This design comes from an exercise in tuning for small area and a short achievable clock period on the open sky130 flow, not from production work. Where RTL was checked, it was by simulation tests only, not by an equivalence proof against the original. Not every run is shown, and edits may drop behaviour that the tests do not exercise. Function not checked in runs 3 to 6: the RTL went through the layout flow alone.

File: run.sh
#!/bin/bash
# synth_recipe.tcl (not shown) runs the flow's synth.tcl, then flattens the netlist and writes it again
# the make line also repeats each setting of config.mk as NAME=value (left out here)
make -C /OpenROAD-flow-scripts/flow DESIGN_CONFIG=/design/flow/config.mk WORK_HOME=/design/flow/orfs CLKGATE_MAP_FILE= SYNTH_SCRIPT=/design/flow/synth_recipe.tcl finish
File: config.mk
export PLATFORM = sky130hd
export DESIGN_NAME = processor
export DESIGN_NICKNAME = processor
export VERILOG_FILES = /design/flow/design.v
export SDC_FILE = /design/flow/constraint.sdc
export NUM_CORES = 4
export LEC_CHECK = 0
export CAP_MARGIN = 20
export CORE_MARGIN = 2
export CORE_UTILIZATION = 35
export SLEW_MARGIN = 20
File: constraint.sdc
create_clock -name core_clock -period 11.0 [get_ports {clock}]
set_input_delay 2.2000 -clock core_clock [delete_from_list [all_inputs] [get_ports {clock}]]
set_output_delay 2.2000 -clock core_clock [all_outputs]
set_load 0.01 [all_outputs]
File: design.v
module pc_main(clk,rst,j_sele,pc_sele,adr_in,funct,neg,zer,ovf,car,label,pc_out);
 input clk,rst,j_sele,pc_sele;
 input [8:0] adr_in,label;
 input [2:0] funct;
 input neg,zer,ovf,car;
 reg [7:0] pc;
 output [7:0] pc_out;
 wire [7:0] incr;
 always@(posedge clk, posedge rst)
 begin
 if(rst==1)
 	pc<=0;
 else if(j_sele==0 & pc_sele==0)
 	pc<=incr;
 else if(j_sele==1 & pc_sele==0)
 	pc<=pc+adr_in;
 else if(j_sele==0 & pc_sele==1)
	if (funct==1 && neg==1)
 	pc<=label;
	else if (funct==2 && zer==1)
 	pc<=label;
	else if (funct==3 && ovf==1)
 	pc<=label;
	else if (funct==4 && car==1)
 	pc<=label;
	else
 	pc<=incr;
 end
 assign incr=pc+1;
 assign pc_out=pc;
 endmodule
module intruc_memory (clk,rst,pc_in,instr_in,instruction_out);
 input clk,rst;
 input [7:0] pc_in;
 input [15:0] instr_in;
 reg [15:0] instruction;
 output [15:0] instruction_out;
 assign instruction_out=instruction;
 always @(posedge clk, posedge rst)
 begin
if(rst==1)
instruction<=0;
else
 instruction<=instr_in;
 end
 endmodule
module signextend(clk,const_in,const_out);
 input clk;
 input [5:0] const_in;
 reg [15:0] const_internal;
 output [15:0] const_out;
 always@(*)
 begin
 if(const_in[5]==0)
 const_internal=const_in|16'h0000;
 else
 const_internal=const_in|32704;
 end
 assign const_out=const_internal;
 endmodule
module data_mem(clk,rst,wr_en,read_en,data_in,address,data_out);
 input clk,rst;
 input wr_en,read_en;
 input [15:0] data_in,address;
 reg [15:0] data_internal;
 output [15:0] data_out;
 reg [15:0] ram [9:0];
 integer k;
always@(posedge clk, posedge rst)
begin
if (rst==1)
for(k=0; k<10;k=k+1)
 begin
 ram[k]<=k+16384;
 end
 else if(wr_en==1 && address<10)
 ram[address]<=data_in;
end
always@(*)
begin
if(read_en==1 && address<10)
 data_internal=ram[address];
else
 data_internal=0;
end
 assign data_out=data_internal;
 endmodule
module alu(clk,rst,var_1,rt_in,constant_in,shamtt,funct,opco,zer,neg,car,ovf,constant_en,result_out,hi_out,lo_out);
 input clk,rst;
 input [15:0] var_1,rt_in;
 input [15:0] constant_in;
 input constant_en;
 input [2:0] shamtt,funct;
 input zer,neg,car,ovf;
 input [3:0] opco;
 reg [16:0] result,hi,lo;
 output [16:0] result_out,hi_out,lo_out;
 reg [15:0] var_2;
 assign result_out=result; assign hi_out=hi; assign lo_out=lo; 
always@(*)
 begin
 if(constant_en==0)
 	var_2=rt_in;
 else
 	var_2=constant_in;
 end
 always@(*)
 begin
 result=0;
 {hi,lo}=var_1*var_2;
 if (opco==0 && funct==0)
 	result=var_1+var_2;
 else if (opco==0 && funct==1 && neg==1)
 	result=var_1+var_2;
 else if (opco==0 && funct==2 && zer==1)
 	result=var_1+var_2;
 else if(opco==1)
 	result=var_1<<shamtt;
 else if(opco==2)
 	result=var_1>>shamtt;
 else if(opco==3)
 	result=var_1|var_2;
 else if(opco==4)
 	result=var_1&var_2;
 else if(opco==5)
 	result=var_1+var_2;
 else if(opco==7)
 	result=var_1+var_2;
 else if(opco==8)
 	result=var_1+var_2;
 end
 endmodule
module decoder (clk,instruction,neg,zer,opcode_d,rs_d,rt_d,rd_d,shamt_d,funct_d,constant_d,address_d,const_en_d, write_en_d,read_en_d,write_en2_d,j_sel_d,pc_sel_d,output_sel_d,hilo_en_d);
 input clk;
 input [15:0] instruction;
 input neg,zer;
 wire [3:0] opcode; wire [3:0] opcodee;
 output [3:0] opcode_d;
 wire [2:0] rs,rd,shamt,funct;
 reg [2:0] rt;
 output [2:0] rs_d,rt_d,rd_d,shamt_d,funct_d;
 wire [5:0] constant;
 output [5:0] constant_d;
 wire [8:0] address;
 output [8:0] address_d;
 reg const_en, write_en, write_en2,j_sel,pc_sel,read_en,hilo_en;
 output const_en_d, write_en_d, write_en2_d,read_en_d,j_sel_d,pc_sel_d,hilo_en_d;
 reg [3:0] output_sel;
 output [3:0] output_sel_d;
 assign opcode_d=opcodee;
 assign rs_d=rs; assign rt_d=rt; assign rd_d=rd; assign shamt_d=shamt;
 assign constant_d=constant;
 assign address_d=address;
 assign const_en_d=const_en; assign write_en_d=write_en; assign write_en2_d=write_en2; assign j_sel_d=j_sel; assign pc_sel_d=pc_sel;
 assign output_sel_d=output_sel;
 assign read_en_d=read_en;
 assign hilo_en_d=hilo_en;
 assign funct_d=funct;
 assign opcode=instruction[3:0];
 always @(*)
 	begin 
 	output_sel=-1;
 	const_en=0;
 	write_en=0;
 	write_en2=0;
 	j_sel=0;
 	pc_sel=0;
	read_en=0;
	hilo_en=0;
 	if ((opcode==0 && funct==0) || (opcode==0 && funct==1 && neg==1) || (opcode==0 && funct==2 && zer==1))
 		begin 
 		output_sel=1;
 		write_en2=1;
 		end 
 	else if (opcode==1| opcode==2| opcode==3 |opcode==4)
 		begin 
 		output_sel=1;
 		write_en2=1;
 		end 
	else if (opcode==10)
		begin
		hilo_en=1;
		end
 	else if (opcode==11)
 		begin 
 		output_sel=3;
 		write_en2=1;
 		end
 	else if (opcode==12)
 		begin
 		output_sel=2;
 		write_en2=1;
 		end
	else if (opcode==5)
		begin
 		output_sel=1;
 		const_en=1;
 		write_en2=1;
		end
	else if (opcode==6)
		begin
 		output_sel=4;
 		write_en2=1;
		end
	else if (opcode==7)
		begin
 		output_sel=0;
 		const_en=1;
 		write_en2=1;
		read_en=1;
		end
	else if (opcode==8)
		begin
 		const_en=1;
 		write_en=1;
		end
	else if (opcode==9 && funct==0)
		begin
 		j_sel=1;
		end
	else if (opcode==9 && funct>0)
		begin
 		pc_sel=1;
		end
 end
assign opcodee=instruction[3:0];
assign rd=instruction[6:4];
assign rs=instruction[9:7];
always@(*)
begin
if (opcode==8)
 rt=rd;
else
 rt=instruction[12:10];
end
assign shamt=instruction[15:13];
assign constant=instruction[15:10];
assign address=instruction[12:4];
assign funct=instruction[15:13];
 endmodule
module regfile(clk,rst,rs_loc,rt_loc,rd_loc,alu_data,hi_data,lo_data,constant_data,ram_data,out_sel,writesignal,hilo_en,rs_out,rt_out,rd_out); 
input [2:0] rs_loc,rt_loc,rd_loc;
 input clk,rst,hilo_en;
 input [16:0] alu_data,hi_data,lo_data;
 input [15:0] constant_data,ram_data;
 input [3:0] out_sel;
 input writesignal;
 output [15:0] rs_out,rt_out,rd_out;
 reg [15:0] rs_internal,rt_internal;
 reg [15:0] hi_r,lo_r;
 reg [15:0] rd_data;
 reg [15:0] registers[7:0];
 integer i;
 always@(posedge clk,posedge rst)
 begin
 	if(rst==1)
 	for(i=0; i<8;i=i+1)
 	begin
 	registers[i]<=0;
 	end
	else if(writesignal==1)
 	registers[rd_loc]<=rd_data;
 end
 always@(posedge clk,posedge rst)
 begin
 	if(rst==1)
 	begin
	hi_r<=0;
	lo_r<=0;
	end
	else if (hilo_en==1)
	begin
	hi_r<=hi_data[15:0];
	lo_r<=lo_data[15:0];
	end
 end
always@(*)
begin
rs_internal=registers[rs_loc];
rt_internal=registers[rt_loc];
end
 assign rs_out=rs_internal;
 assign rt_out=rt_internal;
 assign rd_out=rd_data;
 always@(*)
 begin
 if(out_sel==0)
 	rd_data=ram_data;
 else if(out_sel==1)
 	rd_data=alu_data[15:0];
 else if(out_sel==2)
 	rd_data=hi_r;
 else if(out_sel==3)
 	rd_data=lo_r;
 else if(out_sel==4)
 	rd_data=constant_data;
 else
 	rd_data=0;
 end
 endmodule
module statusr(clock,reset,opc,funct,alu_ans,hi_ans,lo_ans,sr_out);
input clock,reset;
input [16:0] alu_ans,hi_ans,lo_ans;
input [3:0] opc;
input [2:0] funct;
reg [3:0] flags;
reg z_out,n_out,ca_out,of_out,upd;
output [15:0] sr_out;
assign sr_out={12'b0,flags};
always@(*)
begin
upd=0; z_out=0; n_out=0; ca_out=0; of_out=0;
if((opc==0 && (funct==0 || (funct==1 && flags[2]==1) || (funct==2 && flags[3]==1))) || opc==1 || opc==2 || opc==3 || opc==4 || opc==5)
begin
upd=1;
z_out=(alu_ans==0);
n_out=(alu_ans[16:15]==1);
ca_out=(opc==0 && alu_ans[16]==1);
of_out=alu_ans[16];
end
else if(opc==10)
begin
upd=1;
z_out=(hi_ans==0 && lo_ans==0);
n_out=(hi_ans[16:15]==1) || (hi_ans==0 && lo_ans[16:15]==1);
ca_out=0;
of_out=hi_ans[16];
end
end
always@(posedge clock,posedge reset)
begin
if(reset==1)
flags<=0;
else if(upd==1)
flags<={z_out,n_out,ca_out,of_out};
end
endmodule
module processor(clock,reset,imem_addr,imem_data,wb_en,wb_addr,wb_data,flags);
input clock,reset;
output [7:0] imem_addr;
input [15:0] imem_data;
output wb_en;
output [2:0] wb_addr;
output [15:0] wb_data;
output [3:0] flags;
wire jumpselect,pcselect; wire [8:0] adrsin; wire [7:0] counter; wire [15:0] srout; wire [2:0] functd;
pc_main progrmcountr(clock,reset,jumpselect,pcselect,adrsin,functd,srout[2],srout[3],srout[0],srout[1],adrsin,counter);
wire [15:0] instructionout;
intruc_memory instructionsmemory(clock,reset,counter,imem_data,instructionout);
wire [3:0] opc; wire [2:0] rss,rtt,rdd,shamtd; wire [5:0] cons;
wire consten,writeen,writeen2,readen,hiloen; wire [3:0] outputselect;
decoder decoding(clock,instructionout,srout[2],srout[3],opc,rss,rtt,rdd,shamtd,functd,cons,adrsin,consten,writeen,readen,writeen2,jumpselect,pcselect,outputselect,hiloen);
wire [15:0] constout;
signextend signextension(clock,cons,constout);
wire [16:0] arithlu,hid,lod; wire [15:0] memdata,oper1,oper2,rddata;
regfile registerfilee(clock,reset,rss,rtt,rdd,arithlu,hid,lod,constout,memdata,outputselect,writeen2,hiloen,oper1,oper2,rddata);
alu mathlogic(clock,reset,oper1,oper2,constout,shamtd,functd,opc,srout[3],srout[2],srout[1],srout[0],consten,arithlu,hid,lod);
data_mem datasmemory(clock,reset,writeen,readen,oper2,arithlu[15:0],memdata);
statusr statusregister(clock,reset,opc,functd,arithlu,hid,lod,srout);
assign imem_addr=counter;
assign wb_en=writeen2;
assign wb_addr=rdd;
assign wb_data=rddata;
assign flags=srout[3:0];
endmodule
### Signal wires on met1, run 1

Drawn at 2 px/um. Supply wires on this layer in grey.
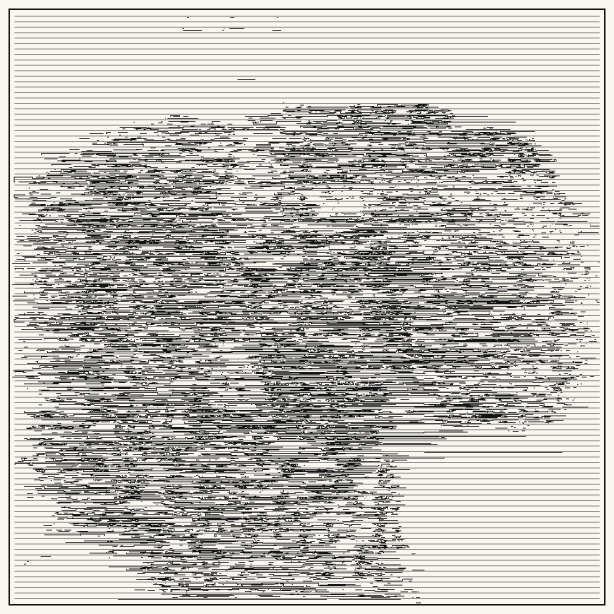
The layer holds 42% of the routed length. The layer carries 48.8 mm of wire. 3,359 nets have wire on it.

### Signal wires on met2, run 1

Drawn at 2 px/um.
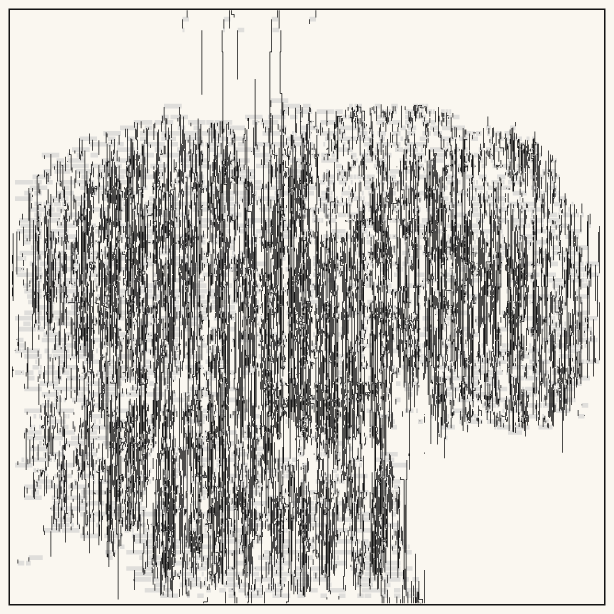
The layer carries 51.7 mm of wire. 3,054 nets have wire on it. The wires run mostly vertical. The layer holds 44% of the routed length.
Post-Route WL: 117,000 um
GR met2 Demand/Resource: 40.2%
total number of vias: 26,100

### Signal wires on met3, run 1

Drawn at 1 px/um.
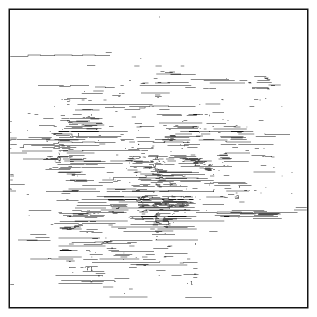
The longest straight run is 74.8 um. The layer holds 8.4% of the routed length.
met3 track demand over resource: 4.24%

### Met4 routing, run 1

Drawn at 2 px/um. Supply wires on this layer in grey.
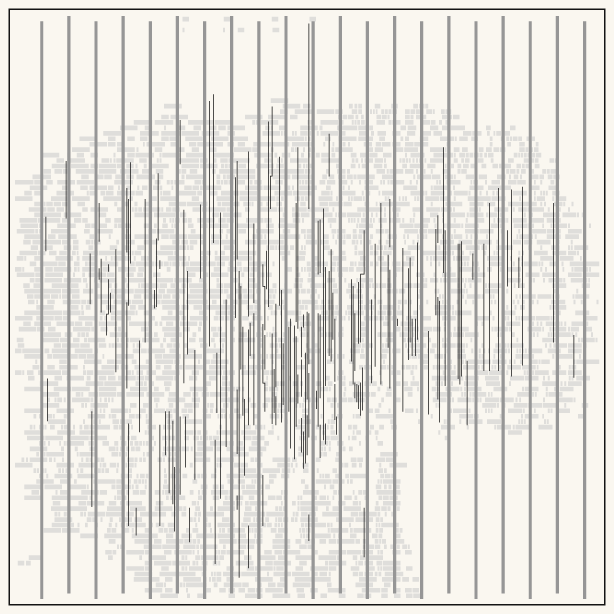
The longest straight run is 153 um. The layer carries 6,360 um of wire.

==> impl_summary.log, run 1 <==
INFO  metric cts_clock_pin_slew_for_the_worst_setup_and_hold_paths = 60 ps
INFO  metric postPlaceCellArea = 31,900 sq um
INFO  metric numSequentialCells = 347
INFO  metric io_pins = 50
INFO  metric layout.area.seq = 8720 sq um
INFO  metric rrSetupSlack = 390 ps
INFO  metric critical_path_required = 8800 ps
INFO  metric worst_pin_slew = 1150 ps
INFO  metric nNonClkInverters = 315
INFO  metric drive_gt1_share = 16.9%
INFO  metric timing.max_cap.violations = 0
INFO  metric final_design_area_no_fill = 33,400 sq um
INFO  metric count_of_unresolved_drc_violations_after_routing = 0
INFO  metric start_kind = register
INFO  metric synth-async-reset-ratio = 100%
INFO  metric seq_area_share = 26.1%
INFO  metric critical_path_class = reg2out
INFO  metric area_share_nonclk_buffers = 4.32%
INFO  metric dieHeight = 297 um
INFO  metric worstPathArrival = 8460 ps
INFO  metric post_synth_and_or_nand_nor_area_fraction = 14.4%
INFO  metric main_combinational_cell_family_by_area_after_synthesis = adder cells
INFO  metric grt-ovfl-total = 0
INFO  metric antenna_cells_inserted = 2
INFO  metric rsz0062_at_grt = no
INFO  metric grt_pass1_vias = 26,100
INFO  metric top_register_by_number_of_flip_flops = datasmemory.ram
INFO  metric detail_route.wl_per_cell = 26.4 um
INFO  metric synth-edff-count = 0
INFO  metric footprint_of_the_multi_input_gates = 19,300 sq um
INFO  metric antenna_violating_nets_post_route = 0
INFO  metric final_core_utilization = 39.2%
INFO  metric place_inst = 4,336
INFO  metric design.core.area = 85,100 sq um
INFO  metric critPathMaxFanout = 19
INFO  metric clock.fmax = 93.8 MHz
INFO  metric multi_input_area_share = 57.8%
INFO  metric syn-instance-count = 3,228
INFO  metric post_route_hold_slack = 485 ps
INFO  metric count_of_final_max_slew_check_failures = 0
INFO  metric layout-area-overhead-vs-synth = 11.1%
INFO  metric yosys-mux-area-fraction = 12.1%
INFO  metric synth_nets = 3,586
INFO  metric final.setup_skew = 22.5 ps
INFO  metric cts_hold_repair.buffers = 0
INFO  metric largest_registers = datasmemory.ram (160), registerfilee.registers (128)
INFO  metric adder_cell_share_of_the_synthesized_area = 19.1%
INFO  metric tritoncts = done
INFO  metric synth_seq_area_share = 29.0%
INFO  metric status = timing/DRC/antenna clean
INFO  metric post_synth_instance_area = 30,000 sq um
INFO  metric multiInputCombCellCount = 2,366
INFO  metric number_of_flip_flops_under_the_largest_register_name = 160
INFO  metric slew_headroom = 23.5%
## run 1: placed cells by master (no fill, tap or decap), drive strengths merged, types with 23 or more instances in the layout
master,count
a22oi,27
dfstp,25
o22ai,48
dfrtp,322
nor3,41
ha,144
a21oi,174
o21ai,115
nand3,65
mux2,252
nand2,371
clkbuf,56
a21o,35
inv,308
buf,119
clkdlybuf4s50,49
mux2i,65
a211oi,23
fa,196
a221oi,23
nor2,307
nand2b,28
xnor2,26
## run 1: worst max-delay path: stages, from the launching register on
cell	delay [ps]
sky130_fd_sc_hd__dfrtp_1	400
sky130_fd_sc_hd__nor4b_2	410
sky130_fd_sc_hd__buf_4	270
sky130_fd_sc_hd__mux2_2	440
sky130_fd_sc_hd__nand2_1	90
sky130_fd_sc_hd__o211ai_1	90
sky130_fd_sc_hd__o21ai_0	100
sky130_fd_sc_hd__nor2_1	60
sky130_fd_sc_hd__nor3_1	210
sky130_fd_sc_hd__a21oi_1	150
sky130_fd_sc_hd__and2_1	230
sky130_fd_sc_hd__a21oi_1	330
sky130_fd_sc_hd__clkinv_1	130
sky130_fd_sc_hd__buf_4	210
sky130_fd_sc_hd__ha_1	320
sky130_fd_sc_hd__fa_1	590
sky130_fd_sc_hd__a22o_1	250
sky130_fd_sc_hd__a21boi_0	250
sky130_fd_sc_hd__o32ai_2	190
sky130_fd_sc_hd__o31a_1	260
sky130_fd_sc_hd__or3_4	560
sky130_fd_sc_hd__nor2_1	470
sky130_fd_sc_hd__a211oi_1	140
sky130_fd_sc_hd__or4_1	630
sky130_fd_sc_hd__a31oi_4	510
sky130_fd_sc_hd__inv_1	80
sky130_fd_sc_hd__clkdlybuf4s50_1	490
## run 1: Yosys cell counts, types with 13 or more instances
master                       n  area, sq um
sky130_fd_sc_hd__fa_1      196         3920
sky130_fd_sc_hd__ha_1      144         1800
sky130_fd_sc_hd__o31ai_1    18          135
sky130_fd_sc_hd__nand4_1    16          100
sky130_fd_sc_hd__o22a_1     13          114
sky130_fd_sc_hd__mux2_1     14          158
sky130_fd_sc_hd__nand2b_1   28          175
sky130_fd_sc_hd__xnor2_1    26          228
sky130_fd_sc_hd__o221ai_1   17          149
sky130_fd_sc_hd__buf_2      35          175
sky130_fd_sc_hd__clkbuf_1  109          409
sky130_fd_sc_hd__o21ai_0   107          536
sky130_fd_sc_hd__buf_4      25          188
sky130_fd_sc_hd__nor2b_1    15         93.8
sky130_fd_sc_hd__a21oi_1   174          871
sky130_fd_sc_hd__inv_1     295         1110
sky130_fd_sc_hd__dfstp_2    25          657
sky130_fd_sc_hd__a211oi_1   22          165
sky130_fd_sc_hd__a21o_1     35          263
sky130_fd_sc_hd__mux2_2    238         2680
sky130_fd_sc_hd__nand2_1   371         1390
sky130_fd_sc_hd__or3_1      13         81.3
sky130_fd_sc_hd__nand3_1    58          290
sky130_fd_sc_hd__a22oi_1    24          180
sky130_fd_sc_hd__a22o_1     16          140
sky130_fd_sc_hd__mux2i_1    65          651
sky130_fd_sc_hd__o21a_1     17          128
sky130_fd_sc_hd__nor2_1    303         1140
sky130_fd_sc_hd__a221oi_1   20          175
sky130_fd_sc_hd__a31oi_1    15         93.8
sky130_fd_sc_hd__buf_1      16         60.1
sky130_fd_sc_hd__dfrtp_1   322         8060
sky130_fd_sc_hd__nor3_1     36          180
sky130_fd_sc_hd__o32ai_1    13          114
sky130_fd_sc_hd__o22ai_1    46          288
sky130_fd_sc_hd__buf_6      14          158
sky130_fd_sc_hd__xor2_1     17          149
sky130_fd_sc_hd__o211ai_1   21          158
## run 1: final timing paths
check | startpoint | to | cells past startpoint
worst max-delay path | instructionsmemory.instruction[2] | wb_data[10] | 26
worst min-delay path | registerfilee.hi_r[12] | registerfilee.hi_r[12] | 2
worst max register to register | instructionsmemory.instruction[2] | statusregister.flags[2] | 33
worst min register to register | registerfilee.hi_r[12] | registerfilee.hi_r[12] | 2
max in group asynchronous | reset | datasmemory.ram[5][7] | 4
min in group asynchronous | reset | registerfilee.registers[2][13] | 3
## run 1: repair_timing
action | 4_1_cts | 5_1_grt
setup buffers | 0 | 3
resized for setup | 0 | 11
setup endpoints to repair | 0 | 15
hold endpoints to repair | 0 | 0
## run 1: metal layers
metal	global-route usage, %	part of all wire [%]	routed length, um
met3	4.24	8.4	9750
met1	35.2	42	48800
met4	13.0	5.5	6360
met5	0	0.011	13
met2	40.2	44	51700
### Routing view, run 1

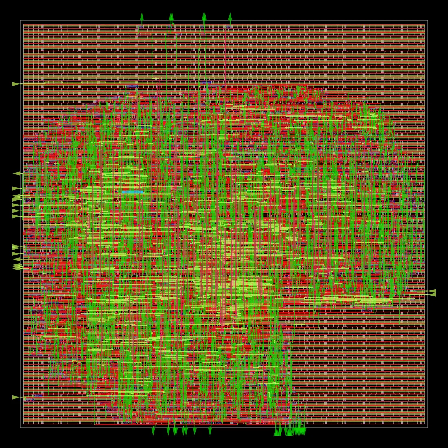

==> inputs of run 2 (changes only) <==
==> design.v (replaced) <==
module processor(clock,reset,imem_addr,imem_data,wb_en,wb_addr,wb_data,flags);
input clock,reset;
output [7:0] imem_addr;
input [15:0] imem_data;
output wb_en;
output [2:0] wb_addr;
output [15:0] wb_data;
output [3:0] flags;
reg [7:0] pc;
reg [15:0] ir;
reg [3:0] fl;             
reg [15:0] rf [0:7];
reg [7:0] rv;
reg [15:0] dm [0:9];
reg [9:0] dv;
reg [14:0] hi;
reg [15:0] lo;
reg hlv;
wire [3:0] op = ir[3:0];
wire [2:0] rd = ir[6:4];
wire [2:0] rs = ir[9:7];
wire [2:0] rt = (op == 4'd8) ? rd : ir[12:10];
wire [2:0] f  = ir[15:13];
wire [5:0] c6 = ir[15:10];
wire [15:0] sx = {1'b0, {9{c6[5]}}, c6};
wire fZ = fl[3], fN = fl[2], fC = fl[1], fV = fl[0];
wire [15:0] A  = rv[rs] ? rf[rs] : 16'd0;
wire [15:0] Bt = rv[rt] ? rf[rt] : 16'd0;
wire isimm = (op == 4'd5) | (op == 4'd7) | (op == 4'd8);
wire [15:0] B = isimm ? sx : Bt;
wire [16:0] sum = {1'b0, A} + {1'b0, B};
wire [16:0] shl = {1'b0, A} << f;
wire [15:0] shr = A >> f;
wire addok = (op == 4'd0) & ((f == 3'd0) | ((f == 3'd1) & fN) | ((f == 3'd2) & fZ));
reg [16:0] res;
always @* begin
  case (op)
    4'd1: res = shl;
    4'd2: res = {1'b0, shr};
    4'd3: res = {1'b0, A | Bt};
    4'd4: res = {1'b0, A & Bt};
    default: res = sum;
  endcase
end
wire [15:0] addr = sum[15:0];
wire inr = (addr < 16'd10);
wire [3:0] a4 = addr[3:0];
wire [15:0] mword = dv[a4] ? dm[a4] : {12'h400, a4};
wire [15:0] mdata = inr ? mword : 16'd0;
wire [31:0] P = A * Bt;
reg [15:0] wd;
always @* begin
  case (op)
    4'd6:  wd = sx;
    4'd7:  wd = mdata;
    4'd11: wd = hlv ? lo : 16'd0;
    4'd12: wd = hlv ? {1'b0, hi} : 16'd0;
    default: wd = res[15:0];
  endcase
end
wire we = addok | (op == 4'd1) | (op == 4'd2) | (op == 4'd3) | (op == 4'd4) |
          (op == 4'd5) | (op == 4'd6) | (op == 4'd7) | (op == 4'd11) | (op == 4'd12);
wire setfl = addok | (op == 4'd1) | (op == 4'd2) | (op == 4'd3) | (op == 4'd4) | (op == 4'd5);
integer k;
always @(posedge clock) begin
  if (we) rf[rd] <= wd;
  if ((op == 4'd8) & inr) dm[a4] <= Bt;
  if (op == 4'd10) begin
    hi <= P[31:17];
    lo <= P[15:0];
  end
end
always @(posedge clock, posedge reset) begin
  if (reset) begin
    rv <= 8'd0;
    dv <= 10'd0;
    hlv <= 1'b0;
  end else begin
    if (we) rv[rd] <= 1'b1;
    if ((op == 4'd8) & inr) dv[a4] <= 1'b1;
    if (op == 4'd10) hlv <= 1'b1;
  end
end
always @(posedge clock, posedge reset) begin
  if (reset)
    fl <= 4'd0;
  else if (setfl)
    fl <= {res == 17'd0, res[16:15] == 2'b01, (op == 4'd0) & res[16], res[16]};
  else if (op == 4'd10)
    fl <= {P == 32'd0, (P[31:16] == 16'd0) & P[15], 2'b00};
end
wire brc = (op == 4'd9) & (((f == 3'd1) & fN) | ((f == 3'd2) & fZ) | ((f == 3'd3) & fV) | ((f == 3'd4) & fC));
wire jmp = (op == 4'd9) & (f == 3'd0);
always @(posedge clock, posedge reset) begin
  if (reset) begin
    pc <= 8'd0;
    ir <= 16'd0;
  end else begin
    ir <= imem_data;
    if (jmp) pc <= pc + ir[11:4];
    else if (brc) pc <= ir[11:4];
    else pc <= pc + 8'd1;
  end
end
assign imem_addr = pc;
assign wb_en = we;
assign wb_addr = rd;
assign wb_data = wd;
assign flags = fl;
endmodule
### Routing view, run 2

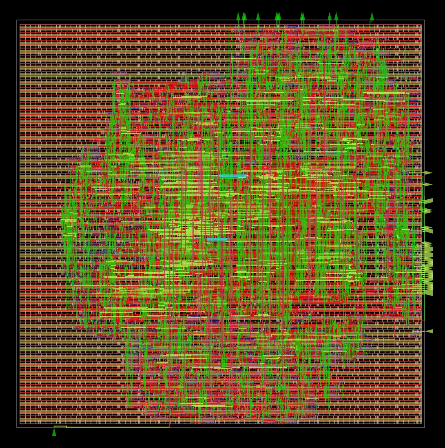
Top Metal Used: met5
Post-Route WL: 96,400 um

==> impl_summary.log, run 2 <==
INFO  metric critPathMaxFanout = 15
INFO  metric detail_route.vias_per_cell = 5.68
INFO  metric die_width = 283 um
INFO  metric critical_path_class = reg2out
INFO  metric rsz0062_at_grt = no
INFO  metric place_congestion = 1.04
INFO  metric status = timing/DRC/antenna clean
INFO  metric critical_path.max_stage_delay = 620 ps
INFO  metric layout-area-overhead-vs-synth = 12.5%
INFO  metric grt_max_degree = 55
INFO  metric synthTopCellsByCount = sky130_fd_sc_hd__nand2_1, sky130_fd_sc_hd__edfxtp_1, sky130_fd_sc_hd__inv_1
INFO  metric yosys-mux-area-fraction = 8.29%
INFO  metric mostFrequentLayoutCells = sky130_fd_sc_hd__nand2_1, sky130_fd_sc_hd__edfxtp_1, sky130_fd_sc_hd__inv_1
INFO  metric post-route-worst-setup-slack = 470 ps
INFO  metric clk_path_buf_depth = 3
INFO  metric syn-instance-count = 2,566
INFO  metric start_kind = register
INFO  metric top_register_by_number_of_flip_flops = dm
INFO  metric post_synth_instance_area = 27,300 sq um
INFO  metric grt-ovfl-total = 0
INFO  metric dieHeight = 283 um
INFO  metric timing.max_cap.violations = 0
INFO  metric main_combinational_cell_family_by_area_after_synthesis = adder cells
INFO  metric antenna_cells_inserted = 0
INFO  metric synthXorXnorAreaFrac = 1.80%
INFO  metric final.setup_skew = 31.8 ps
INFO  metric row_count = 102
INFO  metric cts-htree-levels = 2
INFO  metric vias = 21,000
INFO  metric io_buffer_count = 49
INFO  metric design.core.area = 77,300 sq um
INFO  metric critical_path.slowest_cell = sky130_fd_sc_hd__o21ai_0
INFO  metric synth_seq_area_share = 39.4%
INFO  metric antenna_violating_nets_post_route = 0
INFO  metric count_of_unresolved_drc_violations_after_routing = 0
INFO  metric numCtsBuffers = 40
INFO  metric tritoncts = done
INFO  metric cell_seen_most_often_among_critical_path_stages = sky130_fd_sc_hd__buf_4
INFO  metric critical_path_required = 8800 ps
INFO  metric adder_cell_share_of_the_synthesized_area = 20.6%
INFO  metric worstPathArrival = 8330 ps
INFO  metric post_synth_and_or_nand_nor_area_fraction = 13.0%
INFO  metric global_route.usage.total = 23.9%
INFO  metric dpl_worst_slack = 709 ps
INFO  metric cts_clock_pin_slew_for_the_worst_setup_and_hold_paths = 60 ps
INFO  metric drive_gt1_share = 11.1%
INFO  metric crit_chain = nor4b_4 -> buf_12 -> mux2_2 -> mux2_2 -> a211oi_2 -> buf_4 -> nand3_1 -> o21ai_0 -> ha_1 -> a21o_1 -> a22oi_1 -> a211oi_1 -> o21bai_1 -> a211o_1 -> o311ai_0 -> nor4_1 -> and4_1 -> nor2b_1 -> buf_4 -> a221oi_1 -> a21oi_1 -> buf_4 -> clkdlybuf4s50_1
INFO  metric slew_headroom = 27.1%
INFO  metric synth_nets = 2,916
INFO  metric grt_first_pass_wirelength = 144,000 um
INFO  metric synthDominantAreaCellType = sky130_fd_sc_hd__edfxtp_1
INFO  metric final_common_cell = sky130_fd_sc_hd__nand2_1
INFO  metric numClockSinks = 366
INFO  metric nFillCells = 7,475
INFO  metric count_of_final_max_slew_check_failures = 0
INFO  metric synth-async-reset-ratio = 12.8%
INFO  metric final-hold-violation-count = 0
INFO  metric synth_largest_type_area_fraction = 35.1%
INFO  metric floorplan.initialDensity = 35.3%
INFO  metric yosys.cell_types.count = 85
INFO  metric yosys_register_bits = 366
INFO  metric place_inst = 3,632
INFO  metric report.final.setup_viol = 0
INFO  metric hold_path.class = reg2reg
INFO  metric drt_pre_antenna_iters = 8
INFO  metric grt_pass1_vias = 21,400
INFO  metric clk-insertion-delay-late = 570 ps
INFO  metric worst_pin_slew = 1090 ps
INFO  metric detail_route.wl_per_cell = 26.0 um
INFO  metric io_pins = 50
INFO  metric die-area = 80,300 sq um
INFO  metric synth-edff-count = 319
INFO  metric yosys-top-cells-area = sky130_fd_sc_hd__edfxtp_1, sky130_fd_sc_hd__fa_1, sky130_fd_sc_hd__ha_1
INFO  metric dp_hpwl = 71,800 um
INFO  metric clock.fmax = 95.0 MHz
INFO  metric grt_antenna_before_repair = 2
INFO  metric worst_setup_path_end_kind = primary output
INFO  metric largest_registers = dm (160), rf (128)
INFO  metric drt_iter0_drc = 2,041
INFO  metric final_net_count = 2,985
INFO  metric synth_most_common_cell = sky130_fd_sc_hd__nand2_1
INFO  metric number_of_flip_flops_under_the_largest_register_name = 160
### Critical path on the layout, run 2

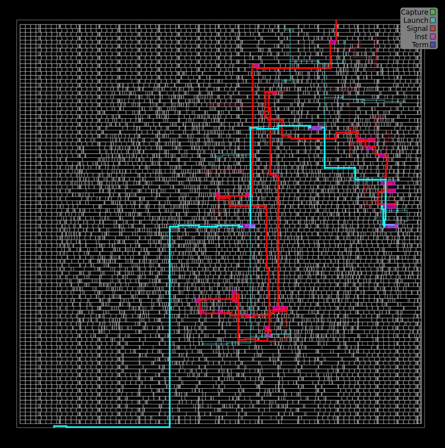
utilization after layout: 39.7%
Fin Setup TNS: 0 ps
Final Non-Filler Cells: 3,705
final critical path time including I/O delays and setup: 10,530 ps

run 2: cell count changes after synthesis, sizes merged, moves of 40 or more:
| cell | change |
|---|---|
| a21oi | -100 |
| buf | -40 |
| dfrtp | -275 |
| edfxtp | +319 |
| mux2 | -228 |
| mux4 | +52 |
| nor2 | -64 |
| o22ai | -42 |
run 2: per-stage QoR:
stage | hold slack [ps] | cell area (sq um)
6_report | 468 | 30700
5_1_grt | 483 | 30700
4_1_cts | 470 | 30700
3_5_place_dp | 457 | 29400
3_3_place_gp | 438 | 29400
2_1_floorplan | 423 | 27300
run 2: layout make-up:
| class | count | area, sq um | share of cell area (%) |
|---|---|---|---|
| Inverter | 280 | 1050 | 3.42 |
| Multi-Input combinational cell | 1790 | 15000 | 48.9 |
| Timing Repair Buffer | 157 | 1330 | 4.31 |
| Clock buffer | 56 | 1110 | 3.62 |
| Sequential cell | 366 | 10800 | 35.0 |
| Tap cell | 1040 | 1300 | 4.23 |
| Clock inverter | 16 | 145 | 0.472 |
run 2: cells by family after synthesis:
family,after synthesis
fa+ha+maj,332
buf+inv,410
mux,149
simple gates,818
compound gates,435
flops,366
xor+xnor,56
run 2: worst max-delay path, delay by kind of cell (launching register included):
kind | cells | cell delay, ps
AND/OR/NAND/NOR | 5 | 1780
AO/OA/AOI/OAI | 10 | 2650
buffers and inverters | 5 | 1510
multiplexers | 2 | 810
adder cells (fa/ha/maj) | 1 | 430
flip-flops | 1 | 560
run 2: timing repair:
action / in CTS / in global routing
setup endpoints to repair: 0 / 12
resized for setup: 0 / 7
hold buffers: 0 / 0
buffers inserted: 0 / 1
run 2: final timing paths:
kind	start	cells after the start	slack (ps)	end
worst max-delay path	ir[1]	23	470	wb_data[7]
worst min-delay path	dv[0]	1	470	dv[0]
worst max register to register	ir[1]	32	840	fl[3]
worst min register to register	dv[0]	1	470	dv[0]
max in group asynchronous	reset	3	8350	ir[9]
min in group asynchronous	reset	3	2160	ir[4]
run 2: per-layer routing:
layer  track usage [%]  part of all wire (%)  routed length, um
met1              32.2                    41              39700
met2              37.9                    46              44300
met3              4.07                   7.8               7500
met4              10.9                   5.0               4850
met5                 0                 0.029                 28
### Signal wires on met1, run 2

Drawn at 2 px/um. Supply wires on this layer in grey.
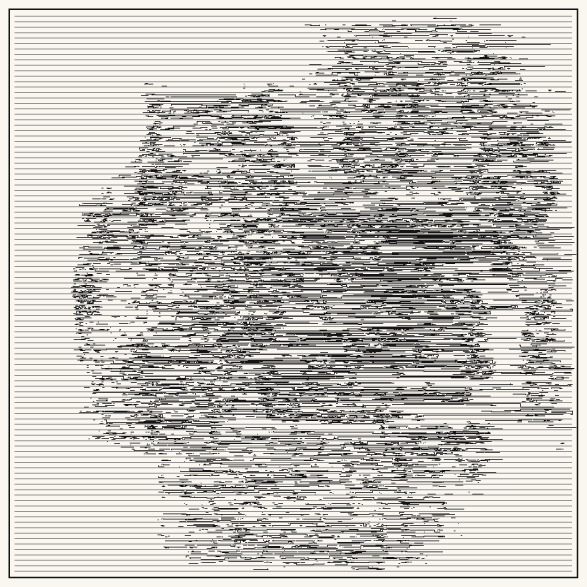

## Run 3: files that changed since run 2, shown whole
==> design.v <==
module mul16(a, b, p);
input [15:0] a, b;
output [31:0] p;
wire pp0_0 = a[0] & b[0];
wire pp0_1 = a[0] & b[1];
wire pp0_2 = a[0] & b[2];
wire pp0_3 = a[0] & b[3];
wire pp0_4 = a[0] & b[4];
wire pp0_5 = a[0] & b[5];
wire pp0_6 = a[0] & b[6];
wire pp0_7 = a[0] & b[7];
wire pp0_8 = a[0] & b[8];
wire pp0_9 = a[0] & b[9];
wire pp0_10 = a[0] & b[10];
wire pp0_11 = a[0] & b[11];
wire pp0_12 = a[0] & b[12];
wire pp0_13 = a[0] & b[13];
wire pp0_14 = a[0] & b[14];
wire pp0_15 = a[0] & b[15];
wire pp1_0 = a[1] & b[0];
wire pp1_1 = a[1] & b[1];
wire pp1_2 = a[1] & b[2];
wire pp1_3 = a[1] & b[3];
wire pp1_4 = a[1] & b[4];
wire pp1_5 = a[1] & b[5];
wire pp1_6 = a[1] & b[6];
wire pp1_7 = a[1] & b[7];
wire pp1_8 = a[1] & b[8];
wire pp1_9 = a[1] & b[9];
wire pp1_10 = a[1] & b[10];
wire pp1_11 = a[1] & b[11];
wire pp1_12 = a[1] & b[12];
wire pp1_13 = a[1] & b[13];
wire pp1_14 = a[1] & b[14];
wire pp1_15 = a[1] & b[15];
wire pp2_0 = a[2] & b[0];
wire pp2_1 = a[2] & b[1];
wire pp2_2 = a[2] & b[2];
wire pp2_3 = a[2] & b[3];
wire pp2_4 = a[2] & b[4];
wire pp2_5 = a[2] & b[5];
wire pp2_6 = a[2] & b[6];
wire pp2_7 = a[2] & b[7];
wire pp2_8 = a[2] & b[8];
wire pp2_9 = a[2] & b[9];
wire pp2_10 = a[2] & b[10];
wire pp2_11 = a[2] & b[11];
wire pp2_12 = a[2] & b[12];
wire pp2_13 = a[2] & b[13];
wire pp2_14 = a[2] & b[14];
wire pp2_15 = a[2] & b[15];
wire pp3_0 = a[3] & b[0];
wire pp3_1 = a[3] & b[1];
wire pp3_2 = a[3] & b[2];
wire pp3_3 = a[3] & b[3];
wire pp3_4 = a[3] & b[4];
wire pp3_5 = a[3] & b[5];
wire pp3_6 = a[3] & b[6];
wire pp3_7 = a[3] & b[7];
wire pp3_8 = a[3] & b[8];
wire pp3_9 = a[3] & b[9];
wire pp3_10 = a[3] & b[10];
wire pp3_11 = a[3] & b[11];
wire pp3_12 = a[3] & b[12];
wire pp3_13 = a[3] & b[13];
wire pp3_14 = a[3] & b[14];
wire pp3_15 = a[3] & b[15];
wire pp4_0 = a[4] & b[0];
wire pp4_1 = a[4] & b[1];
wire pp4_2 = a[4] & b[2];
wire pp4_3 = a[4] & b[3];
wire pp4_4 = a[4] & b[4];
wire pp4_5 = a[4] & b[5];
wire pp4_6 = a[4] & b[6];
wire pp4_7 = a[4] & b[7];
wire pp4_8 = a[4] & b[8];
wire pp4_9 = a[4] & b[9];
wire pp4_10 = a[4] & b[10];
wire pp4_11 = a[4] & b[11];
wire pp4_12 = a[4] & b[12];
wire pp4_13 = a[4] & b[13];
wire pp4_14 = a[4] & b[14];
wire pp4_15 = a[4] & b[15];
wire pp5_0 = a[5] & b[0];
wire pp5_1 = a[5] & b[1];
wire pp5_2 = a[5] & b[2];
wire pp5_3 = a[5] & b[3];
wire pp5_4 = a[5] & b[4];
wire pp5_5 = a[5] & b[5];
wire pp5_6 = a[5] & b[6];
wire pp5_7 = a[5] & b[7];
wire pp5_8 = a[5] & b[8];
wire pp5_9 = a[5] & b[9];
wire pp5_10 = a[5] & b[10];
wire pp5_11 = a[5] & b[11];
wire pp5_12 = a[5] & b[12];
wire pp5_13 = a[5] & b[13];
wire pp5_14 = a[5] & b[14];
wire pp5_15 = a[5] & b[15];
wire pp6_0 = a[6] & b[0];
wire pp6_1 = a[6] & b[1];
wire pp6_2 = a[6] & b[2];
wire pp6_3 = a[6] & b[3];
wire pp6_4 = a[6] & b[4];
wire pp6_5 = a[6] & b[5];
wire pp6_6 = a[6] & b[6];
wire pp6_7 = a[6] & b[7];
wire pp6_8 = a[6] & b[8];
wire pp6_9 = a[6] & b[9];
wire pp6_10 = a[6] & b[10];
wire pp6_11 = a[6] & b[11];
wire pp6_12 = a[6] & b[12];
wire pp6_13 = a[6] & b[13];
wire pp6_14 = a[6] & b[14];
wire pp6_15 = a[6] & b[15];
wire pp7_0 = a[7] & b[0];
wire pp7_1 = a[7] & b[1];
wire pp7_2 = a[7] & b[2];
wire pp7_3 = a[7] & b[3];
wire pp7_4 = a[7] & b[4];
wire pp7_5 = a[7] & b[5];
wire pp7_6 = a[7] & b[6];
wire pp7_7 = a[7] & b[7];
wire pp7_8 = a[7] & b[8];
wire pp7_9 = a[7] & b[9];
wire pp7_10 = a[7] & b[10];
wire pp7_11 = a[7] & b[11];
wire pp7_12 = a[7] & b[12];
wire pp7_13 = a[7] & b[13];
wire pp7_14 = a[7] & b[14];
wire pp7_15 = a[7] & b[15];
wire pp8_0 = a[8] & b[0];
wire pp8_1 = a[8] & b[1];
wire pp8_2 = a[8] & b[2];
wire pp8_3 = a[8] & b[3];
wire pp8_4 = a[8] & b[4];
wire pp8_5 = a[8] & b[5];
wire pp8_6 = a[8] & b[6];
wire pp8_7 = a[8] & b[7];
wire pp8_8 = a[8] & b[8];
wire pp8_9 = a[8] & b[9];
wire pp8_10 = a[8] & b[10];
wire pp8_11 = a[8] & b[11];
wire pp8_12 = a[8] & b[12];
wire pp8_13 = a[8] & b[13];
wire pp8_14 = a[8] & b[14];
wire pp8_15 = a[8] & b[15];
wire pp9_0 = a[9] & b[0];
wire pp9_1 = a[9] & b[1];
wire pp9_2 = a[9] & b[2];
wire pp9_3 = a[9] & b[3];
wire pp9_4 = a[9] & b[4];
wire pp9_5 = a[9] & b[5];
wire pp9_6 = a[9] & b[6];
wire pp9_7 = a[9] & b[7];
wire pp9_8 = a[9] & b[8];
wire pp9_9 = a[9] & b[9];
wire pp9_10 = a[9] & b[10];
wire pp9_11 = a[9] & b[11];
wire pp9_12 = a[9] & b[12];
wire pp9_13 = a[9] & b[13];
wire pp9_14 = a[9] & b[14];
wire pp9_15 = a[9] & b[15];
wire pp10_0 = a[10] & b[0];
wire pp10_1 = a[10] & b[1];
wire pp10_2 = a[10] & b[2];
wire pp10_3 = a[10] & b[3];
wire pp10_4 = a[10] & b[4];
wire pp10_5 = a[10] & b[5];
wire pp10_6 = a[10] & b[6];
wire pp10_7 = a[10] & b[7];
wire pp10_8 = a[10] & b[8];
wire pp10_9 = a[10] & b[9];
wire pp10_10 = a[10] & b[10];
wire pp10_11 = a[10] & b[11];
wire pp10_12 = a[10] & b[12];
wire pp10_13 = a[10] & b[13];
wire pp10_14 = a[10] & b[14];
wire pp10_15 = a[10] & b[15];
wire pp11_0 = a[11] & b[0];
wire pp11_1 = a[11] & b[1];
wire pp11_2 = a[11] & b[2];
wire pp11_3 = a[11] & b[3];
wire pp11_4 = a[11] & b[4];
wire pp11_5 = a[11] & b[5];
wire pp11_6 = a[11] & b[6];
wire pp11_7 = a[11] & b[7];
wire pp11_8 = a[11] & b[8];
wire pp11_9 = a[11] & b[9];
wire pp11_10 = a[11] & b[10];
wire pp11_11 = a[11] & b[11];
wire pp11_12 = a[11] & b[12];
wire pp11_13 = a[11] & b[13];
wire pp11_14 = a[11] & b[14];
wire pp11_15 = a[11] & b[15];
wire pp12_0 = a[12] & b[0];
wire pp12_1 = a[12] & b[1];
wire pp12_2 = a[12] & b[2];
wire pp12_3 = a[12] & b[3];
wire pp12_4 = a[12] & b[4];
wire pp12_5 = a[12] & b[5];
wire pp12_6 = a[12] & b[6];
wire pp12_7 = a[12] & b[7];
wire pp12_8 = a[12] & b[8];
wire pp12_9 = a[12] & b[9];
wire pp12_10 = a[12] & b[10];
wire pp12_11 = a[12] & b[11];
wire pp12_12 = a[12] & b[12];
wire pp12_13 = a[12] & b[13];
wire pp12_14 = a[12] & b[14];
wire pp12_15 = a[12] & b[15];
wire pp13_0 = a[13] & b[0];
wire pp13_1 = a[13] & b[1];
wire pp13_2 = a[13] & b[2];
wire pp13_3 = a[13] & b[3];
wire pp13_4 = a[13] & b[4];
wire pp13_5 = a[13] & b[5];
wire pp13_6 = a[13] & b[6];
wire pp13_7 = a[13] & b[7];
wire pp13_8 = a[13] & b[8];
wire pp13_9 = a[13] & b[9];
wire pp13_10 = a[13] & b[10];
wire pp13_11 = a[13] & b[11];
wire pp13_12 = a[13] & b[12];
wire pp13_13 = a[13] & b[13];
wire pp13_14 = a[13] & b[14];
wire pp13_15 = a[13] & b[15];
wire pp14_0 = a[14] & b[0];
wire pp14_1 = a[14] & b[1];
wire pp14_2 = a[14] & b[2];
wire pp14_3 = a[14] & b[3];
wire pp14_4 = a[14] & b[4];
wire pp14_5 = a[14] & b[5];
wire pp14_6 = a[14] & b[6];
wire pp14_7 = a[14] & b[7];
wire pp14_8 = a[14] & b[8];
wire pp14_9 = a[14] & b[9];
wire pp14_10 = a[14] & b[10];
wire pp14_11 = a[14] & b[11];
wire pp14_12 = a[14] & b[12];
wire pp14_13 = a[14] & b[13];
wire pp14_14 = a[14] & b[14];
wire pp14_15 = a[14] & b[15];
wire pp15_0 = a[15] & b[0];
wire pp15_1 = a[15] & b[1];
wire pp15_2 = a[15] & b[2];
wire pp15_3 = a[15] & b[3];
wire pp15_4 = a[15] & b[4];
wire pp15_5 = a[15] & b[5];
wire pp15_6 = a[15] & b[6];
wire pp15_7 = a[15] & b[7];
wire pp15_8 = a[15] & b[8];
wire pp15_9 = a[15] & b[9];
wire pp15_10 = a[15] & b[10];
wire pp15_11 = a[15] & b[11];
wire pp15_12 = a[15] & b[12];
wire pp15_13 = a[15] & b[13];
wire pp15_14 = a[15] & b[14];
wire pp15_15 = a[15] & b[15];
wire s0 = pp0_13 ^ pp1_12;
wire c0 = pp0_13 & pp1_12;
wire s1 = pp0_14 ^ pp1_13 ^ pp2_12;
wire c1 = (pp0_14 & pp1_13) | (pp0_14 & pp2_12) | (pp1_13 & pp2_12);
wire s2 = pp3_11 ^ pp4_10;
wire c2 = pp3_11 & pp4_10;
wire s3 = pp0_15 ^ pp1_14 ^ pp2_13;
wire c3 = (pp0_15 & pp1_14) | (pp0_15 & pp2_13) | (pp1_14 & pp2_13);
wire s4 = pp3_12 ^ pp4_11 ^ pp5_10;
wire c4 = (pp3_12 & pp4_11) | (pp3_12 & pp5_10) | (pp4_11 & pp5_10);
wire s5 = pp6_9 ^ pp7_8;
wire c5 = pp6_9 & pp7_8;
wire s6 = pp1_15 ^ pp2_14 ^ pp3_13;
wire c6 = (pp1_15 & pp2_14) | (pp1_15 & pp3_13) | (pp2_14 & pp3_13);
wire s7 = pp4_12 ^ pp5_11 ^ pp6_10;
wire c7 = (pp4_12 & pp5_11) | (pp4_12 & pp6_10) | (pp5_11 & pp6_10);
wire s8 = pp7_9 ^ pp8_8;
wire c8 = pp7_9 & pp8_8;
wire s9 = pp2_15 ^ pp3_14 ^ pp4_13;
wire c9 = (pp2_15 & pp3_14) | (pp2_15 & pp4_13) | (pp3_14 & pp4_13);
wire s10 = pp5_12 ^ pp6_11 ^ pp7_10;
wire c10 = (pp5_12 & pp6_11) | (pp5_12 & pp7_10) | (pp6_11 & pp7_10);
wire s11 = pp3_15 ^ pp4_14 ^ pp5_13;
wire c11 = (pp3_15 & pp4_14) | (pp3_15 & pp5_13) | (pp4_14 & pp5_13);
wire s12 = pp0_9 ^ pp1_8;
wire c12 = pp0_9 & pp1_8;
wire s13 = pp0_10 ^ pp1_9 ^ pp2_8;
wire c13 = (pp0_10 & pp1_9) | (pp0_10 & pp2_8) | (pp1_9 & pp2_8);
wire s14 = pp3_7 ^ pp4_6;
wire c14 = pp3_7 & pp4_6;
wire s15 = pp0_11 ^ pp1_10 ^ pp2_9;
wire c15 = (pp0_11 & pp1_10) | (pp0_11 & pp2_9) | (pp1_10 & pp2_9);
wire s16 = pp3_8 ^ pp4_7 ^ pp5_6;
wire c16 = (pp3_8 & pp4_7) | (pp3_8 & pp5_6) | (pp4_7 & pp5_6);
wire s17 = pp6_5 ^ pp7_4;
wire c17 = pp6_5 & pp7_4;
wire s18 = pp0_12 ^ pp1_11 ^ pp2_10;
wire c18 = (pp0_12 & pp1_11) | (pp0_12 & pp2_10) | (pp1_11 & pp2_10);
wire s19 = pp3_9 ^ pp4_8 ^ pp5_7;
wire c19 = (pp3_9 & pp4_8) | (pp3_9 & pp5_7) | (pp4_8 & pp5_7);
wire s20 = pp6_6 ^ pp7_5 ^ pp8_4;
wire c20 = (pp6_6 & pp7_5) | (pp6_6 & pp8_4) | (pp7_5 & pp8_4);
wire s21 = pp9_3 ^ pp10_2;
wire c21 = pp9_3 & pp10_2;
wire s22 = pp2_11 ^ pp3_10 ^ pp4_9;
wire c22 = (pp2_11 & pp3_10) | (pp2_11 & pp4_9) | (pp3_10 & pp4_9);
wire s23 = pp5_8 ^ pp6_7 ^ pp7_6;
wire c23 = (pp5_8 & pp6_7) | (pp5_8 & pp7_6) | (pp6_7 & pp7_6);
wire s24 = pp8_5 ^ pp9_4 ^ pp10_3;
wire c24 = (pp8_5 & pp9_4) | (pp8_5 & pp10_3) | (pp9_4 & pp10_3);
wire s25 = pp11_2 ^ pp12_1 ^ pp13_0;
wire c25 = (pp11_2 & pp12_1) | (pp11_2 & pp13_0) | (pp12_1 & pp13_0);
wire s26 = pp5_9 ^ pp6_8 ^ pp7_7;
wire c26 = (pp5_9 & pp6_8) | (pp5_9 & pp7_7) | (pp6_8 & pp7_7);
wire s27 = pp8_6 ^ pp9_5 ^ pp10_4;
wire c27 = (pp8_6 & pp9_5) | (pp8_6 & pp10_4) | (pp9_5 & pp10_4);
wire s28 = pp11_3 ^ pp12_2 ^ pp13_1;
wire c28 = (pp11_3 & pp12_2) | (pp11_3 & pp13_1) | (pp12_2 & pp13_1);
wire s29 = pp14_0 ^ s1 ^ s2;
wire c29 = (pp14_0 & s1) | (pp14_0 & s2) | (s1 & s2);
wire s30 = pp8_7 ^ pp9_6 ^ pp10_5;
wire c30 = (pp8_7 & pp9_6) | (pp8_7 & pp10_5) | (pp9_6 & pp10_5);
wire s31 = pp11_4 ^ pp12_3 ^ pp13_2;
wire c31 = (pp11_4 & pp12_3) | (pp11_4 & pp13_2) | (pp12_3 & pp13_2);
wire s32 = pp14_1 ^ pp15_0 ^ s3;
wire c32 = (pp14_1 & pp15_0) | (pp14_1 & s3) | (pp15_0 & s3);
wire s33 = s4 ^ s5 ^ c1;
wire c33 = (s4 & s5) | (s4 & c1) | (s5 & c1);
wire s34 = pp9_7 ^ pp10_6 ^ pp11_5;
wire c34 = (pp9_7 & pp10_6) | (pp9_7 & pp11_5) | (pp10_6 & pp11_5);
wire s35 = pp12_4 ^ pp13_3 ^ pp14_2;
wire c35 = (pp12_4 & pp13_3) | (pp12_4 & pp14_2) | (pp13_3 & pp14_2);
wire s36 = pp15_1 ^ s6 ^ s7;
wire c36 = (pp15_1 & s6) | (pp15_1 & s7) | (s6 & s7);
wire s37 = s8 ^ c3 ^ c4;
wire c37 = (s8 & c3) | (s8 & c4) | (c3 & c4);
wire s38 = pp8_9 ^ pp9_8 ^ pp10_7;
wire c38 = (pp8_9 & pp9_8) | (pp8_9 & pp10_7) | (pp9_8 & pp10_7);
wire s39 = pp11_6 ^ pp12_5 ^ pp13_4;
wire c39 = (pp11_6 & pp12_5) | (pp11_6 & pp13_4) | (pp12_5 & pp13_4);
wire s40 = pp14_3 ^ pp15_2 ^ s9;
wire c40 = (pp14_3 & pp15_2) | (pp14_3 & s9) | (pp15_2 & s9);
wire s41 = s10 ^ c6 ^ c7;
wire c41 = (s10 & c6) | (s10 & c7) | (c6 & c7);
wire s42 = pp6_12 ^ pp7_11 ^ pp8_10;
wire c42 = (pp6_12 & pp7_11) | (pp6_12 & pp8_10) | (pp7_11 & pp8_10);
wire s43 = pp9_9 ^ pp10_8 ^ pp11_7;
wire c43 = (pp9_9 & pp10_8) | (pp9_9 & pp11_7) | (pp10_8 & pp11_7);
wire s44 = pp12_6 ^ pp13_5 ^ pp14_4;
wire c44 = (pp12_6 & pp13_5) | (pp12_6 & pp14_4) | (pp13_5 & pp14_4);
wire s45 = pp15_3 ^ s11 ^ c9;
wire c45 = (pp15_3 & s11) | (pp15_3 & c9) | (s11 & c9);
wire s46 = pp4_15 ^ pp5_14 ^ pp6_13;
wire c46 = (pp4_15 & pp5_14) | (pp4_15 & pp6_13) | (pp5_14 & pp6_13);
wire s47 = pp7_12 ^ pp8_11 ^ pp9_10;
wire c47 = (pp7_12 & pp8_11) | (pp7_12 & pp9_10) | (pp8_11 & pp9_10);
wire s48 = pp10_9 ^ pp11_8 ^ pp12_7;
wire c48 = (pp10_9 & pp11_8) | (pp10_9 & pp12_7) | (pp11_8 & pp12_7);
wire s49 = pp13_6 ^ pp14_5 ^ pp15_4;
wire c49 = (pp13_6 & pp14_5) | (pp13_6 & pp15_4) | (pp14_5 & pp15_4);
wire s50 = pp5_15 ^ pp6_14 ^ pp7_13;
wire c50 = (pp5_15 & pp6_14) | (pp5_15 & pp7_13) | (pp6_14 & pp7_13);
wire s51 = pp8_12 ^ pp9_11 ^ pp10_10;
wire c51 = (pp8_12 & pp9_11) | (pp8_12 & pp10_10) | (pp9_11 & pp10_10);
wire s52 = pp11_9 ^ pp12_8 ^ pp13_7;
wire c52 = (pp11_9 & pp12_8) | (pp11_9 & pp13_7) | (pp12_8 & pp13_7);
wire s53 = pp6_15 ^ pp7_14 ^ pp8_13;
wire c53 = (pp6_15 & pp7_14) | (pp6_15 & pp8_13) | (pp7_14 & pp8_13);
wire s54 = pp9_12 ^ pp10_11 ^ pp11_10;
wire c54 = (pp9_12 & pp10_11) | (pp9_12 & pp11_10) | (pp10_11 & pp11_10);
wire s55 = pp7_15 ^ pp8_14 ^ pp9_13;
wire c55 = (pp7_15 & pp8_14) | (pp7_15 & pp9_13) | (pp8_14 & pp9_13);
wire s56 = pp0_6 ^ pp1_5;
wire c56 = pp0_6 & pp1_5;
wire s57 = pp0_7 ^ pp1_6 ^ pp2_5;
wire c57 = (pp0_7 & pp1_6) | (pp0_7 & pp2_5) | (pp1_6 & pp2_5);
wire s58 = pp3_4 ^ pp4_3;
wire c58 = pp3_4 & pp4_3;
wire s59 = pp0_8 ^ pp1_7 ^ pp2_6;
wire c59 = (pp0_8 & pp1_7) | (pp0_8 & pp2_6) | (pp1_7 & pp2_6);
wire s60 = pp3_5 ^ pp4_4 ^ pp5_3;
wire c60 = (pp3_5 & pp4_4) | (pp3_5 & pp5_3) | (pp4_4 & pp5_3);
wire s61 = pp6_2 ^ pp7_1;
wire c61 = pp6_2 & pp7_1;
wire s62 = pp2_7 ^ pp3_6 ^ pp4_5;
wire c62 = (pp2_7 & pp3_6) | (pp2_7 & pp4_5) | (pp3_6 & pp4_5);
wire s63 = pp5_4 ^ pp6_3 ^ pp7_2;
wire c63 = (pp5_4 & pp6_3) | (pp5_4 & pp7_2) | (pp6_3 & pp7_2);
wire s64 = pp8_1 ^ pp9_0 ^ s12;
wire c64 = (pp8_1 & pp9_0) | (pp8_1 & s12) | (pp9_0 & s12);
wire s65 = pp5_5 ^ pp6_4 ^ pp7_3;
wire c65 = (pp5_5 & pp6_4) | (pp5_5 & pp7_3) | (pp6_4 & pp7_3);
wire s66 = pp8_2 ^ pp9_1 ^ pp10_0;
wire c66 = (pp8_2 & pp9_1) | (pp8_2 & pp10_0) | (pp9_1 & pp10_0);
wire s67 = s13 ^ s14 ^ c12;
wire c67 = (s13 & s14) | (s13 & c12) | (s14 & c12);
wire s68 = pp8_3 ^ pp9_2 ^ pp10_1;
wire c68 = (pp8_3 & pp9_2) | (pp8_3 & pp10_1) | (pp9_2 & pp10_1);
wire s69 = pp11_0 ^ s15 ^ s16;
wire c69 = (pp11_0 & s15) | (pp11_0 & s16) | (s15 & s16);
wire s70 = s17 ^ c13 ^ c14;
wire c70 = (s17 & c13) | (s17 & c14) | (c13 & c14);
wire s71 = pp11_1 ^ pp12_0 ^ s18;
wire c71 = (pp11_1 & pp12_0) | (pp11_1 & s18) | (pp12_0 & s18);
wire s72 = s19 ^ s20 ^ s21;
wire c72 = (s19 & s20) | (s19 & s21) | (s20 & s21);
wire s73 = c15 ^ c16 ^ c17;
wire c73 = (c15 & c16) | (c15 & c17) | (c16 & c17);
wire s74 = s0 ^ s22 ^ s23;
wire c74 = (s0 & s22) | (s0 & s23) | (s22 & s23);
wire s75 = s24 ^ s25 ^ c18;
wire c75 = (s24 & s25) | (s24 & c18) | (s25 & c18);
wire s76 = c19 ^ c20 ^ c21;
wire c76 = (c19 & c20) | (c19 & c21) | (c20 & c21);
wire s77 = c0 ^ s26 ^ s27;
wire c77 = (c0 & s26) | (c0 & s27) | (s26 & s27);
wire s78 = s28 ^ s29 ^ c22;
wire c78 = (s28 & s29) | (s28 & c22) | (s29 & c22);
wire s79 = c23 ^ c24 ^ c25;
wire c79 = (c23 & c24) | (c23 & c25) | (c24 & c25);
wire s80 = c2 ^ s30 ^ s31;
wire c80 = (c2 & s30) | (c2 & s31) | (s30 & s31);
wire s81 = s32 ^ s33 ^ c26;
wire c81 = (s32 & s33) | (s32 & c26) | (s33 & c26);
wire s82 = c27 ^ c28 ^ c29;
wire c82 = (c27 & c28) | (c27 & c29) | (c28 & c29);
wire s83 = c5 ^ s34 ^ s35;
wire c83 = (c5 & s34) | (c5 & s35) | (s34 & s35);
wire s84 = s36 ^ s37 ^ c30;
wire c84 = (s36 & s37) | (s36 & c30) | (s37 & c30);
wire s85 = c31 ^ c32 ^ c33;
wire c85 = (c31 & c32) | (c31 & c33) | (c32 & c33);
wire s86 = c8 ^ s38 ^ s39;
wire c86 = (c8 & s38) | (c8 & s39) | (s38 & s39);
wire s87 = s40 ^ s41 ^ c34;
wire c87 = (s40 & s41) | (s40 & c34) | (s41 & c34);
wire s88 = c35 ^ c36 ^ c37;
wire c88 = (c35 & c36) | (c35 & c37) | (c36 & c37);
wire s89 = c10 ^ s42 ^ s43;
wire c89 = (c10 & s42) | (c10 & s43) | (s42 & s43);
wire s90 = s44 ^ s45 ^ c38;
wire c90 = (s44 & s45) | (s44 & c38) | (s45 & c38);
wire s91 = c39 ^ c40 ^ c41;
wire c91 = (c39 & c40) | (c39 & c41) | (c40 & c41);
wire s92 = c11 ^ s46 ^ s47;
wire c92 = (c11 & s46) | (c11 & s47) | (s46 & s47);
wire s93 = s48 ^ s49 ^ c42;
wire c93 = (s48 & s49) | (s48 & c42) | (s49 & c42);
wire s94 = c43 ^ c44 ^ c45;
wire c94 = (c43 & c44) | (c43 & c45) | (c44 & c45);
wire s95 = pp14_6 ^ pp15_5 ^ s50;
wire c95 = (pp14_6 & pp15_5) | (pp14_6 & s50) | (pp15_5 & s50);
wire s96 = s51 ^ s52 ^ c46;
wire c96 = (s51 & s52) | (s51 & c46) | (s52 & c46);
wire s97 = c47 ^ c48 ^ c49;
wire c97 = (c47 & c48) | (c47 & c49) | (c48 & c49);
wire s98 = pp12_9 ^ pp13_8 ^ pp14_7;
wire c98 = (pp12_9 & pp13_8) | (pp12_9 & pp14_7) | (pp13_8 & pp14_7);
wire s99 = pp15_6 ^ s53 ^ s54;
wire c99 = (pp15_6 & s53) | (pp15_6 & s54) | (s53 & s54);
wire s100 = c50 ^ c51 ^ c52;
wire c100 = (c50 & c51) | (c50 & c52) | (c51 & c52);
wire s101 = pp10_12 ^ pp11_11 ^ pp12_10;
wire c101 = (pp10_12 & pp11_11) | (pp10_12 & pp12_10) | (pp11_11 & pp12_10);
wire s102 = pp13_9 ^ pp14_8 ^ pp15_7;
wire c102 = (pp13_9 & pp14_8) | (pp13_9 & pp15_7) | (pp14_8 & pp15_7);
wire s103 = s55 ^ c53 ^ c54;
wire c103 = (s55 & c53) | (s55 & c54) | (c53 & c54);
wire s104 = pp8_15 ^ pp9_14 ^ pp10_13;
wire c104 = (pp8_15 & pp9_14) | (pp8_15 & pp10_13) | (pp9_14 & pp10_13);
wire s105 = pp11_12 ^ pp12_11 ^ pp13_10;
wire c105 = (pp11_12 & pp12_11) | (pp11_12 & pp13_10) | (pp12_11 & pp13_10);
wire s106 = pp14_9 ^ pp15_8 ^ c55;
wire c106 = (pp14_9 & pp15_8) | (pp14_9 & c55) | (pp15_8 & c55);
wire s107 = pp9_15 ^ pp10_14 ^ pp11_13;
wire c107 = (pp9_15 & pp10_14) | (pp9_15 & pp11_13) | (pp10_14 & pp11_13);
wire s108 = pp12_12 ^ pp13_11 ^ pp14_10;
wire c108 = (pp12_12 & pp13_11) | (pp12_12 & pp14_10) | (pp13_11 & pp14_10);
wire s109 = pp10_15 ^ pp11_14 ^ pp12_13;
wire c109 = (pp10_15 & pp11_14) | (pp10_15 & pp12_13) | (pp11_14 & pp12_13);
wire s110 = pp0_4 ^ pp1_3;
wire c110 = pp0_4 & pp1_3;
wire s111 = pp0_5 ^ pp1_4 ^ pp2_3;
wire c111 = (pp0_5 & pp1_4) | (pp0_5 & pp2_3) | (pp1_4 & pp2_3);
wire s112 = pp3_2 ^ pp4_1;
wire c112 = pp3_2 & pp4_1;
wire s113 = pp2_4 ^ pp3_3 ^ pp4_2;
wire c113 = (pp2_4 & pp3_3) | (pp2_4 & pp4_2) | (pp3_3 & pp4_2);
wire s114 = pp5_1 ^ pp6_0 ^ s56;
wire c114 = (pp5_1 & pp6_0) | (pp5_1 & s56) | (pp6_0 & s56);
wire s115 = pp5_2 ^ pp6_1 ^ pp7_0;
wire c115 = (pp5_2 & pp6_1) | (pp5_2 & pp7_0) | (pp6_1 & pp7_0);
wire s116 = s57 ^ s58 ^ c56;
wire c116 = (s57 & s58) | (s57 & c56) | (s58 & c56);
wire s117 = pp8_0 ^ s59 ^ s60;
wire c117 = (pp8_0 & s59) | (pp8_0 & s60) | (s59 & s60);
wire s118 = s61 ^ c57 ^ c58;
wire c118 = (s61 & c57) | (s61 & c58) | (c57 & c58);
wire s119 = s62 ^ s63 ^ s64;
wire c119 = (s62 & s63) | (s62 & s64) | (s63 & s64);
wire s120 = c59 ^ c60 ^ c61;
wire c120 = (c59 & c60) | (c59 & c61) | (c60 & c61);
wire s121 = s65 ^ s66 ^ s67;
wire c121 = (s65 & s66) | (s65 & s67) | (s66 & s67);
wire s122 = c62 ^ c63 ^ c64;
wire c122 = (c62 & c63) | (c62 & c64) | (c63 & c64);
wire s123 = s68 ^ s69 ^ s70;
wire c123 = (s68 & s69) | (s68 & s70) | (s69 & s70);
wire s124 = c65 ^ c66 ^ c67;
wire c124 = (c65 & c66) | (c65 & c67) | (c66 & c67);
wire s125 = s71 ^ s72 ^ s73;
wire c125 = (s71 & s72) | (s71 & s73) | (s72 & s73);
wire s126 = c68 ^ c69 ^ c70;
wire c126 = (c68 & c69) | (c68 & c70) | (c69 & c70);
wire s127 = s74 ^ s75 ^ s76;
wire c127 = (s74 & s75) | (s74 & s76) | (s75 & s76);
wire s128 = c71 ^ c72 ^ c73;
wire c128 = (c71 & c72) | (c71 & c73) | (c72 & c73);
wire s129 = s77 ^ s78 ^ s79;
wire c129 = (s77 & s78) | (s77 & s79) | (s78 & s79);
wire s130 = c74 ^ c75 ^ c76;
wire c130 = (c74 & c75) | (c74 & c76) | (c75 & c76);
wire s131 = s80 ^ s81 ^ s82;
wire c131 = (s80 & s81) | (s80 & s82) | (s81 & s82);
wire s132 = c77 ^ c78 ^ c79;
wire c132 = (c77 & c78) | (c77 & c79) | (c78 & c79);
wire s133 = s83 ^ s84 ^ s85;
wire c133 = (s83 & s84) | (s83 & s85) | (s84 & s85);
wire s134 = c80 ^ c81 ^ c82;
wire c134 = (c80 & c81) | (c80 & c82) | (c81 & c82);
wire s135 = s86 ^ s87 ^ s88;
wire c135 = (s86 & s87) | (s86 & s88) | (s87 & s88);
wire s136 = c83 ^ c84 ^ c85;
wire c136 = (c83 & c84) | (c83 & c85) | (c84 & c85);
wire s137 = s89 ^ s90 ^ s91;
wire c137 = (s89 & s90) | (s89 & s91) | (s90 & s91);
wire s138 = c86 ^ c87 ^ c88;
wire c138 = (c86 & c87) | (c86 & c88) | (c87 & c88);
wire s139 = s92 ^ s93 ^ s94;
wire c139 = (s92 & s93) | (s92 & s94) | (s93 & s94);
wire s140 = c89 ^ c90 ^ c91;
wire c140 = (c89 & c90) | (c89 & c91) | (c90 & c91);
wire s141 = s95 ^ s96 ^ s97;
wire c141 = (s95 & s96) | (s95 & s97) | (s96 & s97);
wire s142 = c92 ^ c93 ^ c94;
wire c142 = (c92 & c93) | (c92 & c94) | (c93 & c94);
wire s143 = s98 ^ s99 ^ s100;
wire c143 = (s98 & s99) | (s98 & s100) | (s99 & s100);
wire s144 = c95 ^ c96 ^ c97;
wire c144 = (c95 & c96) | (c95 & c97) | (c96 & c97);
wire s145 = s101 ^ s102 ^ s103;
wire c145 = (s101 & s102) | (s101 & s103) | (s102 & s103);
wire s146 = c98 ^ c99 ^ c100;
wire c146 = (c98 & c99) | (c98 & c100) | (c99 & c100);
wire s147 = s104 ^ s105 ^ s106;
wire c147 = (s104 & s105) | (s104 & s106) | (s105 & s106);
wire s148 = c101 ^ c102 ^ c103;
wire c148 = (c101 & c102) | (c101 & c103) | (c102 & c103);
wire s149 = pp15_9 ^ s107 ^ s108;
wire c149 = (pp15_9 & s107) | (pp15_9 & s108) | (s107 & s108);
wire s150 = c104 ^ c105 ^ c106;
wire c150 = (c104 & c105) | (c104 & c106) | (c105 & c106);
wire s151 = pp13_12 ^ pp14_11 ^ pp15_10;
wire c151 = (pp13_12 & pp14_11) | (pp13_12 & pp15_10) | (pp14_11 & pp15_10);
wire s152 = s109 ^ c107 ^ c108;
wire c152 = (s109 & c107) | (s109 & c108) | (c107 & c108);
wire s153 = pp11_15 ^ pp12_14 ^ pp13_13;
wire c153 = (pp11_15 & pp12_14) | (pp11_15 & pp13_13) | (pp12_14 & pp13_13);
wire s154 = pp14_12 ^ pp15_11 ^ c109;
wire c154 = (pp14_12 & pp15_11) | (pp14_12 & c109) | (pp15_11 & c109);
wire s155 = pp12_15 ^ pp13_14 ^ pp14_13;
wire c155 = (pp12_15 & pp13_14) | (pp12_15 & pp14_13) | (pp13_14 & pp14_13);
wire s156 = pp0_3 ^ pp1_2;
wire c156 = pp0_3 & pp1_2;
wire s157 = pp2_2 ^ pp3_1 ^ pp4_0;
wire c157 = (pp2_2 & pp3_1) | (pp2_2 & pp4_0) | (pp3_1 & pp4_0);
wire s158 = pp5_0 ^ s111 ^ s112;
wire c158 = (pp5_0 & s111) | (pp5_0 & s112) | (s111 & s112);
wire s159 = s113 ^ s114 ^ c111;
wire c159 = (s113 & s114) | (s113 & c111) | (s114 & c111);
wire s160 = s115 ^ s116 ^ c113;
wire c160 = (s115 & s116) | (s115 & c113) | (s116 & c113);
wire s161 = s117 ^ s118 ^ c115;
wire c161 = (s117 & s118) | (s117 & c115) | (s118 & c115);
wire s162 = s119 ^ s120 ^ c117;
wire c162 = (s119 & s120) | (s119 & c117) | (s120 & c117);
wire s163 = s121 ^ s122 ^ c119;
wire c163 = (s121 & s122) | (s121 & c119) | (s122 & c119);
wire s164 = s123 ^ s124 ^ c121;
wire c164 = (s123 & s124) | (s123 & c121) | (s124 & c121);
wire s165 = s125 ^ s126 ^ c123;
wire c165 = (s125 & s126) | (s125 & c123) | (s126 & c123);
wire s166 = s127 ^ s128 ^ c125;
wire c166 = (s127 & s128) | (s127 & c125) | (s128 & c125);
wire s167 = s129 ^ s130 ^ c127;
wire c167 = (s129 & s130) | (s129 & c127) | (s130 & c127);
wire s168 = s131 ^ s132 ^ c129;
wire c168 = (s131 & s132) | (s131 & c129) | (s132 & c129);
wire s169 = s133 ^ s134 ^ c131;
wire c169 = (s133 & s134) | (s133 & c131) | (s134 & c131);
wire s170 = s135 ^ s136 ^ c133;
wire c170 = (s135 & s136) | (s135 & c133) | (s136 & c133);
wire s171 = s137 ^ s138 ^ c135;
wire c171 = (s137 & s138) | (s137 & c135) | (s138 & c135);
wire s172 = s139 ^ s140 ^ c137;
wire c172 = (s139 & s140) | (s139 & c137) | (s140 & c137);
wire s173 = s141 ^ s142 ^ c139;
wire c173 = (s141 & s142) | (s141 & c139) | (s142 & c139);
wire s174 = s143 ^ s144 ^ c141;
wire c174 = (s143 & s144) | (s143 & c141) | (s144 & c141);
wire s175 = s145 ^ s146 ^ c143;
wire c175 = (s145 & s146) | (s145 & c143) | (s146 & c143);
wire s176 = s147 ^ s148 ^ c145;
wire c176 = (s147 & s148) | (s147 & c145) | (s148 & c145);
wire s177 = s149 ^ s150 ^ c147;
wire c177 = (s149 & s150) | (s149 & c147) | (s150 & c147);
wire s178 = s151 ^ s152 ^ c149;
wire c178 = (s151 & s152) | (s151 & c149) | (s152 & c149);
wire s179 = s153 ^ s154 ^ c151;
wire c179 = (s153 & s154) | (s153 & c151) | (s154 & c151);
wire s180 = pp15_12 ^ s155 ^ c153;
wire c180 = (pp15_12 & s155) | (pp15_12 & c153) | (s155 & c153);
wire s181 = pp13_15 ^ pp14_14 ^ pp15_13;
wire c181 = (pp13_15 & pp14_14) | (pp13_15 & pp15_13) | (pp14_14 & pp15_13);
wire s182 = pp0_2 ^ pp1_1;
wire c182 = pp0_2 & pp1_1;
wire s183 = pp2_1 ^ pp3_0 ^ s156;
wire c183 = (pp2_1 & pp3_0) | (pp2_1 & s156) | (pp3_0 & s156);
wire s184 = s110 ^ s157 ^ c156;
wire c184 = (s110 & s157) | (s110 & c156) | (s157 & c156);
wire s185 = c110 ^ s158 ^ c157;
wire c185 = (c110 & s158) | (c110 & c157) | (s158 & c157);
wire s186 = c112 ^ s159 ^ c158;
wire c186 = (c112 & s159) | (c112 & c158) | (s159 & c158);
wire s187 = c114 ^ s160 ^ c159;
wire c187 = (c114 & s160) | (c114 & c159) | (s160 & c159);
wire s188 = c116 ^ s161 ^ c160;
wire c188 = (c116 & s161) | (c116 & c160) | (s161 & c160);
wire s189 = c118 ^ s162 ^ c161;
wire c189 = (c118 & s162) | (c118 & c161) | (s162 & c161);
wire s190 = c120 ^ s163 ^ c162;
wire c190 = (c120 & s163) | (c120 & c162) | (s163 & c162);
wire s191 = c122 ^ s164 ^ c163;
wire c191 = (c122 & s164) | (c122 & c163) | (s164 & c163);
wire s192 = c124 ^ s165 ^ c164;
wire c192 = (c124 & s165) | (c124 & c164) | (s165 & c164);
wire s193 = c126 ^ s166 ^ c165;
wire c193 = (c126 & s166) | (c126 & c165) | (s166 & c165);
wire s194 = c128 ^ s167 ^ c166;
wire c194 = (c128 & s167) | (c128 & c166) | (s167 & c166);
wire s195 = c130 ^ s168 ^ c167;
wire c195 = (c130 & s168) | (c130 & c167) | (s168 & c167);
wire s196 = c132 ^ s169 ^ c168;
wire c196 = (c132 & s169) | (c132 & c168) | (s169 & c168);
wire s197 = c134 ^ s170 ^ c169;
wire c197 = (c134 & s170) | (c134 & c169) | (s170 & c169);
wire s198 = c136 ^ s171 ^ c170;
wire c198 = (c136 & s171) | (c136 & c170) | (s171 & c170);
wire s199 = c138 ^ s172 ^ c171;
wire c199 = (c138 & s172) | (c138 & c171) | (s172 & c171);
wire s200 = c140 ^ s173 ^ c172;
wire c200 = (c140 & s173) | (c140 & c172) | (s173 & c172);
wire s201 = c142 ^ s174 ^ c173;
wire c201 = (c142 & s174) | (c142 & c173) | (s174 & c173);
wire s202 = c144 ^ s175 ^ c174;
wire c202 = (c144 & s175) | (c144 & c174) | (s175 & c174);
wire s203 = c146 ^ s176 ^ c175;
wire c203 = (c146 & s176) | (c146 & c175) | (s176 & c175);
wire s204 = c148 ^ s177 ^ c176;
wire c204 = (c148 & s177) | (c148 & c176) | (s177 & c176);
wire s205 = c150 ^ s178 ^ c177;
wire c205 = (c150 & s178) | (c150 & c177) | (s178 & c177);
wire s206 = c152 ^ s179 ^ c178;
wire c206 = (c152 & s179) | (c152 & c178) | (s179 & c178);
wire s207 = c154 ^ s180 ^ c179;
wire c207 = (c154 & s180) | (c154 & c179) | (s180 & c179);
wire s208 = c155 ^ s181 ^ c180;
wire c208 = (c155 & s181) | (c155 & c180) | (s181 & c180);
wire s209 = pp14_15 ^ pp15_14 ^ c181;
wire c209 = (pp14_15 & pp15_14) | (pp14_15 & c181) | (pp15_14 & c181);
wire [31:0] x = {1'b0, pp15_15, s209, s208, s207, s206, s205, s204, s203, s202, s201, s200, s199, s198, s197, s196, s195, s194, s193, s192, s191, s190, s189, s188, s187, s186, s185, s184, s183, pp2_0, pp0_1, pp0_0};
wire [31:0] y = {1'b0, c209, c208, c207, c206, c205, c204, c203, c202, c201, c200, c199, c198, c197, c196, c195, c194, c193, c192, c191, c190, c189, c188, c187, c186, c185, c184, c183, c182, s182, pp1_0, 1'b0};
assign p = x + y;
endmodule
module processor(clock,reset,imem_addr,imem_data,wb_en,wb_addr,wb_data,flags);
input clock,reset;
output [7:0] imem_addr;
input [15:0] imem_data;
output wb_en;
output [2:0] wb_addr;
output [15:0] wb_data;
output [3:0] flags;
reg [7:0] pc;
reg [15:0] ir;
reg [3:0] fl;             
reg [15:0] rf [0:7];
reg [7:0] rv;
reg [15:0] dm [0:9];
reg [9:0] dv;
reg [14:0] hi;
reg [15:0] lo;
reg hlv;
reg [15:0] opa, opb;      
wire [3:0] op = ir[3:0];
wire [2:0] rd = ir[6:4];
wire [2:0] f  = ir[15:13];
wire [5:0] c6 = ir[15:10];
wire [15:0] sx = {1'b0, {9{c6[5]}}, c6};
wire fZ = fl[3], fN = fl[2], fC = fl[1], fV = fl[0];
wire [15:0] A  = opa;
wire [15:0] Bt = opb;
wire [15:0] B = (op == 4'd5) ? sx : Bt;
wire [16:0] sum = {1'b0, A} + {1'b0, B};
wire [16:0] shl = {1'b0, A} << f;
wire [15:0] shr = A >> f;
wire addok = (op == 4'd0) & ((f == 3'd0) | ((f == 3'd1) & fN) | ((f == 3'd2) & fZ));
reg [16:0] res;
always @* begin
  case (op)
    4'd1: res = shl;
    4'd2: res = {1'b0, shr};
    4'd3: res = {1'b0, A | Bt};
    4'd4: res = {1'b0, A & Bt};
    default: res = sum;
  endcase
end
wire [9:0] hit;
genvar k;
generate
  for (k = 0; k < 10; k = k + 1) begin : g_hit
    wire [15:0] kk = k;
    wire [15:0] t = A ^ sx ^ kk;
    wire [15:1] g = (A[14:0] & sx[14:0]) | (A[14:0] & t[14:0]) | (sx[14:0] & t[14:0]);
    assign hit[k] = ~t[0] & ~|(t[15:1] ^ g);
  end
endgenerate
reg [15:0] mdata;
integer j;
always @* begin
  mdata = 16'd0;
  for (j = 0; j < 10; j = j + 1)
    if (hit[j]) mdata = mdata | (dv[j] ? dm[j] : (16'h4000 | j));
end
wire [31:0] P;
mul16 u_mul(.a(A), .b(Bt), .p(P));
reg [15:0] wd;
always @* begin
  case (op)
    4'd6:  wd = sx;
    4'd7:  wd = mdata;
    4'd11: wd = hlv ? lo : 16'd0;
    4'd12: wd = hlv ? {1'b0, hi} : 16'd0;
    default: wd = res[15:0];
  endcase
end
wire we = addok | (op == 4'd1) | (op == 4'd2) | (op == 4'd3) | (op == 4'd4) |
          (op == 4'd5) | (op == 4'd6) | (op == 4'd7) | (op == 4'd11) | (op == 4'd12);
wire setfl = addok | (op == 4'd1) | (op == 4'd2) | (op == 4'd3) | (op == 4'd4) | (op == 4'd5);
wire st = (op == 4'd8);
always @(posedge clock) begin
  if (we) rf[rd] <= wd;
  for (j = 0; j < 10; j = j + 1)
    if (st & hit[j]) dm[j] <= Bt;
  if (op == 4'd10) begin
    hi <= P[31:17];
    lo <= P[15:0];
  end
end
always @(posedge clock, posedge reset) begin
  if (reset) begin
    rv <= 8'd0;
    dv <= 10'd0;
    hlv <= 1'b0;
  end else begin
    if (we) rv[rd] <= 1'b1;
    for (j = 0; j < 10; j = j + 1)
      if (st & hit[j]) dv[j] <= 1'b1;
    if (op == 4'd10) hlv <= 1'b1;
  end
end
always @(posedge clock, posedge reset) begin
  if (reset)
    fl <= 4'd0;
  else if (setfl)
    fl <= {res == 17'd0, res[16:15] == 2'b01, (op == 4'd0) & res[16], res[16]};
  else if (op == 4'd10)
    fl <= {(A == 16'd0) | (Bt == 16'd0), (P[31:16] == 16'd0) & P[15], 2'b00};
end
wire [3:0] nop = imem_data[3:0];
wire [2:0] nrs = imem_data[9:7];
wire [2:0] nrt = (nop == 4'd8) ? imem_data[6:4] : imem_data[12:10];
wire [15:0] rA = rv[nrs] ? rf[nrs] : 16'd0;
wire [15:0] rB = rv[nrt] ? rf[nrt] : 16'd0;
wire brc = (op == 4'd9) & (((f == 3'd1) & fN) | ((f == 3'd2) & fZ) | ((f == 3'd3) & fV) | ((f == 3'd4) & fC));
wire jmp = (op == 4'd9) & (f == 3'd0);
always @(posedge clock, posedge reset) begin
  if (reset) begin
    pc <= 8'd0;
    ir <= 16'd0;
    opa <= 16'd0;
    opb <= 16'd0;
  end else begin
    ir <= imem_data;
    opa <= (we & (rd == nrs)) ? wd : rA;
    opb <= (we & (rd == nrt)) ? wd : rB;
    if (jmp) pc <= pc + ir[11:4];
    else if (brc) pc <= ir[11:4];
    else pc <= pc + 8'd1;
  end
end
assign imem_addr = pc;
assign wb_en = we;
assign wb_addr = rd;
assign wb_data = wd;
assign flags = fl;
endmodule
### Signal wires on met1, run 3

Drawn at 2 px/um. Supply wires on this layer in grey.
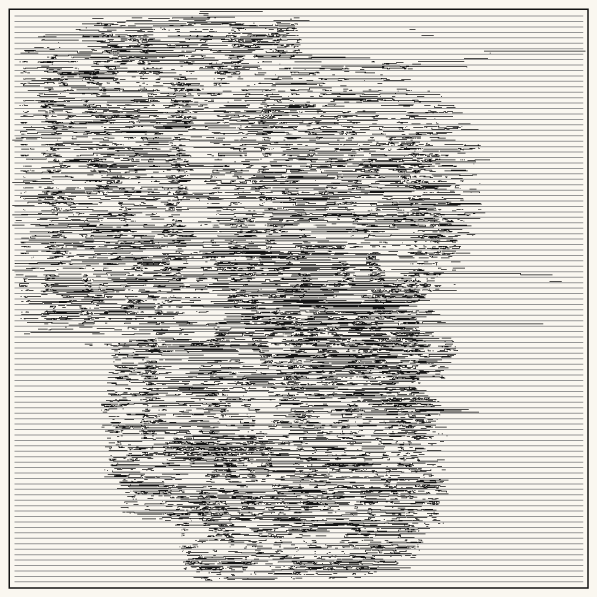
The layer holds 40% of the routed length. The wires run mostly horizontal. 2,682 nets have wire on it.
Post-Route WL: 91,700 um
total number of vias: 21,300
met1 usage in global routing: 29.4%

==> impl_summary.log, run 3 <==
INFO  metric cell_seen_most_often_among_critical_path_stages = sky130_fd_sc_hd__nand2_1
INFO  metric io_buffer_count = 49
INFO  metric io_pins = 50
INFO  metric final_core_utilization = 39.1%
INFO  metric dieHeight = 289 um
INFO  metric global_route.usage.total = 22.1%
INFO  metric synth_largest_type_area_fraction = 33.8%
INFO  metric hold_path.class = reg2reg
INFO  metric post_synth_instance_area = 28,400 sq um
INFO  metric rrSetupSlack = 3870 ps
INFO  metric drive_gt1_share = 9.56%
INFO  metric floorplan.initialDensity = 35.3%
INFO  metric mostFrequentLayoutCells = sky130_fd_sc_hd__nand2_1, sky130_fd_sc_hd__edfxtp_1, sky130_fd_sc_hd__inv_1
INFO  metric syn-instance-count = 2,592
INFO  metric worst_setup_path_end_kind = primary output
INFO  metric nFillCells = 7,747
INFO  metric final.setup_skew = 41.8 ps
INFO  metric antenna_violating_nets_post_route = 0
INFO  metric grt_pass1_vias = 21,500
INFO  metric synth_nets = 2,899
INFO  metric count_of_final_max_slew_check_failures = 0
INFO  metric clk-insertion-delay-late = 610 ps
INFO  metric fin_crit = 8440 ps
INFO  metric detail_route.wl_per_cell = 24.9 um
INFO  metric synthTopCellsByCount = sky130_fd_sc_hd__nand2_1, sky130_fd_sc_hd__edfxtp_1, sky130_fd_sc_hd__inv_1
INFO  metric critical_path_depth = 16
INFO  metric yosysWarningCount = 2
INFO  metric clk_path_buf_depth = 3
INFO  metric grt-ovfl-total = 0
INFO  metric place_congestion = 0.967
INFO  metric synth_seq_area_share = 40.8%
INFO  metric final-hold-violation-count = 0
INFO  metric cts-htree-levels = 2
INFO  metric design.core.area = 80,400 sq um
INFO  metric crit_reg_reg_startpoint = opa[2]
INFO  metric regToRegEndpoint = fl[2]
INFO  metric place_inst = 3,595
INFO  metric layout_worst_path_cycle_share = 76.8%
INFO  metric worstPathArrival = 6240 ps
INFO  metric critPathMaxFanout = 21
INFO  metric top_register_by_number_of_flip_flops = dm
INFO  metric synthDominantAreaCellType = sky130_fd_sc_hd__edfxtp_1
INFO  metric cp_num_buf_inv = 2
INFO  metric fin_cells = 3,678
INFO  metric count_of_unresolved_drc_violations_after_routing = 0
INFO  metric post-cts-setup-buffers = 0
INFO  metric slew_headroom = 20.1%
INFO  metric numClockSinks = 398
INFO  metric post_cts_resized = 0
INFO  metric final_common_cell = sky130_fd_sc_hd__nand2_1
INFO  metric worstRegToRegCells = 21
INFO  metric final_net_count = 2,888
INFO  metric worst_pin_slew = 1190 ps
INFO  metric critical_path_required = 8800 ps
INFO  metric finalSetupTns = 0 ps
INFO  metric synth-async-reset-ratio = 19.8%
INFO  metric die-area = 83,300 sq um
INFO  metric post_route_hold_slack = 485 ps
INFO  metric drt_iter0_drc = 2,340
INFO  metric synth-edff-count = 319
INFO  metric critical_path_class = reg2out
INFO  metric critical_path.max_stage_delay = 700 ps
INFO  metric critical_path.slowest_cell = sky130_fd_sc_hd__dfrtp_1
INFO  metric grt_max_degree = 70
INFO  metric tritoncts = done
INFO  metric drt_pre_antenna_iters = 8
INFO  metric dp_hpwl = 61,000 um
INFO  metric yosys.cell_types.count = 93
INFO  metric cts_hold_repair.buffers = 0
INFO  metric grt_antenna_before_repair = 4
INFO  metric rsz0062_at_grt = no
INFO  metric die_width = 289 um
INFO  metric timing.max_cap.violations = 0
INFO  metric critical_path.endpoint = wb_data[14]
INFO  metric largest_registers = dm (160), rf (128)
INFO  metric report.final.setup_viol = 0
INFO  metric yosys_register_bits = 398
INFO  metric critical_path.top_delay_family = compound AO/OA/AOI/OAI gates
INFO  metric worst_setup_path_startpoint = ir[2]
INFO  metric yosys-top-cells-area = sky130_fd_sc_hd__edfxtp_1, sky130_fd_sc_hd__fa_1, sky130_fd_sc_hd__dfrtp_1
INFO  metric synth_most_common_cell = sky130_fd_sc_hd__nand2_1
INFO  metric numCtsBuffers = 44
INFO  metric layout-area-overhead-vs-synth = 10.8%
INFO  metric crit_chain = nor2b_1 -> nand2_1 -> nand2_1 -> o21ai_0 -> ha_1 -> fa_1 -> a211oi_1 -> o21ai_0 -> nand2_1 -> a21oi_1 -> a31o_2 -> xor2_1 -> a211o_1 -> o221ai_1 -> inv_1 -> clkdlybuf4s50_1
INFO  metric clock.fmax = 118 MHz
INFO  metric number_of_flip_flops_under_the_largest_register_name = 160
INFO  metric cts_clock_pin_slew_for_the_worst_setup_and_hold_paths = 60 ps
INFO  metric detail_route.vias_per_cell = 5.79
INFO  metric row_count = 104
INFO  metric grt_first_pass_wirelength = 137,000 um
INFO  metric status = timing/DRC/antenna clean
INFO  metric start_kind = register
### Signal wires on met3, run 3

Drawn at 1 px/um.
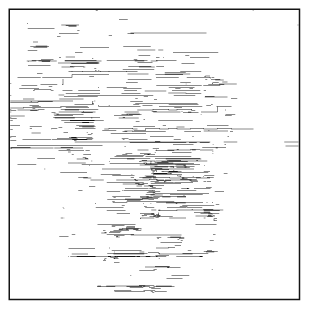
The layer holds 9.0% of the routed length. The layer carries 8,210 um of wire. The wires run mostly horizontal. 280 nets have wire on it. The longest straight run is 135 um.

## run 3: worst min-delay path by stage
| stage | from | endpoint | slack [ps] | cells past startpoint |
|---|---|---|---|---|
| global route | hlv | hlv | 500 | 1 |
| CTS | hlv | hlv | 480 | 1 |
| floorplan | hlv | hlv | 440 | 1 |
| global placement | hlv | hlv | 470 | 1 |
| finish | hlv | hlv | 480 | 1 |
| detailed placement | hlv | hlv | 470 | 1 |
## run 3: through the flow
step	setup slack [ps]	instance area, sq um
3_3_place_gp	3450	30000
6_report	2560	31400
4_1_cts	2700	31400
5_1_grt	2270	31400
2_1_floorplan	4600	28400
3_5_place_dp	3340	30000
## run 3: metal layers
metal / vias to the layer above / GRT usage [%] / wire length, um
met2: 1063 / 35.9 / 43100
met1: 10900 / 29.4 / 37100
met5: - / 0 / 27
met3: 192 / 4.37 / 8210
li1: 9157 / - / -
met4: 4 / 7.73 / 3290
## run 3: kinds of logic (layout without fill, tap and decap cells)
kind of cell | count (synthesis) | count (layout) | synth area share (%)
buf+inv | 422 | 446 | 6.05
compound gates | 463 | 463 | 11.7
mux | 91 | 91 | 5.62
other cells | 0 | 2 | 0
simple gates | 857 | 857 | 15.7
flops | 398 | 398 | 40.8
xor+xnor | 72 | 72 | 2.22
fa+ha+maj | 289 | 289 | 18.0
## run 3: area by class of cell
class	count	area (sq um)	share of cell area (%)
inverters	256	977	3.11
well taps	1060	1330	4.22
repair buffers	109	935	2.98
clock buffers	59	1180	3.75
flip-flops and latches	398	11600	36.8
diodes	2	5.00	0.0159
multi-input cells	1772	15200	48.3
clock inverters	22	267	0.848
### Critical path on the layout, run 3

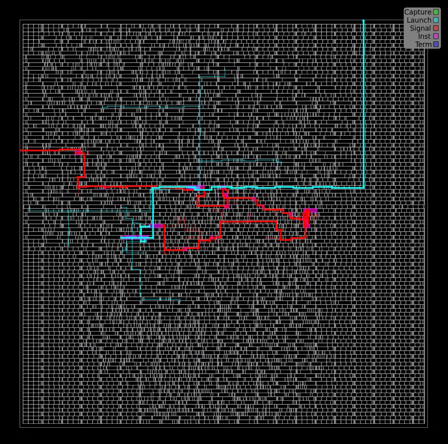

==> inputs of run 4 (changes only) <==
--- a/config.mk
+++ b/config.mk
@@ -5,7 +5,9 @@
 export SDC_FILE = /design/flow/constraint.sdc
 export NUM_CORES = 4
 export LEC_CHECK = 0
+export ABC_CLOCK_PERIOD_IN_PS = 5000
 export CAP_MARGIN = 20
 export CORE_MARGIN = 2
 export CORE_UTILIZATION = 35
+export SETUP_SLACK_MARGIN = 5
 export SLEW_MARGIN = 20
### Critical path on the layout, run 4

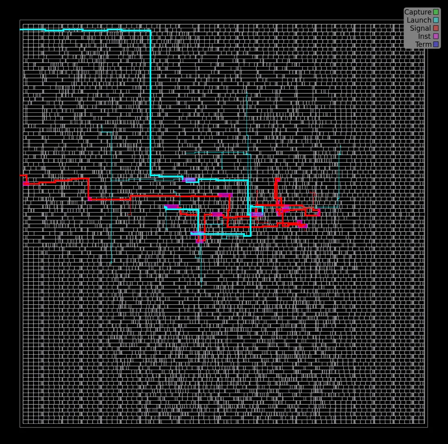
setup slack of the critical path after layout: 4670 ps
utilization after layout: 42.7%
final critical path time including I/O delays and setup: 6330 ps
Final Non-Filler Cells: 3,849

==> impl_summary.log, run 4 <==
INFO  metric status = timing/DRC/antenna clean
INFO  metric final-hold-violation-count = 0
INFO  metric hold_path.class = reg2reg
INFO  metric die_width = 289 um
INFO  metric start_kind = register
INFO  metric grt_first_pass_wirelength = 146,000 um
INFO  metric place_congestion = 0.991
INFO  metric rrSetupSlack = 4920 ps
INFO  metric dieHeight = 289 um
INFO  metric detail_route.wl_per_cell = 25.8 um
INFO  metric layout_worst_path_cycle_share = 57.5%
INFO  metric yosys-top-cells-area = sky130_fd_sc_hd__edfxtp_1, sky130_fd_sc_hd__fa_1, sky130_fd_sc_hd__dfrtp_1
INFO  metric place_inst = 3,586
INFO  metric worst_pin_slew = 1130 ps
INFO  metric floorplan.initialDensity = 35.3%
INFO  metric clk_path_buf_depth = 3
INFO  metric synth-edff-count = 319
INFO  metric drive_gt1_share = 21.4%
INFO  metric antenna_violating_nets_post_route = 0
INFO  metric cts_clock_pin_slew_for_the_worst_setup_and_hold_paths = 70 ps
INFO  metric die-area = 83,300 sq um
INFO  metric grt_pass1_vias = 22,700
INFO  metric drt_iter0_drc = 2,516
INFO  metric synth_nets = 2,899
INFO  metric critical_path_required = 8800 ps
INFO  metric final_common_cell = sky130_fd_sc_hd__nand2_1
INFO  metric row_count = 104
INFO  metric rsz0062_at_grt = yes
INFO  metric final_net_count = 3,061
INFO  metric synth_largest_type_area_fraction = 33.8%
INFO  metric tritoncts = done
INFO  metric numCtsBuffers = 43
INFO  metric final.setup_skew = 25.6 ps
INFO  metric finalSetupTns = 0 ps
INFO  metric critPathMaxFanout = 10
INFO  metric numClockSinks = 398
INFO  metric detail_route.vias_per_cell = 5.80
INFO  metric mostFrequentLayoutCells = sky130_fd_sc_hd__nand2_1, sky130_fd_sc_hd__edfxtp_1, sky130_fd_sc_hd__inv_1
INFO  metric postPlaceCellArea = 30,000 sq um
INFO  metric worst_setup_path_end_kind = primary output
### Signal wires on met3, run 4

Drawn at 1 px/um.
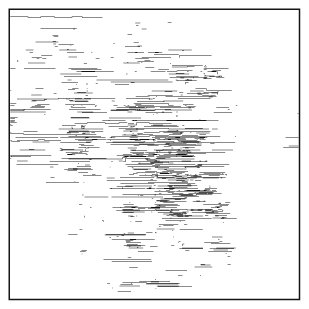
The layer holds 9.7% of the routed length. The layer carries 9,620 um of wire.
total number of vias: 22,300
Post-Route WL: 99,400 um

[run 4: how the worst min path moves through the flow]
| stage | start | to | slack [ps] | cells after the start |
|---|---|---|---|---|
| 6_report | hlv | hlv | 500 | 1 |
| 5_1_grt | rv[5] | rv[5] | 530 | 1 |
| 4_1_cts | hlv | hlv | 500 | 1 |
| 3_5_place_dp | hlv | hlv | 480 | 1 |
| 3_3_place_gp | hlv | hlv | 480 | 1 |
| 2_1_floorplan | hlv | hlv | 440 | 1 |
[run 4: metrics by stage]
step / setup WS, ps
6_report: 4670
5_1_grt: 4620
4_1_cts: 4690
3_5_place_dp: 3310
3_3_place_gp: 3340
2_1_floorplan: 5000
[run 4: kinds of logic after synthesis]
kind of cell | share of synthesized area, %
compound gates | 11.7
xor+xnor | 2.22
fa+ha+maj | 18.0
buf+inv | 6.05
flops | 40.8
mux | 5.62
simple gates | 15.7
[run 4: critical path, stage by stage (launching register included)]
cell and delay (ps):
sky130_fd_sc_hd__dfrtp_2 440, sky130_fd_sc_hd__nor2b_4 240, sky130_fd_sc_hd__buf_12 160, sky130_fd_sc_hd__nand2_4 110
sky130_fd_sc_hd__nand2_1 90, sky130_fd_sc_hd__o21ai_0 130, sky130_fd_sc_hd__ha_1 390, sky130_fd_sc_hd__o21ai_0 200
sky130_fd_sc_hd__o21ai_1 220, sky130_fd_sc_hd__nand2_1 70, sky130_fd_sc_hd__a21oi_1 260, sky130_fd_sc_hd__a31o_2 230
sky130_fd_sc_hd__xor2_1 60, sky130_fd_sc_hd__a211o_1 370, sky130_fd_sc_hd__o221ai_4 330, sky130_fd_sc_hd__inv_4 80
sky130_fd_sc_hd__buf_6 130
[run 4: what timing repair did]
item | CTS | global route
endpoints found under the setup margin | 30 | 22
hold buffers | 0 | 0
resized for setup | 293 | 81
cloned | 10 | 2
setup buffers | 150 | 21
pin swaps | 81 | 42
[run 4: area by class of cell]
type / count / area (sq um)
flip-flops and latches: 398 / 11600
well taps: 1060 / 1330
repair inverters: 1 / 7.51
fillers: 7463 / 46100
repair buffers: 281 / 2860
multi-input cells: 1773 / 16100
clock buffers: 59 / 1200
inverters: 256 / 1000
diodes: 1 / 2.50
clock inverters: 20 / 214
[run 4: metal layers]
layer  global-route usage, %  wire (um)  share of wire, %  vias to the layer above
li1                        -          -                 -                     9500
met1                    31.5      39400                40                    11300
met2                    37.1      45100                45                     1268
met3                    4.52       9620               9.7                      261
met4                    10.5       5290               5.3                        4
met5                       0         27             0.027                        -
### Met4 routing, run 4

Drawn at 3 px/um. Supply wires on this layer in grey.
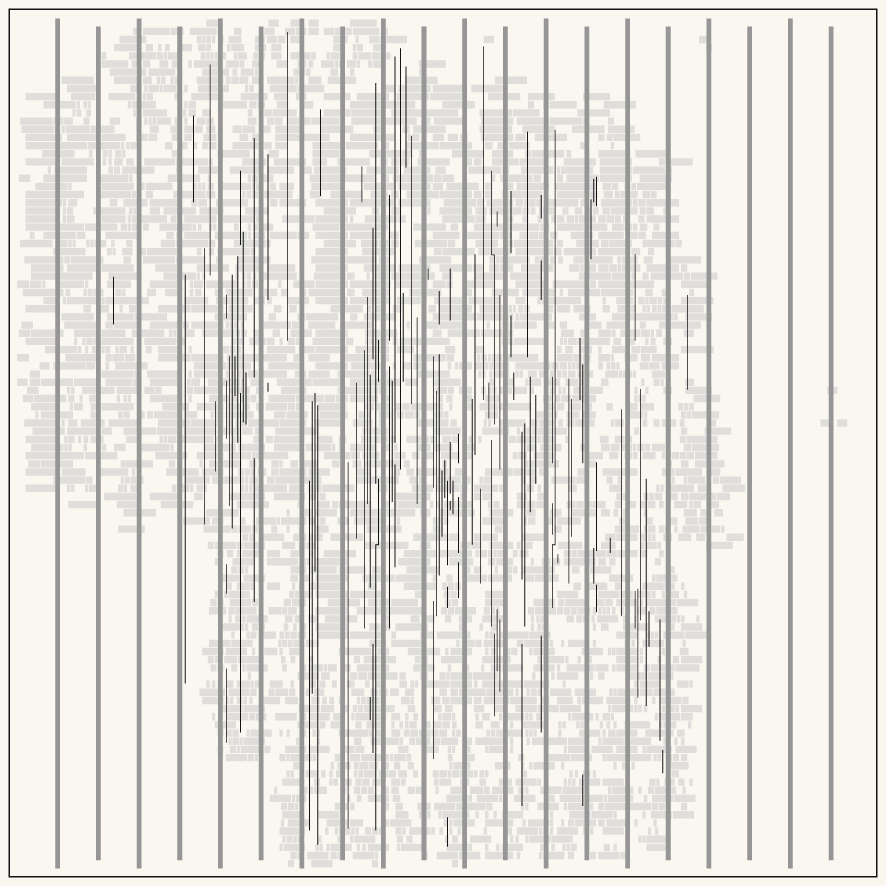

==> inputs of run 5 (changes only) <==
--- a/design.v
+++ b/design.v
@@ -700,29 +700,21 @@
 reg [15:0] lo;
 reg hlv;
 reg [15:0] opa, opb;      
+reg s_sum, s_shl, s_shr, s_or, s_and, s_mem, s_lo, s_hi;
 wire [3:0] op = ir[3:0];
 wire [2:0] rd = ir[6:4];
 wire [2:0] f  = ir[15:13];
 wire [5:0] c6 = ir[15:10];
 wire [15:0] sx = {1'b0, {9{c6[5]}}, c6};
 wire fZ = fl[3], fN = fl[2], fC = fl[1], fV = fl[0];
-wire [15:0] A  = opa;
-wire [15:0] Bt = opb;
-wire [15:0] B = (op == 4'd5) ? sx : Bt;
+wire [15:0] A = opa;
+wire [15:0] B = opb;
 wire [16:0] sum = {1'b0, A} + {1'b0, B};
 wire [16:0] shl = {1'b0, A} << f;
 wire [15:0] shr = A >> f;
 wire addok = (op == 4'd0) & ((f == 3'd0) | ((f == 3'd1) & fN) | ((f == 3'd2) & fZ));
-reg [16:0] res;
-always @* begin
-  case (op)
-    4'd1: res = shl;
-    4'd2: res = {1'b0, shr};
-    4'd3: res = {1'b0, A | Bt};
-    4'd4: res = {1'b0, A & Bt};
-    default: res = sum;
-  endcase
-end
+wire [16:0] res = ({17{s_sum}} & sum) | ({17{s_shl}} & shl) | ({17{s_shr}} & {1'b0, shr}) |
+                  ({17{s_or}} & {1'b0, A | B}) | ({17{s_and}} & {1'b0, A & B});
 wire [9:0] hit;
 genvar k;
 generate
@@ -741,26 +733,19 @@
     if (hit[j]) mdata = mdata | (dv[j] ? dm[j] : (16'h4000 | j));
 end
 wire [31:0] P;
-mul16 u_mul(.a(A), .b(Bt), .p(P));
-reg [15:0] wd;
-always @* begin
-  case (op)
-    4'd6:  wd = sx;
-    4'd7:  wd = mdata;
-    4'd11: wd = hlv ? lo : 16'd0;
-    4'd12: wd = hlv ? {1'b0, hi} : 16'd0;
-    default: wd = res[15:0];
-  endcase
-end
+mul16 u_mul(.a(A), .b(B), .p(P));
+wire [15:0] wd = res[15:0] | ({16{s_mem}} & mdata) | ({16{s_lo & hlv}} & lo) |
+                 ({16{s_hi & hlv}} & {1'b0, hi});
 wire we = addok | (op == 4'd1) | (op == 4'd2) | (op == 4'd3) | (op == 4'd4) |
           (op == 4'd5) | (op == 4'd6) | (op == 4'd7) | (op == 4'd11) | (op == 4'd12);
 wire setfl = addok | (op == 4'd1) | (op == 4'd2) | (op == 4'd3) | (op == 4'd4) | (op == 4'd5);
 wire st = (op == 4'd8);
+wire mul = (op == 4'd10);
 always @(posedge clock) begin
   if (we) rf[rd] <= wd;
   for (j = 0; j < 10; j = j + 1)
-    if (st & hit[j]) dm[j] <= Bt;
-  if (op == 4'd10) begin
+    if (st & hit[j]) dm[j] <= B;
+  if (mul) begin
     hi <= P[31:17];
     lo <= P[15:0];
   end
@@ -774,7 +759,7 @@
     if (we) rv[rd] <= 1'b1;
     for (j = 0; j < 10; j = j + 1)
       if (st & hit[j]) dv[j] <= 1'b1;
-    if (op == 4'd10) hlv <= 1'b1;
+    if (mul) hlv <= 1'b1;
   end
 end
 always @(posedge clock, posedge reset) begin
@@ -782,14 +767,20 @@
     fl <= 4'd0;
   else if (setfl)
     fl <= {res == 17'd0, res[16:15] == 2'b01, (op == 4'd0) & res[16], res[16]};
-  else if (op == 4'd10)
-    fl <= {(A == 16'd0) | (Bt == 16'd0), (P[31:16] == 16'd0) & P[15], 2'b00};
+  else if (mul)
+    fl <= {(A == 16'd0) | (B == 16'd0), (P[31:16] == 16'd0) & P[15], 2'b00};
 end
 wire [3:0] nop = imem_data[3:0];
 wire [2:0] nrs = imem_data[9:7];
 wire [2:0] nrt = (nop == 4'd8) ? imem_data[6:4] : imem_data[12:10];
-wire [15:0] rA = rv[nrs] ? rf[nrs] : 16'd0;
+wire [5:0] nc6 = imem_data[15:10];
+wire [15:0] nsx = {1'b0, {9{nc6[5]}}, nc6};
+wire nimm = (nop == 4'd5) | (nop == 4'd6);
+wire nli = (nop == 4'd6);
+wire [15:0] rA = (rv[nrs] & ~nli) ? rf[nrs] : 16'd0;
 wire [15:0] rB = rv[nrt] ? rf[nrt] : 16'd0;
+wire fwa = we & (rd == nrs) & ~nli;
+wire fwb = we & (rd == nrt);
 wire brc = (op == 4'd9) & (((f == 3'd1) & fN) | ((f == 3'd2) & fZ) | ((f == 3'd3) & fV) | ((f == 3'd4) & fC));
 wire jmp = (op == 4'd9) & (f == 3'd0);
 always @(posedge clock, posedge reset) begin
@@ -798,10 +789,26 @@
     ir <= 16'd0;
     opa <= 16'd0;
     opb <= 16'd0;
+    s_sum <= 1'b1;
+    s_shl <= 1'b0;
+    s_shr <= 1'b0;
+    s_or <= 1'b0;
+    s_and <= 1'b0;
+    s_mem <= 1'b0;
+    s_lo <= 1'b0;
+    s_hi <= 1'b0;
   end else begin
     ir <= imem_data;
-    opa <= (we & (rd == nrs)) ? wd : rA;
-    opb <= (we & (rd == nrt)) ? wd : rB;
+    opa <= fwa ? wd : rA;
+    opb <= nimm ? nsx : fwb ? wd : rB;
+    s_sum <= (nop == 4'd0) | (nop == 4'd5) | (nop == 4'd6);
+    s_shl <= (nop == 4'd1);
+    s_shr <= (nop == 4'd2);
+    s_or <= (nop == 4'd3);
+    s_and <= (nop == 4'd4);
+    s_mem <= (nop == 4'd7);
+    s_lo <= (nop == 4'd11);
+    s_hi <= (nop == 4'd12);
     if (jmp) pc <= pc + ir[11:4];
     else if (brc) pc <= ir[11:4];
     else pc <= pc + 8'd1;
### Met4 routing, run 5

Drawn at 3 px/um. Supply wires on this layer in grey.
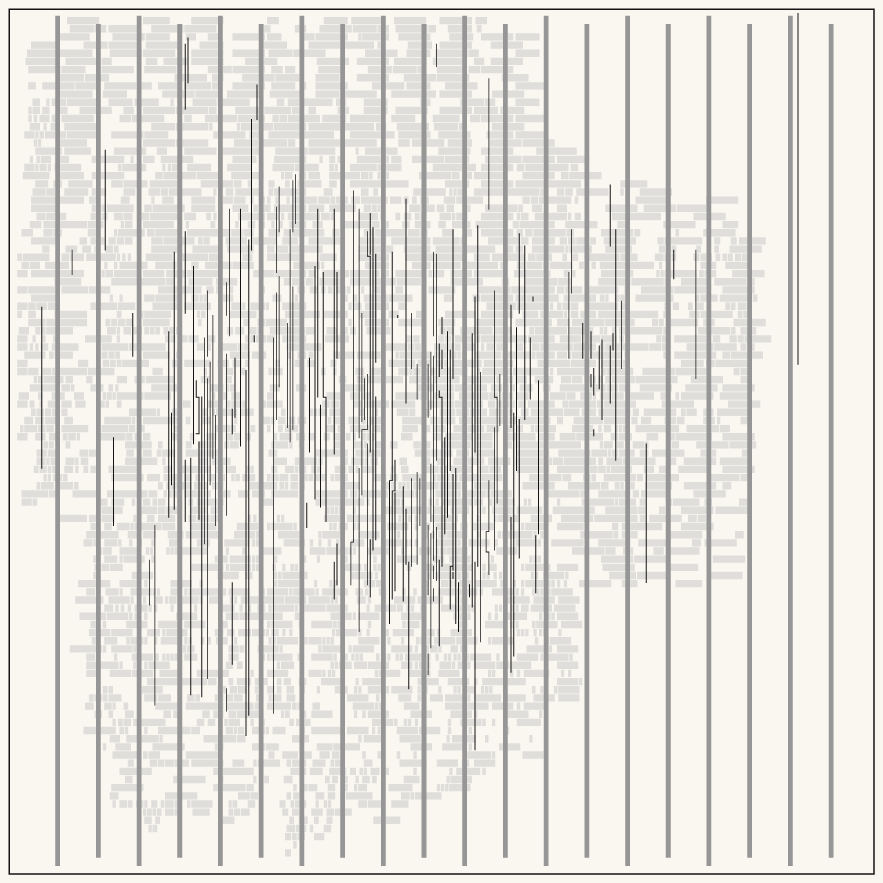
108 nets have wire on it. The wires run mostly vertical. The layer carries 5,970 um of wire. The longest straight run is 158 um.
Post-Route WL: 101,000 um
total number of vias: 22,100

==> impl_summary.log, run 5 <==
INFO  metric row_count = 104
INFO  metric clock.fmax = 147 MHz
INFO  metric start_kind = register
INFO  metric synth_largest_type_area_fraction = 34.0%
INFO  metric global_route.usage.total = 24.3%
INFO  metric rsz0062_at_grt = yes
INFO  metric worstPathArrival = 7330 ps
INFO  metric synthTopCellsByCount = sky130_fd_sc_hd__edfxtp_1, sky130_fd_sc_hd__nor2_1, sky130_fd_sc_hd__inv_1
INFO  metric slew_headroom = 21.1%
INFO  metric layout_worst_path_cycle_share = 61.8%
INFO  metric critical_path_class = reg2reg
INFO  metric detail_route.wl_per_cell = 26.8 um
INFO  metric status = timing/DRC/antenna clean
INFO  metric grt_antenna_before_repair = 3
INFO  metric maxUsedRoutingLayer = met5
INFO  metric mostFrequentLayoutCells = sky130_fd_sc_hd__edfxtp_1, sky130_fd_sc_hd__nor2_1, sky130_fd_sc_hd__inv_1
INFO  metric final.setup_skew = 31.1 ps
INFO  metric count_of_unresolved_drc_violations_after_routing = 0
INFO  metric critical_path.slowest_cell = sky130_fd_sc_hd__or4_4
INFO  metric worst_setup_path_end_kind = register
INFO  metric yosys.cell_types.count = 96
INFO  metric cts_hold_repair.buffers = 0
INFO  metric dp_hpwl = 67,900 um
INFO  metric clk-insertion-delay-late = 610 ps
INFO  metric grt-ovfl-total = 0
INFO  metric footprint_of_the_multi_input_gates = 16,300 sq um
INFO  metric yosysWarningCount = 2
INFO  metric crit_chain = clkinvlp_4 -> buf_12 -> nor2_4 -> fa_1 -> inv_1 -> fa_1 -> fa_1 -> fa_2 -> fa_2 -> inv_2 -> fa_2 -> ha_4 -> a21oi_4 -> o211ai_1 -> or4_4 -> nor3_4 -> nor4_2 -> or4_1 -> or4_4 -> or4_1 -> o21ai_1
INFO  metric numClockSinks = 406
INFO  metric final_common_cell = sky130_fd_sc_hd__edfxtp_1
INFO  metric timing.max_cap.violations = 0
INFO  metric die-area = 82,800 sq um
INFO  metric drt_pre_antenna_iters = 6
INFO  metric io_buffer_count = 49
INFO  metric hold_path.class = reg2reg
INFO  metric number_of_flip_flops_under_the_largest_register_name = 160
INFO  metric detail_route.vias_per_cell = 5.86
INFO  metric ys.flop_type = sky130_fd_sc_hd__edfxtp_1
INFO  metric final_net_count = 2,992
INFO  metric count_of_final_max_slew_check_failures = 0
INFO  metric grt_max_degree = 69
INFO  metric floorplan.initialDensity = 35.2%
INFO  metric cts_clock_pin_slew_for_the_worst_setup_and_hold_paths = 70 ps
INFO  metric synth-edff-count = 319
INFO  metric finalSetupTns = 0 ps
INFO  metric antenna_violating_nets_post_route = 0
INFO  metric nFillCells = 7,409
INFO  metric layout.area.seq = 11,800 sq um
INFO  metric critical_path_required = 11,530 ps
INFO  metric yosys_register_bits = 406
INFO  metric io_pins = 50
INFO  metric numCtsBuffers = 45
INFO  metric synthDominantAreaCellType = sky130_fd_sc_hd__edfxtp_1
INFO  metric cts.root.buffer_cell = sky130_fd_sc_hd__clkbuf_16
INFO  metric report.final.setup_viol = 0
INFO  metric synth_most_common_cell = sky130_fd_sc_hd__edfxtp_1
INFO  metric clk_path_buf_depth = 3
INFO  metric top_register_by_number_of_flip_flops = dm
INFO  metric synth_seq_area_share = 41.7%
INFO  metric dieHeight = 288 um
INFO  metric syn-instance-count = 2,464
INFO  metric post_synth_instance_area = 28,200 sq um
INFO  metric synth-async-reset-ratio = 21.4%
INFO  metric yosys-top-cells-area = sky130_fd_sc_hd__edfxtp_1, sky130_fd_sc_hd__fa_1, sky130_fd_sc_hd__dfrtp_1
INFO  metric drt_iter0_drc = 2,598
INFO  metric critical_path.max_stage_delay = 560 ps
INFO  metric design.core.area = 80,200 sq um
INFO  metric place_congestion = 0.961
INFO  metric largest_registers = dm (160), rf (128)
INFO  metric layout-area-overhead-vs-synth = 24.0%
INFO  metric drive_gt1_share = 26.9%
INFO  metric cts-htree-levels = 2
INFO  metric tritoncts = done
INFO  metric grt_pass1_vias = 23,000
INFO  metric worst_pin_slew = 1180 ps
INFO  metric dr_wl_met2 = 46,600 um
INFO  metric critPathMaxFanout = 4
INFO  metric final-hold-violation-count = 0
INFO  metric postSynthAreaPerCell = 11.4 sq um
INFO  metric m1WireLength = 38,300 um
INFO  metric die_width = 288 um
INFO  metric routed-wl-met3 = 10,100 um
INFO  metric synth_nets = 2,787
INFO  metric antenna_cells_inserted = 0
INFO  metric grt_first_pass_wirelength = 149,000 um
INFO  metric fin_crit = 6800 ps
### Signal wires on met1, run 5

Drawn at 2 px/um. Supply wires on this layer in grey.
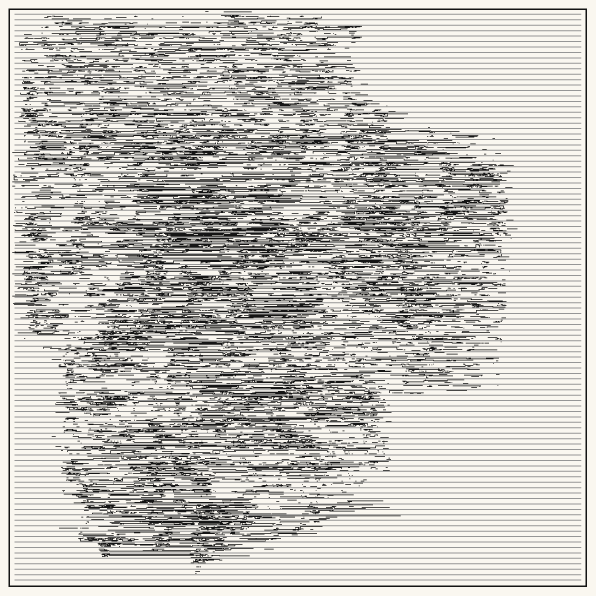
The wires run mostly horizontal. The layer carries 38.3 mm of wire. The longest straight run is 120 um. 2,801 nets have wire on it. The layer holds 38% of the routed length.

-- run 5: cell count changes in the layout (fill, tap and decap cells not counted), moves of 17 or more --
cell | before | now
sky130_fd_sc_hd__nor2_1 | 68 | 238
sky130_fd_sc_hd__and3_1 | 42 | 16
sky130_fd_sc_hd__a21o_1 | 38 | 19
sky130_fd_sc_hd__mux2_2 | 5 | 22
sky130_fd_sc_hd__a22oi_1 | 42 | 24
sky130_fd_sc_hd__nand2_1 | 343 | 207
sky130_fd_sc_hd__mux4_2 | 54 | 91
sky130_fd_sc_hd__a31oi_1 | 22 | 3
sky130_fd_sc_hd__a311oi_1 | 17 | 0
sky130_fd_sc_hd__dfrtp_1 | 50 | 70
sky130_fd_sc_hd__and2_1 | 164 | 6
-- run 5: timing repair --
item                       in CTS  in global routing
gates resized for setup       399                 61
setup endpoints to repair      39                 33
pin swaps                     110                 64
gates cloned                    5                  0
buffers inserted              144                 32
-- run 5: path summary, 6_finish.rpt --
check,startpoint,endpoint,slack (ps),cells past startpoint
setup / recovery,opa[4],fl[2],4200,21
hold / removal,hlv,hlv,480,1
setup reg to reg,opa[4],fl[2],4200,21
hold reg to reg,hlv,hlv,480,1
max in group asynchronous,reset,opb[11],7620,3
min in group asynchronous,reset,fl[2],1890,2
-- run 5: metal layers --
metal	track usage [%]	up-vias
met3	6.97	324
li1	-	9246
met4	12.6	4
met2	38.2	1203
met5	0	-
met1	30.4	11300
-- run 5: cells by family after synthesis --
| family | after synthesis | share of synthesized area, % |
|---|---|---|
| mux | 154 | 9.62 |
| xor+xnor | 71 | 2.21 |
| buf+inv | 398 | 5.55 |
| simple gates | 716 | 11.5 |
| fa+ha+maj | 305 | 18.8 |
| compound gates | 414 | 10.6 |
| flops | 406 | 41.7 |
-- run 5: stage by stage --
| stage | util (%) | setup WS [ps] | cells | cell area [sq um] | hold WS [ps] |
|---|---|---|---|---|---|
| final | 43.6 | 4200 | 3766 | 34900 | 482 |
| after global routing | 43.6 | 4030 | 3766 | 34900 | 508 |
| after CTS | 43.0 | 4180 | 3734 | 34500 | 480 |
| after detailed placement | 37.5 | 3030 | 3501 | 30100 | 465 |
| after global placement | 37.5 | 3100 | 3501 | 30100 | 459 |
| after floorplan | - | 4420 | 2464 | 28400 | 440 |
-- run 5: final cells by class --
class,count,share of cell area [%]
flip-flops and latches,406,33.8
repair buffers,285,7.75
clock inverters,23,1.03
clock buffers,61,3.54
inverters,270,3.43
well taps,1060,3.80
multi-input cells,1661,46.7
-- run 5: worst max-delay path: cells and delay by family, from the launching register on --
family                   cells  cell delay, ps
AND/OR/NAND/NOR              7            2140
buffers and inverters        4             330
AO/OA/AOI/OAI                3             440
flip-flops                   1             540
adder cells (fa/ha/maj)      7            3290
### Critical path on the layout, run 5

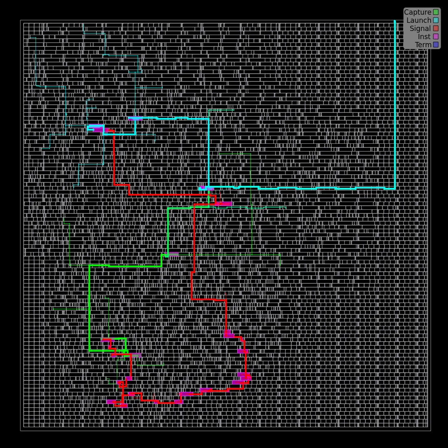

==> inputs of run 6 (changes only) <==
--- a/design.v
+++ b/design.v
@@ -1,6 +1,6 @@
-module mul16(a, b, p);
+module mul16(a, b, x, y);
 input [15:0] a, b;
-output [31:0] p;
+output [31:0] x, y;
 wire pp0_0 = a[0] & b[0];
 wire pp0_1 = a[0] & b[1];
 wire pp0_2 = a[0] & b[2];
@@ -677,9 +677,8 @@
 wire c208 = (c155 & s181) | (c155 & c180) | (s181 & c180);
 wire s209 = pp14_15 ^ pp15_14 ^ c181;
 wire c209 = (pp14_15 & pp15_14) | (pp14_15 & c181) | (pp15_14 & c181);
-wire [31:0] x = {1'b0, pp15_15, s209, s208, s207, s206, s205, s204, s203, s202, s201, s200, s199, s198, s197, s196, s195, s194, s193, s192, s191, s190, s189, s188, s187, s186, s185, s184, s183, pp2_0, pp0_1, pp0_0};
-wire [31:0] y = {1'b0, c209, c208, c207, c206, c205, c204, c203, c202, c201, c200, c199, c198, c197, c196, c195, c194, c193, c192, c191, c190, c189, c188, c187, c186, c185, c184, c183, c182, s182, pp1_0, 1'b0};
-assign p = x + y;
+assign x = {1'b0, pp15_15, s209, s208, s207, s206, s205, s204, s203, s202, s201, s200, s199, s198, s197, s196, s195, s194, s193, s192, s191, s190, s189, s188, s187, s186, s185, s184, s183, pp2_0, pp0_1, pp0_0};
+assign y = {1'b0, c209, c208, c207, c206, c205, c204, c203, c202, c201, c200, c199, c198, c197, c196, c195, c194, c193, c192, c191, c190, c189, c188, c187, c186, c185, c184, c183, c182, s182, pp1_0, 1'b0};
 endmodule
 module processor(clock,reset,imem_addr,imem_data,wb_en,wb_addr,wb_data,flags);
 input clock,reset;
@@ -732,8 +731,10 @@
   for (j = 0; j < 10; j = j + 1)
     if (hit[j]) mdata = mdata | (dv[j] ? dm[j] : (16'h4000 | j));
 end
-wire [31:0] P;
-mul16 u_mul(.a(A), .b(B), .p(P));
+wire [31:0] mx, my;
+mul16 u_mul(.a(A), .b(B), .x(mx), .y(my));
+wire [31:0] P = mx + my;
+wire pz_hi = &((mx[31:17] ^ my[31:17]) ~^ (mx[30:16] | my[30:16])) & ~P[16];
 wire [15:0] wd = res[15:0] | ({16{s_mem}} & mdata) | ({16{s_lo & hlv}} & lo) |
                  ({16{s_hi & hlv}} & {1'b0, hi});
 wire we = addok | (op == 4'd1) | (op == 4'd2) | (op == 4'd3) | (op == 4'd4) |
@@ -768,7 +769,7 @@
   else if (setfl)
     fl <= {res == 17'd0, res[16:15] == 2'b01, (op == 4'd0) & res[16], res[16]};
   else if (mul)
-    fl <= {(A == 16'd0) | (B == 16'd0), (P[31:16] == 16'd0) & P[15], 2'b00};
+    fl <= {(A == 16'd0) | (B == 16'd0), pz_hi & P[15], 2'b00};
 end
 wire [3:0] nop = imem_data[3:0];
 wire [2:0] nrs = imem_data[9:7];
### Critical path on the layout, run 6

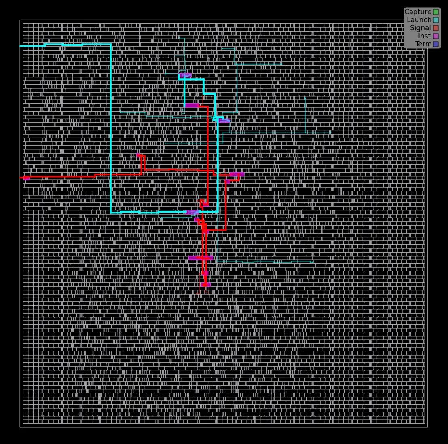
setup slack of the critical path after layout: 4950 ps
Final Non-Filler Cells: 3,982
utilization after layout: 43.4%

### Signal wires on met1, run 6

Drawn at 2 px/um. Supply wires on this layer in grey.
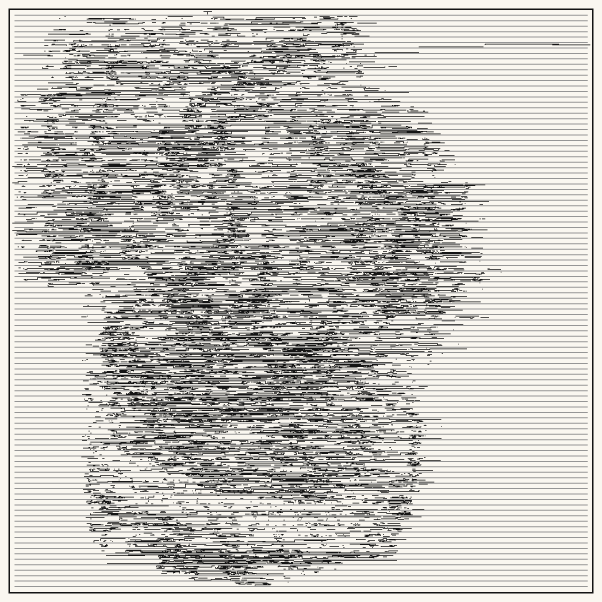
The longest straight run is 72.7 um. The layer carries 39.6 mm of wire.
met1 usage in global routing: 31.6%
Post-Route WL: 103,000 um
total number of vias: 23,300

==> impl_summary.log, run 6 <==
INFO  metric post_synth_instance_area = 28,800 sq um
INFO  metric fin_crit = 6050 ps
INFO  metric antenna_cells_inserted = 0
INFO  metric layout.area.seq = 11,800 sq um
INFO  metric regToRegEndpoint = hi[10]
INFO  metric critical_path.slowest_cell = sky130_fd_sc_hd__dfrtp_4
INFO  metric gr-max-usage-layer = met2
INFO  metric global_route.usage.total = 23.6%
INFO  metric synth_nets = 3,010
INFO  metric final.setup_skew = 31.1 ps
INFO  metric report.final.setup_viol = 0
INFO  metric final_design_area_no_fill = 35,500 sq um
INFO  metric layout_worst_path_cycle_share = 55.0%
INFO  metric grt-ovfl-total = 0
INFO  metric cts-htree-levels = 2
INFO  metric count_of_unresolved_drc_violations_after_routing = 0
INFO  metric grt_pass1_vias = 22,700
INFO  metric dieHeight = 291 um
INFO  metric status = timing/DRC/antenna clean
INFO  metric detail_route.vias_per_cell = 5.85
INFO  metric clk_path_buf_depth = 3
INFO  metric yosys.cell_types.count = 97
INFO  metric hold_path.class = reg2reg
INFO  metric layout-area-overhead-vs-synth = 23.2%
INFO  metric clk-insertion-delay-late = 630 ps
INFO  metric worst_pin_slew = 1120 ps
INFO  metric clock.fmax = 165 MHz
INFO  metric hold_path_depth = 1
INFO  metric design.core.area = 81,800 sq um
INFO  metric final_common_cell = sky130_fd_sc_hd__edfxtp_1
INFO  metric grt_first_pass_wirelength = 150,000 um
INFO  metric finalSetupTns = 0 ps
INFO  metric place_congestion = 0.940
INFO  metric mostFrequentLayoutCells = sky130_fd_sc_hd__edfxtp_1, sky130_fd_sc_hd__inv_1, sky130_fd_sc_hd__nor2_1
INFO  metric synth_largest_type_area_fraction = 33.2%
INFO  metric postPlaceCellArea = 30,500 sq um
INFO  metric cell_seen_most_often_among_critical_path_stages = sky130_fd_sc_hd__buf_6
INFO  metric cts.root.buffer_cell = sky130_fd_sc_hd__clkbuf_16
INFO  metric synth-edff-count = 319
INFO  metric footprint_of_the_multi_input_gates = 16,700 sq um
INFO  metric die_width = 291 um
INFO  metric critical_path_required = 8800 ps
INFO  metric worstPathArrival = 3850 ps
INFO  metric drt_iter0_drc = 2,740
INFO  metric rsz0062_at_grt = yes
INFO  metric count_of_final_max_slew_check_failures = 0
INFO  metric critical_path_class = reg2out
INFO  metric nFillCells = 7,540
INFO  metric synth_seq_area_share = 40.8%
==> run 6: layout make-up <==
class	count	area share (%)
clock buffer	53	3.26
clock inverter	30	1.02
inverter	309	3.65
multi-input combinational	1809	47.1
sequential	406	33.2
tap	1070	3.77
timing repair buffer	304	7.90
timing repair inverter	1	0.0247
==> run 6: routing by layer <==
metal	share of wire, %	vias to the layer above
met3	10	325
met4	6.6	0
li1	-	9844
met2	45	1493
met5	0	-
met1	39	11600
==> run 6: cell families after synthesis <==
| group | after synthesis | share of synthesized area, % |
|---|---|---|
| mux | 111 | 6.52 |
| fa+ha+maj | 320 | 19.0 |
| buf+inv | 458 | 6.27 |
| xor+xnor | 81 | 2.46 |
| flops | 406 | 40.8 |
| simple gates | 867 | 14.1 |
| compound gates | 429 | 10.8 |
==> run 6: worst max-delay path by stage <==
stage                     startpoint          to  slack, ps  cells after the start
after floorplan              opb[13]      hi[12]       5010                     21
after global placement        ir[15]  wb_data[3]       3840                     10
after detailed placement      ir[15]  wb_data[0]       3710                     10
after CTS                     opa[6]  wb_data[0]       4790                     12
after global routing          opa[6]  wb_data[4]       4910                     13
final                         opb[0]  wb_data[2]       4950                     12
==> run 6: repair_timing <==
action,CTS,global route
gates resized for setup,317,126
pin swaps,62,69
setup buffers,152,40
setup endpoints to repair,34,29
gates cloned,5,5
==> run 6: per-stage QoR <==
| step | hold WS, ps | std cells |
|---|---|---|
| 2_1_floorplan | 440 | 2672 |
| 3_3_place_gp | 479 | 3697 |
| 4_1_cts | 494 | 3937 |
| 6_report | 496 | 3982 |
| 3_5_place_dp | 467 | 3697 |
| 5_1_grt | 508 | 3982 |

==> notes/layouts.md <==
Pictures saved along the way, in no particular order.

Met4 routing.
Drawn at 3 px/um. Supply wires on this layer in grey.
Plate I
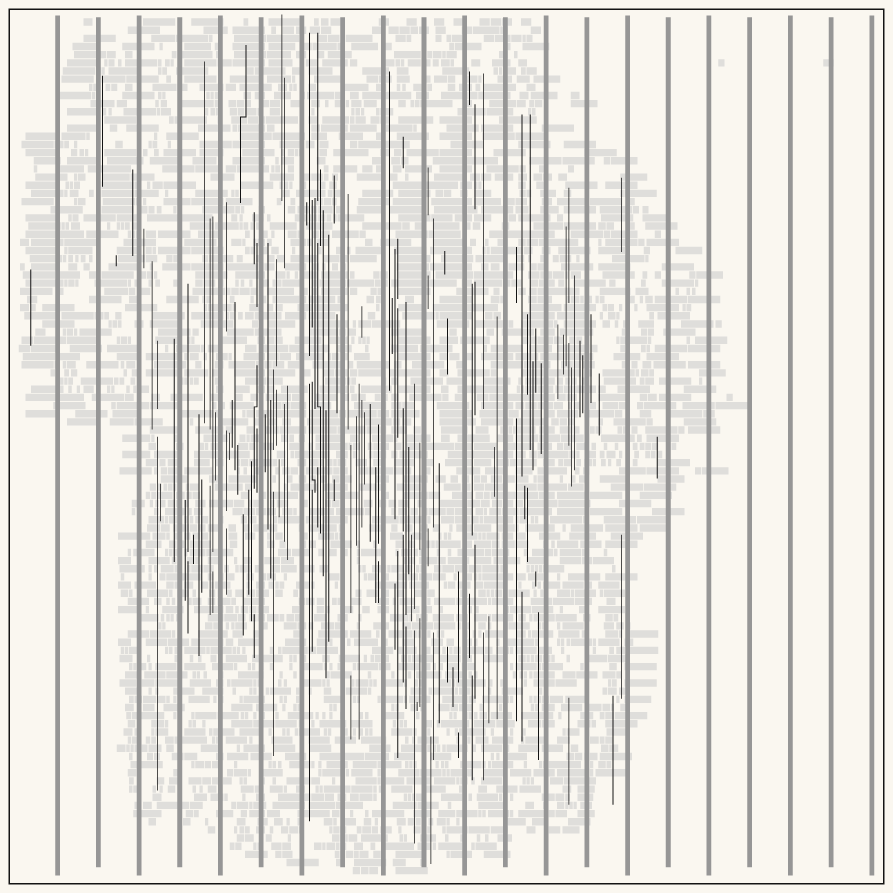
Plate II
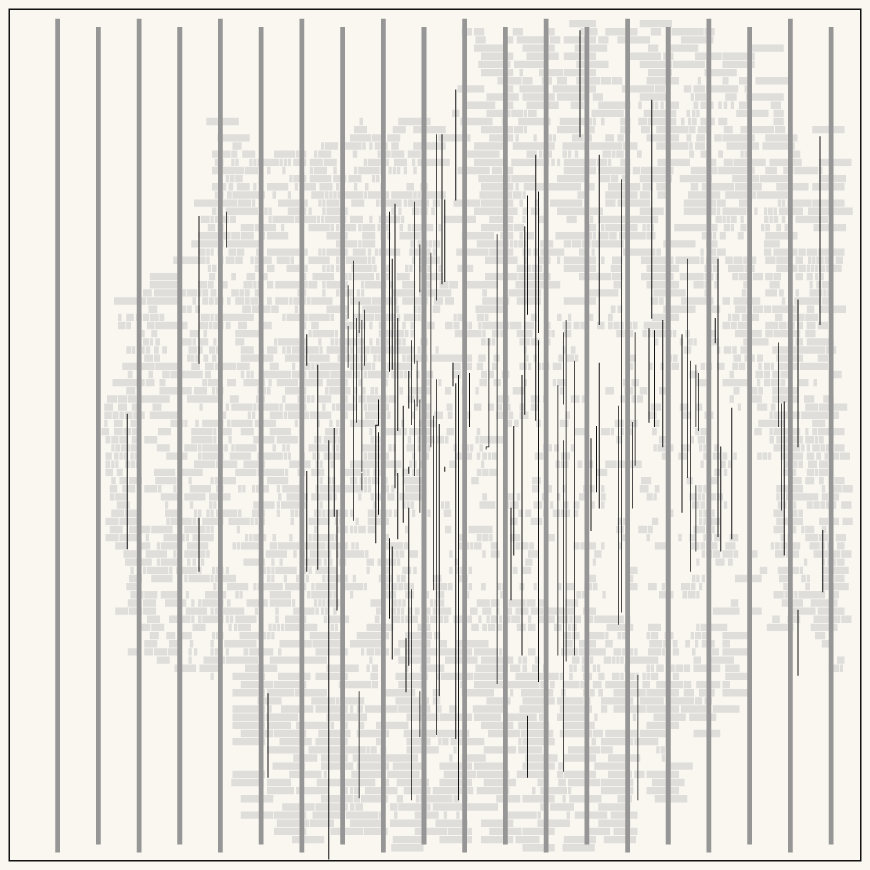
Plate III
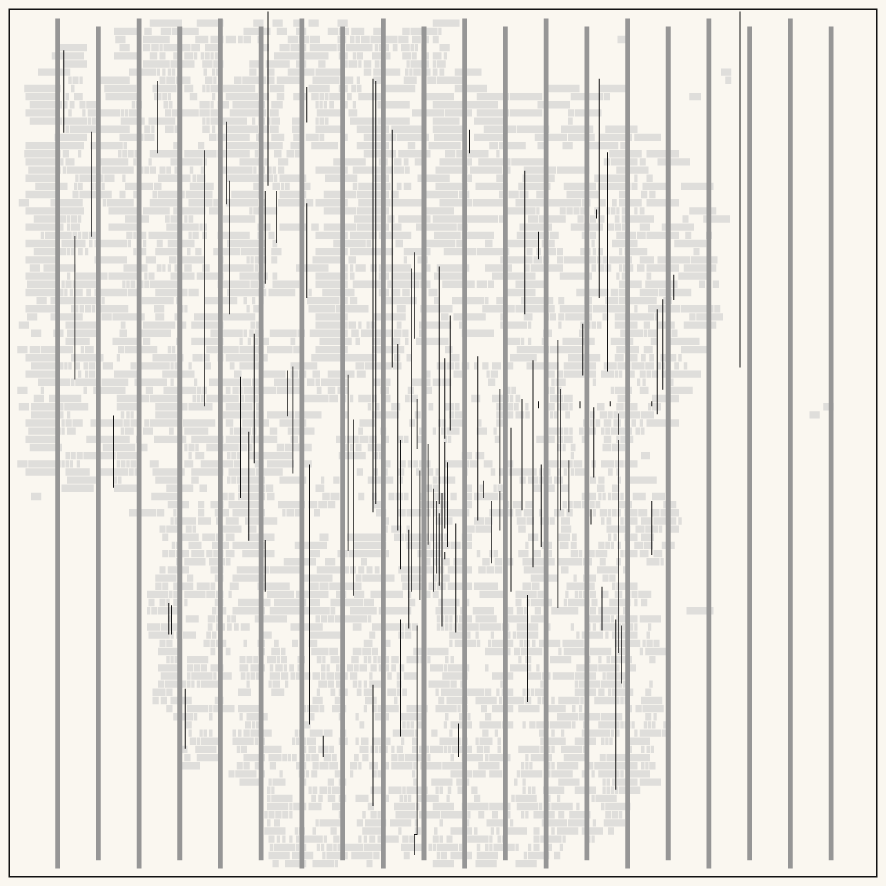
- Plate III = run 3
- Plate II = run 2
- Plate I = run 6

Key to Plate III:
The layer carries 3,290 um of wire. 58 nets have wire on it. The wires run mostly vertical. The layer holds 3.6% of the routed length. The longest straight run is 144 um.


==> notes/layouts.md <==
Pictures saved along the way, in no particular order.

Routing view.
(a)
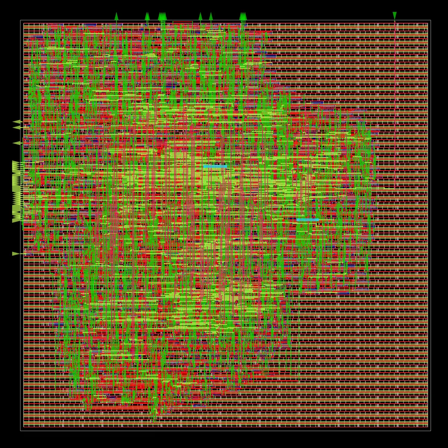
(b)
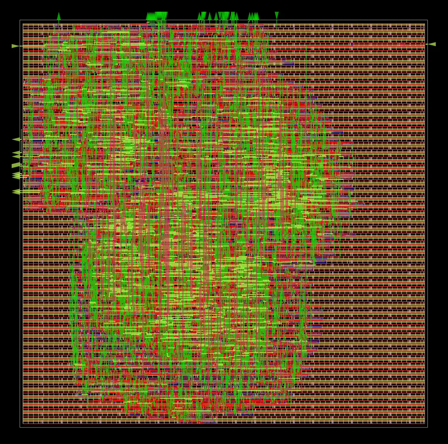
| picture | from |
|---|---|
| (a) | run 5 |
| (b) | run 6 |

==> port drivers added, routing unchanged <==
No port has a modelled driver above. Below, the same layouts with a new extraction and two added sets of constraints. Step 1 (the two cells are an assumption about what drives the block):
set clk [get_ports {clock}]
set_driving_cell -lib_cell sky130_fd_sc_hd__clkbuf_16 $clk
set_driving_cell -lib_cell sky130_fd_sc_hd__buf_2 [delete_from_list [all_inputs] $clk]
Step 2, shift: input delay + t, output delay - t, t = (earliest + latest rising clock arrival at the registers) / 2. This alone moves slack from input paths to output paths. Three values: ideal ports, drivers, drivers and shift; two values: the first two.
run	t (ns)	setup slack, ns	hold WS [ns]	worst setup path after step 2	worst slew at a driven data input, ns
run 1	0.611	0.341 / 0.283 / 0.387	0.485 / 0.485 / 0.485	register to register	0.05
run 2	0.621	0.470 / 0.404 / 0.843	0.468 / 0.468 / 0.468	register to register	0.07
run 3	0.652	2.555 / 2.495 / 3.147	0.485 / 0.485 / 0.485	register to output	0.06
run 4	0.648	4.671 / 4.613 / 4.532	0.505 / 0.505 / 0.505	input to register	0.11
run 5	0.659	4.202 / 4.202 / 4.202	0.482 / 0.482 / 0.482	register to register	0.06
run 6	0.680	4.947 / 4.879 / 4.744	0.496 / 0.496 / 0.496	input to register	0.05
After both steps every run listed still meets setup and hold. The setup slack of run 6, which loses most, moves by -0.068 ns with the drivers and by -0.203 ns with both steps.
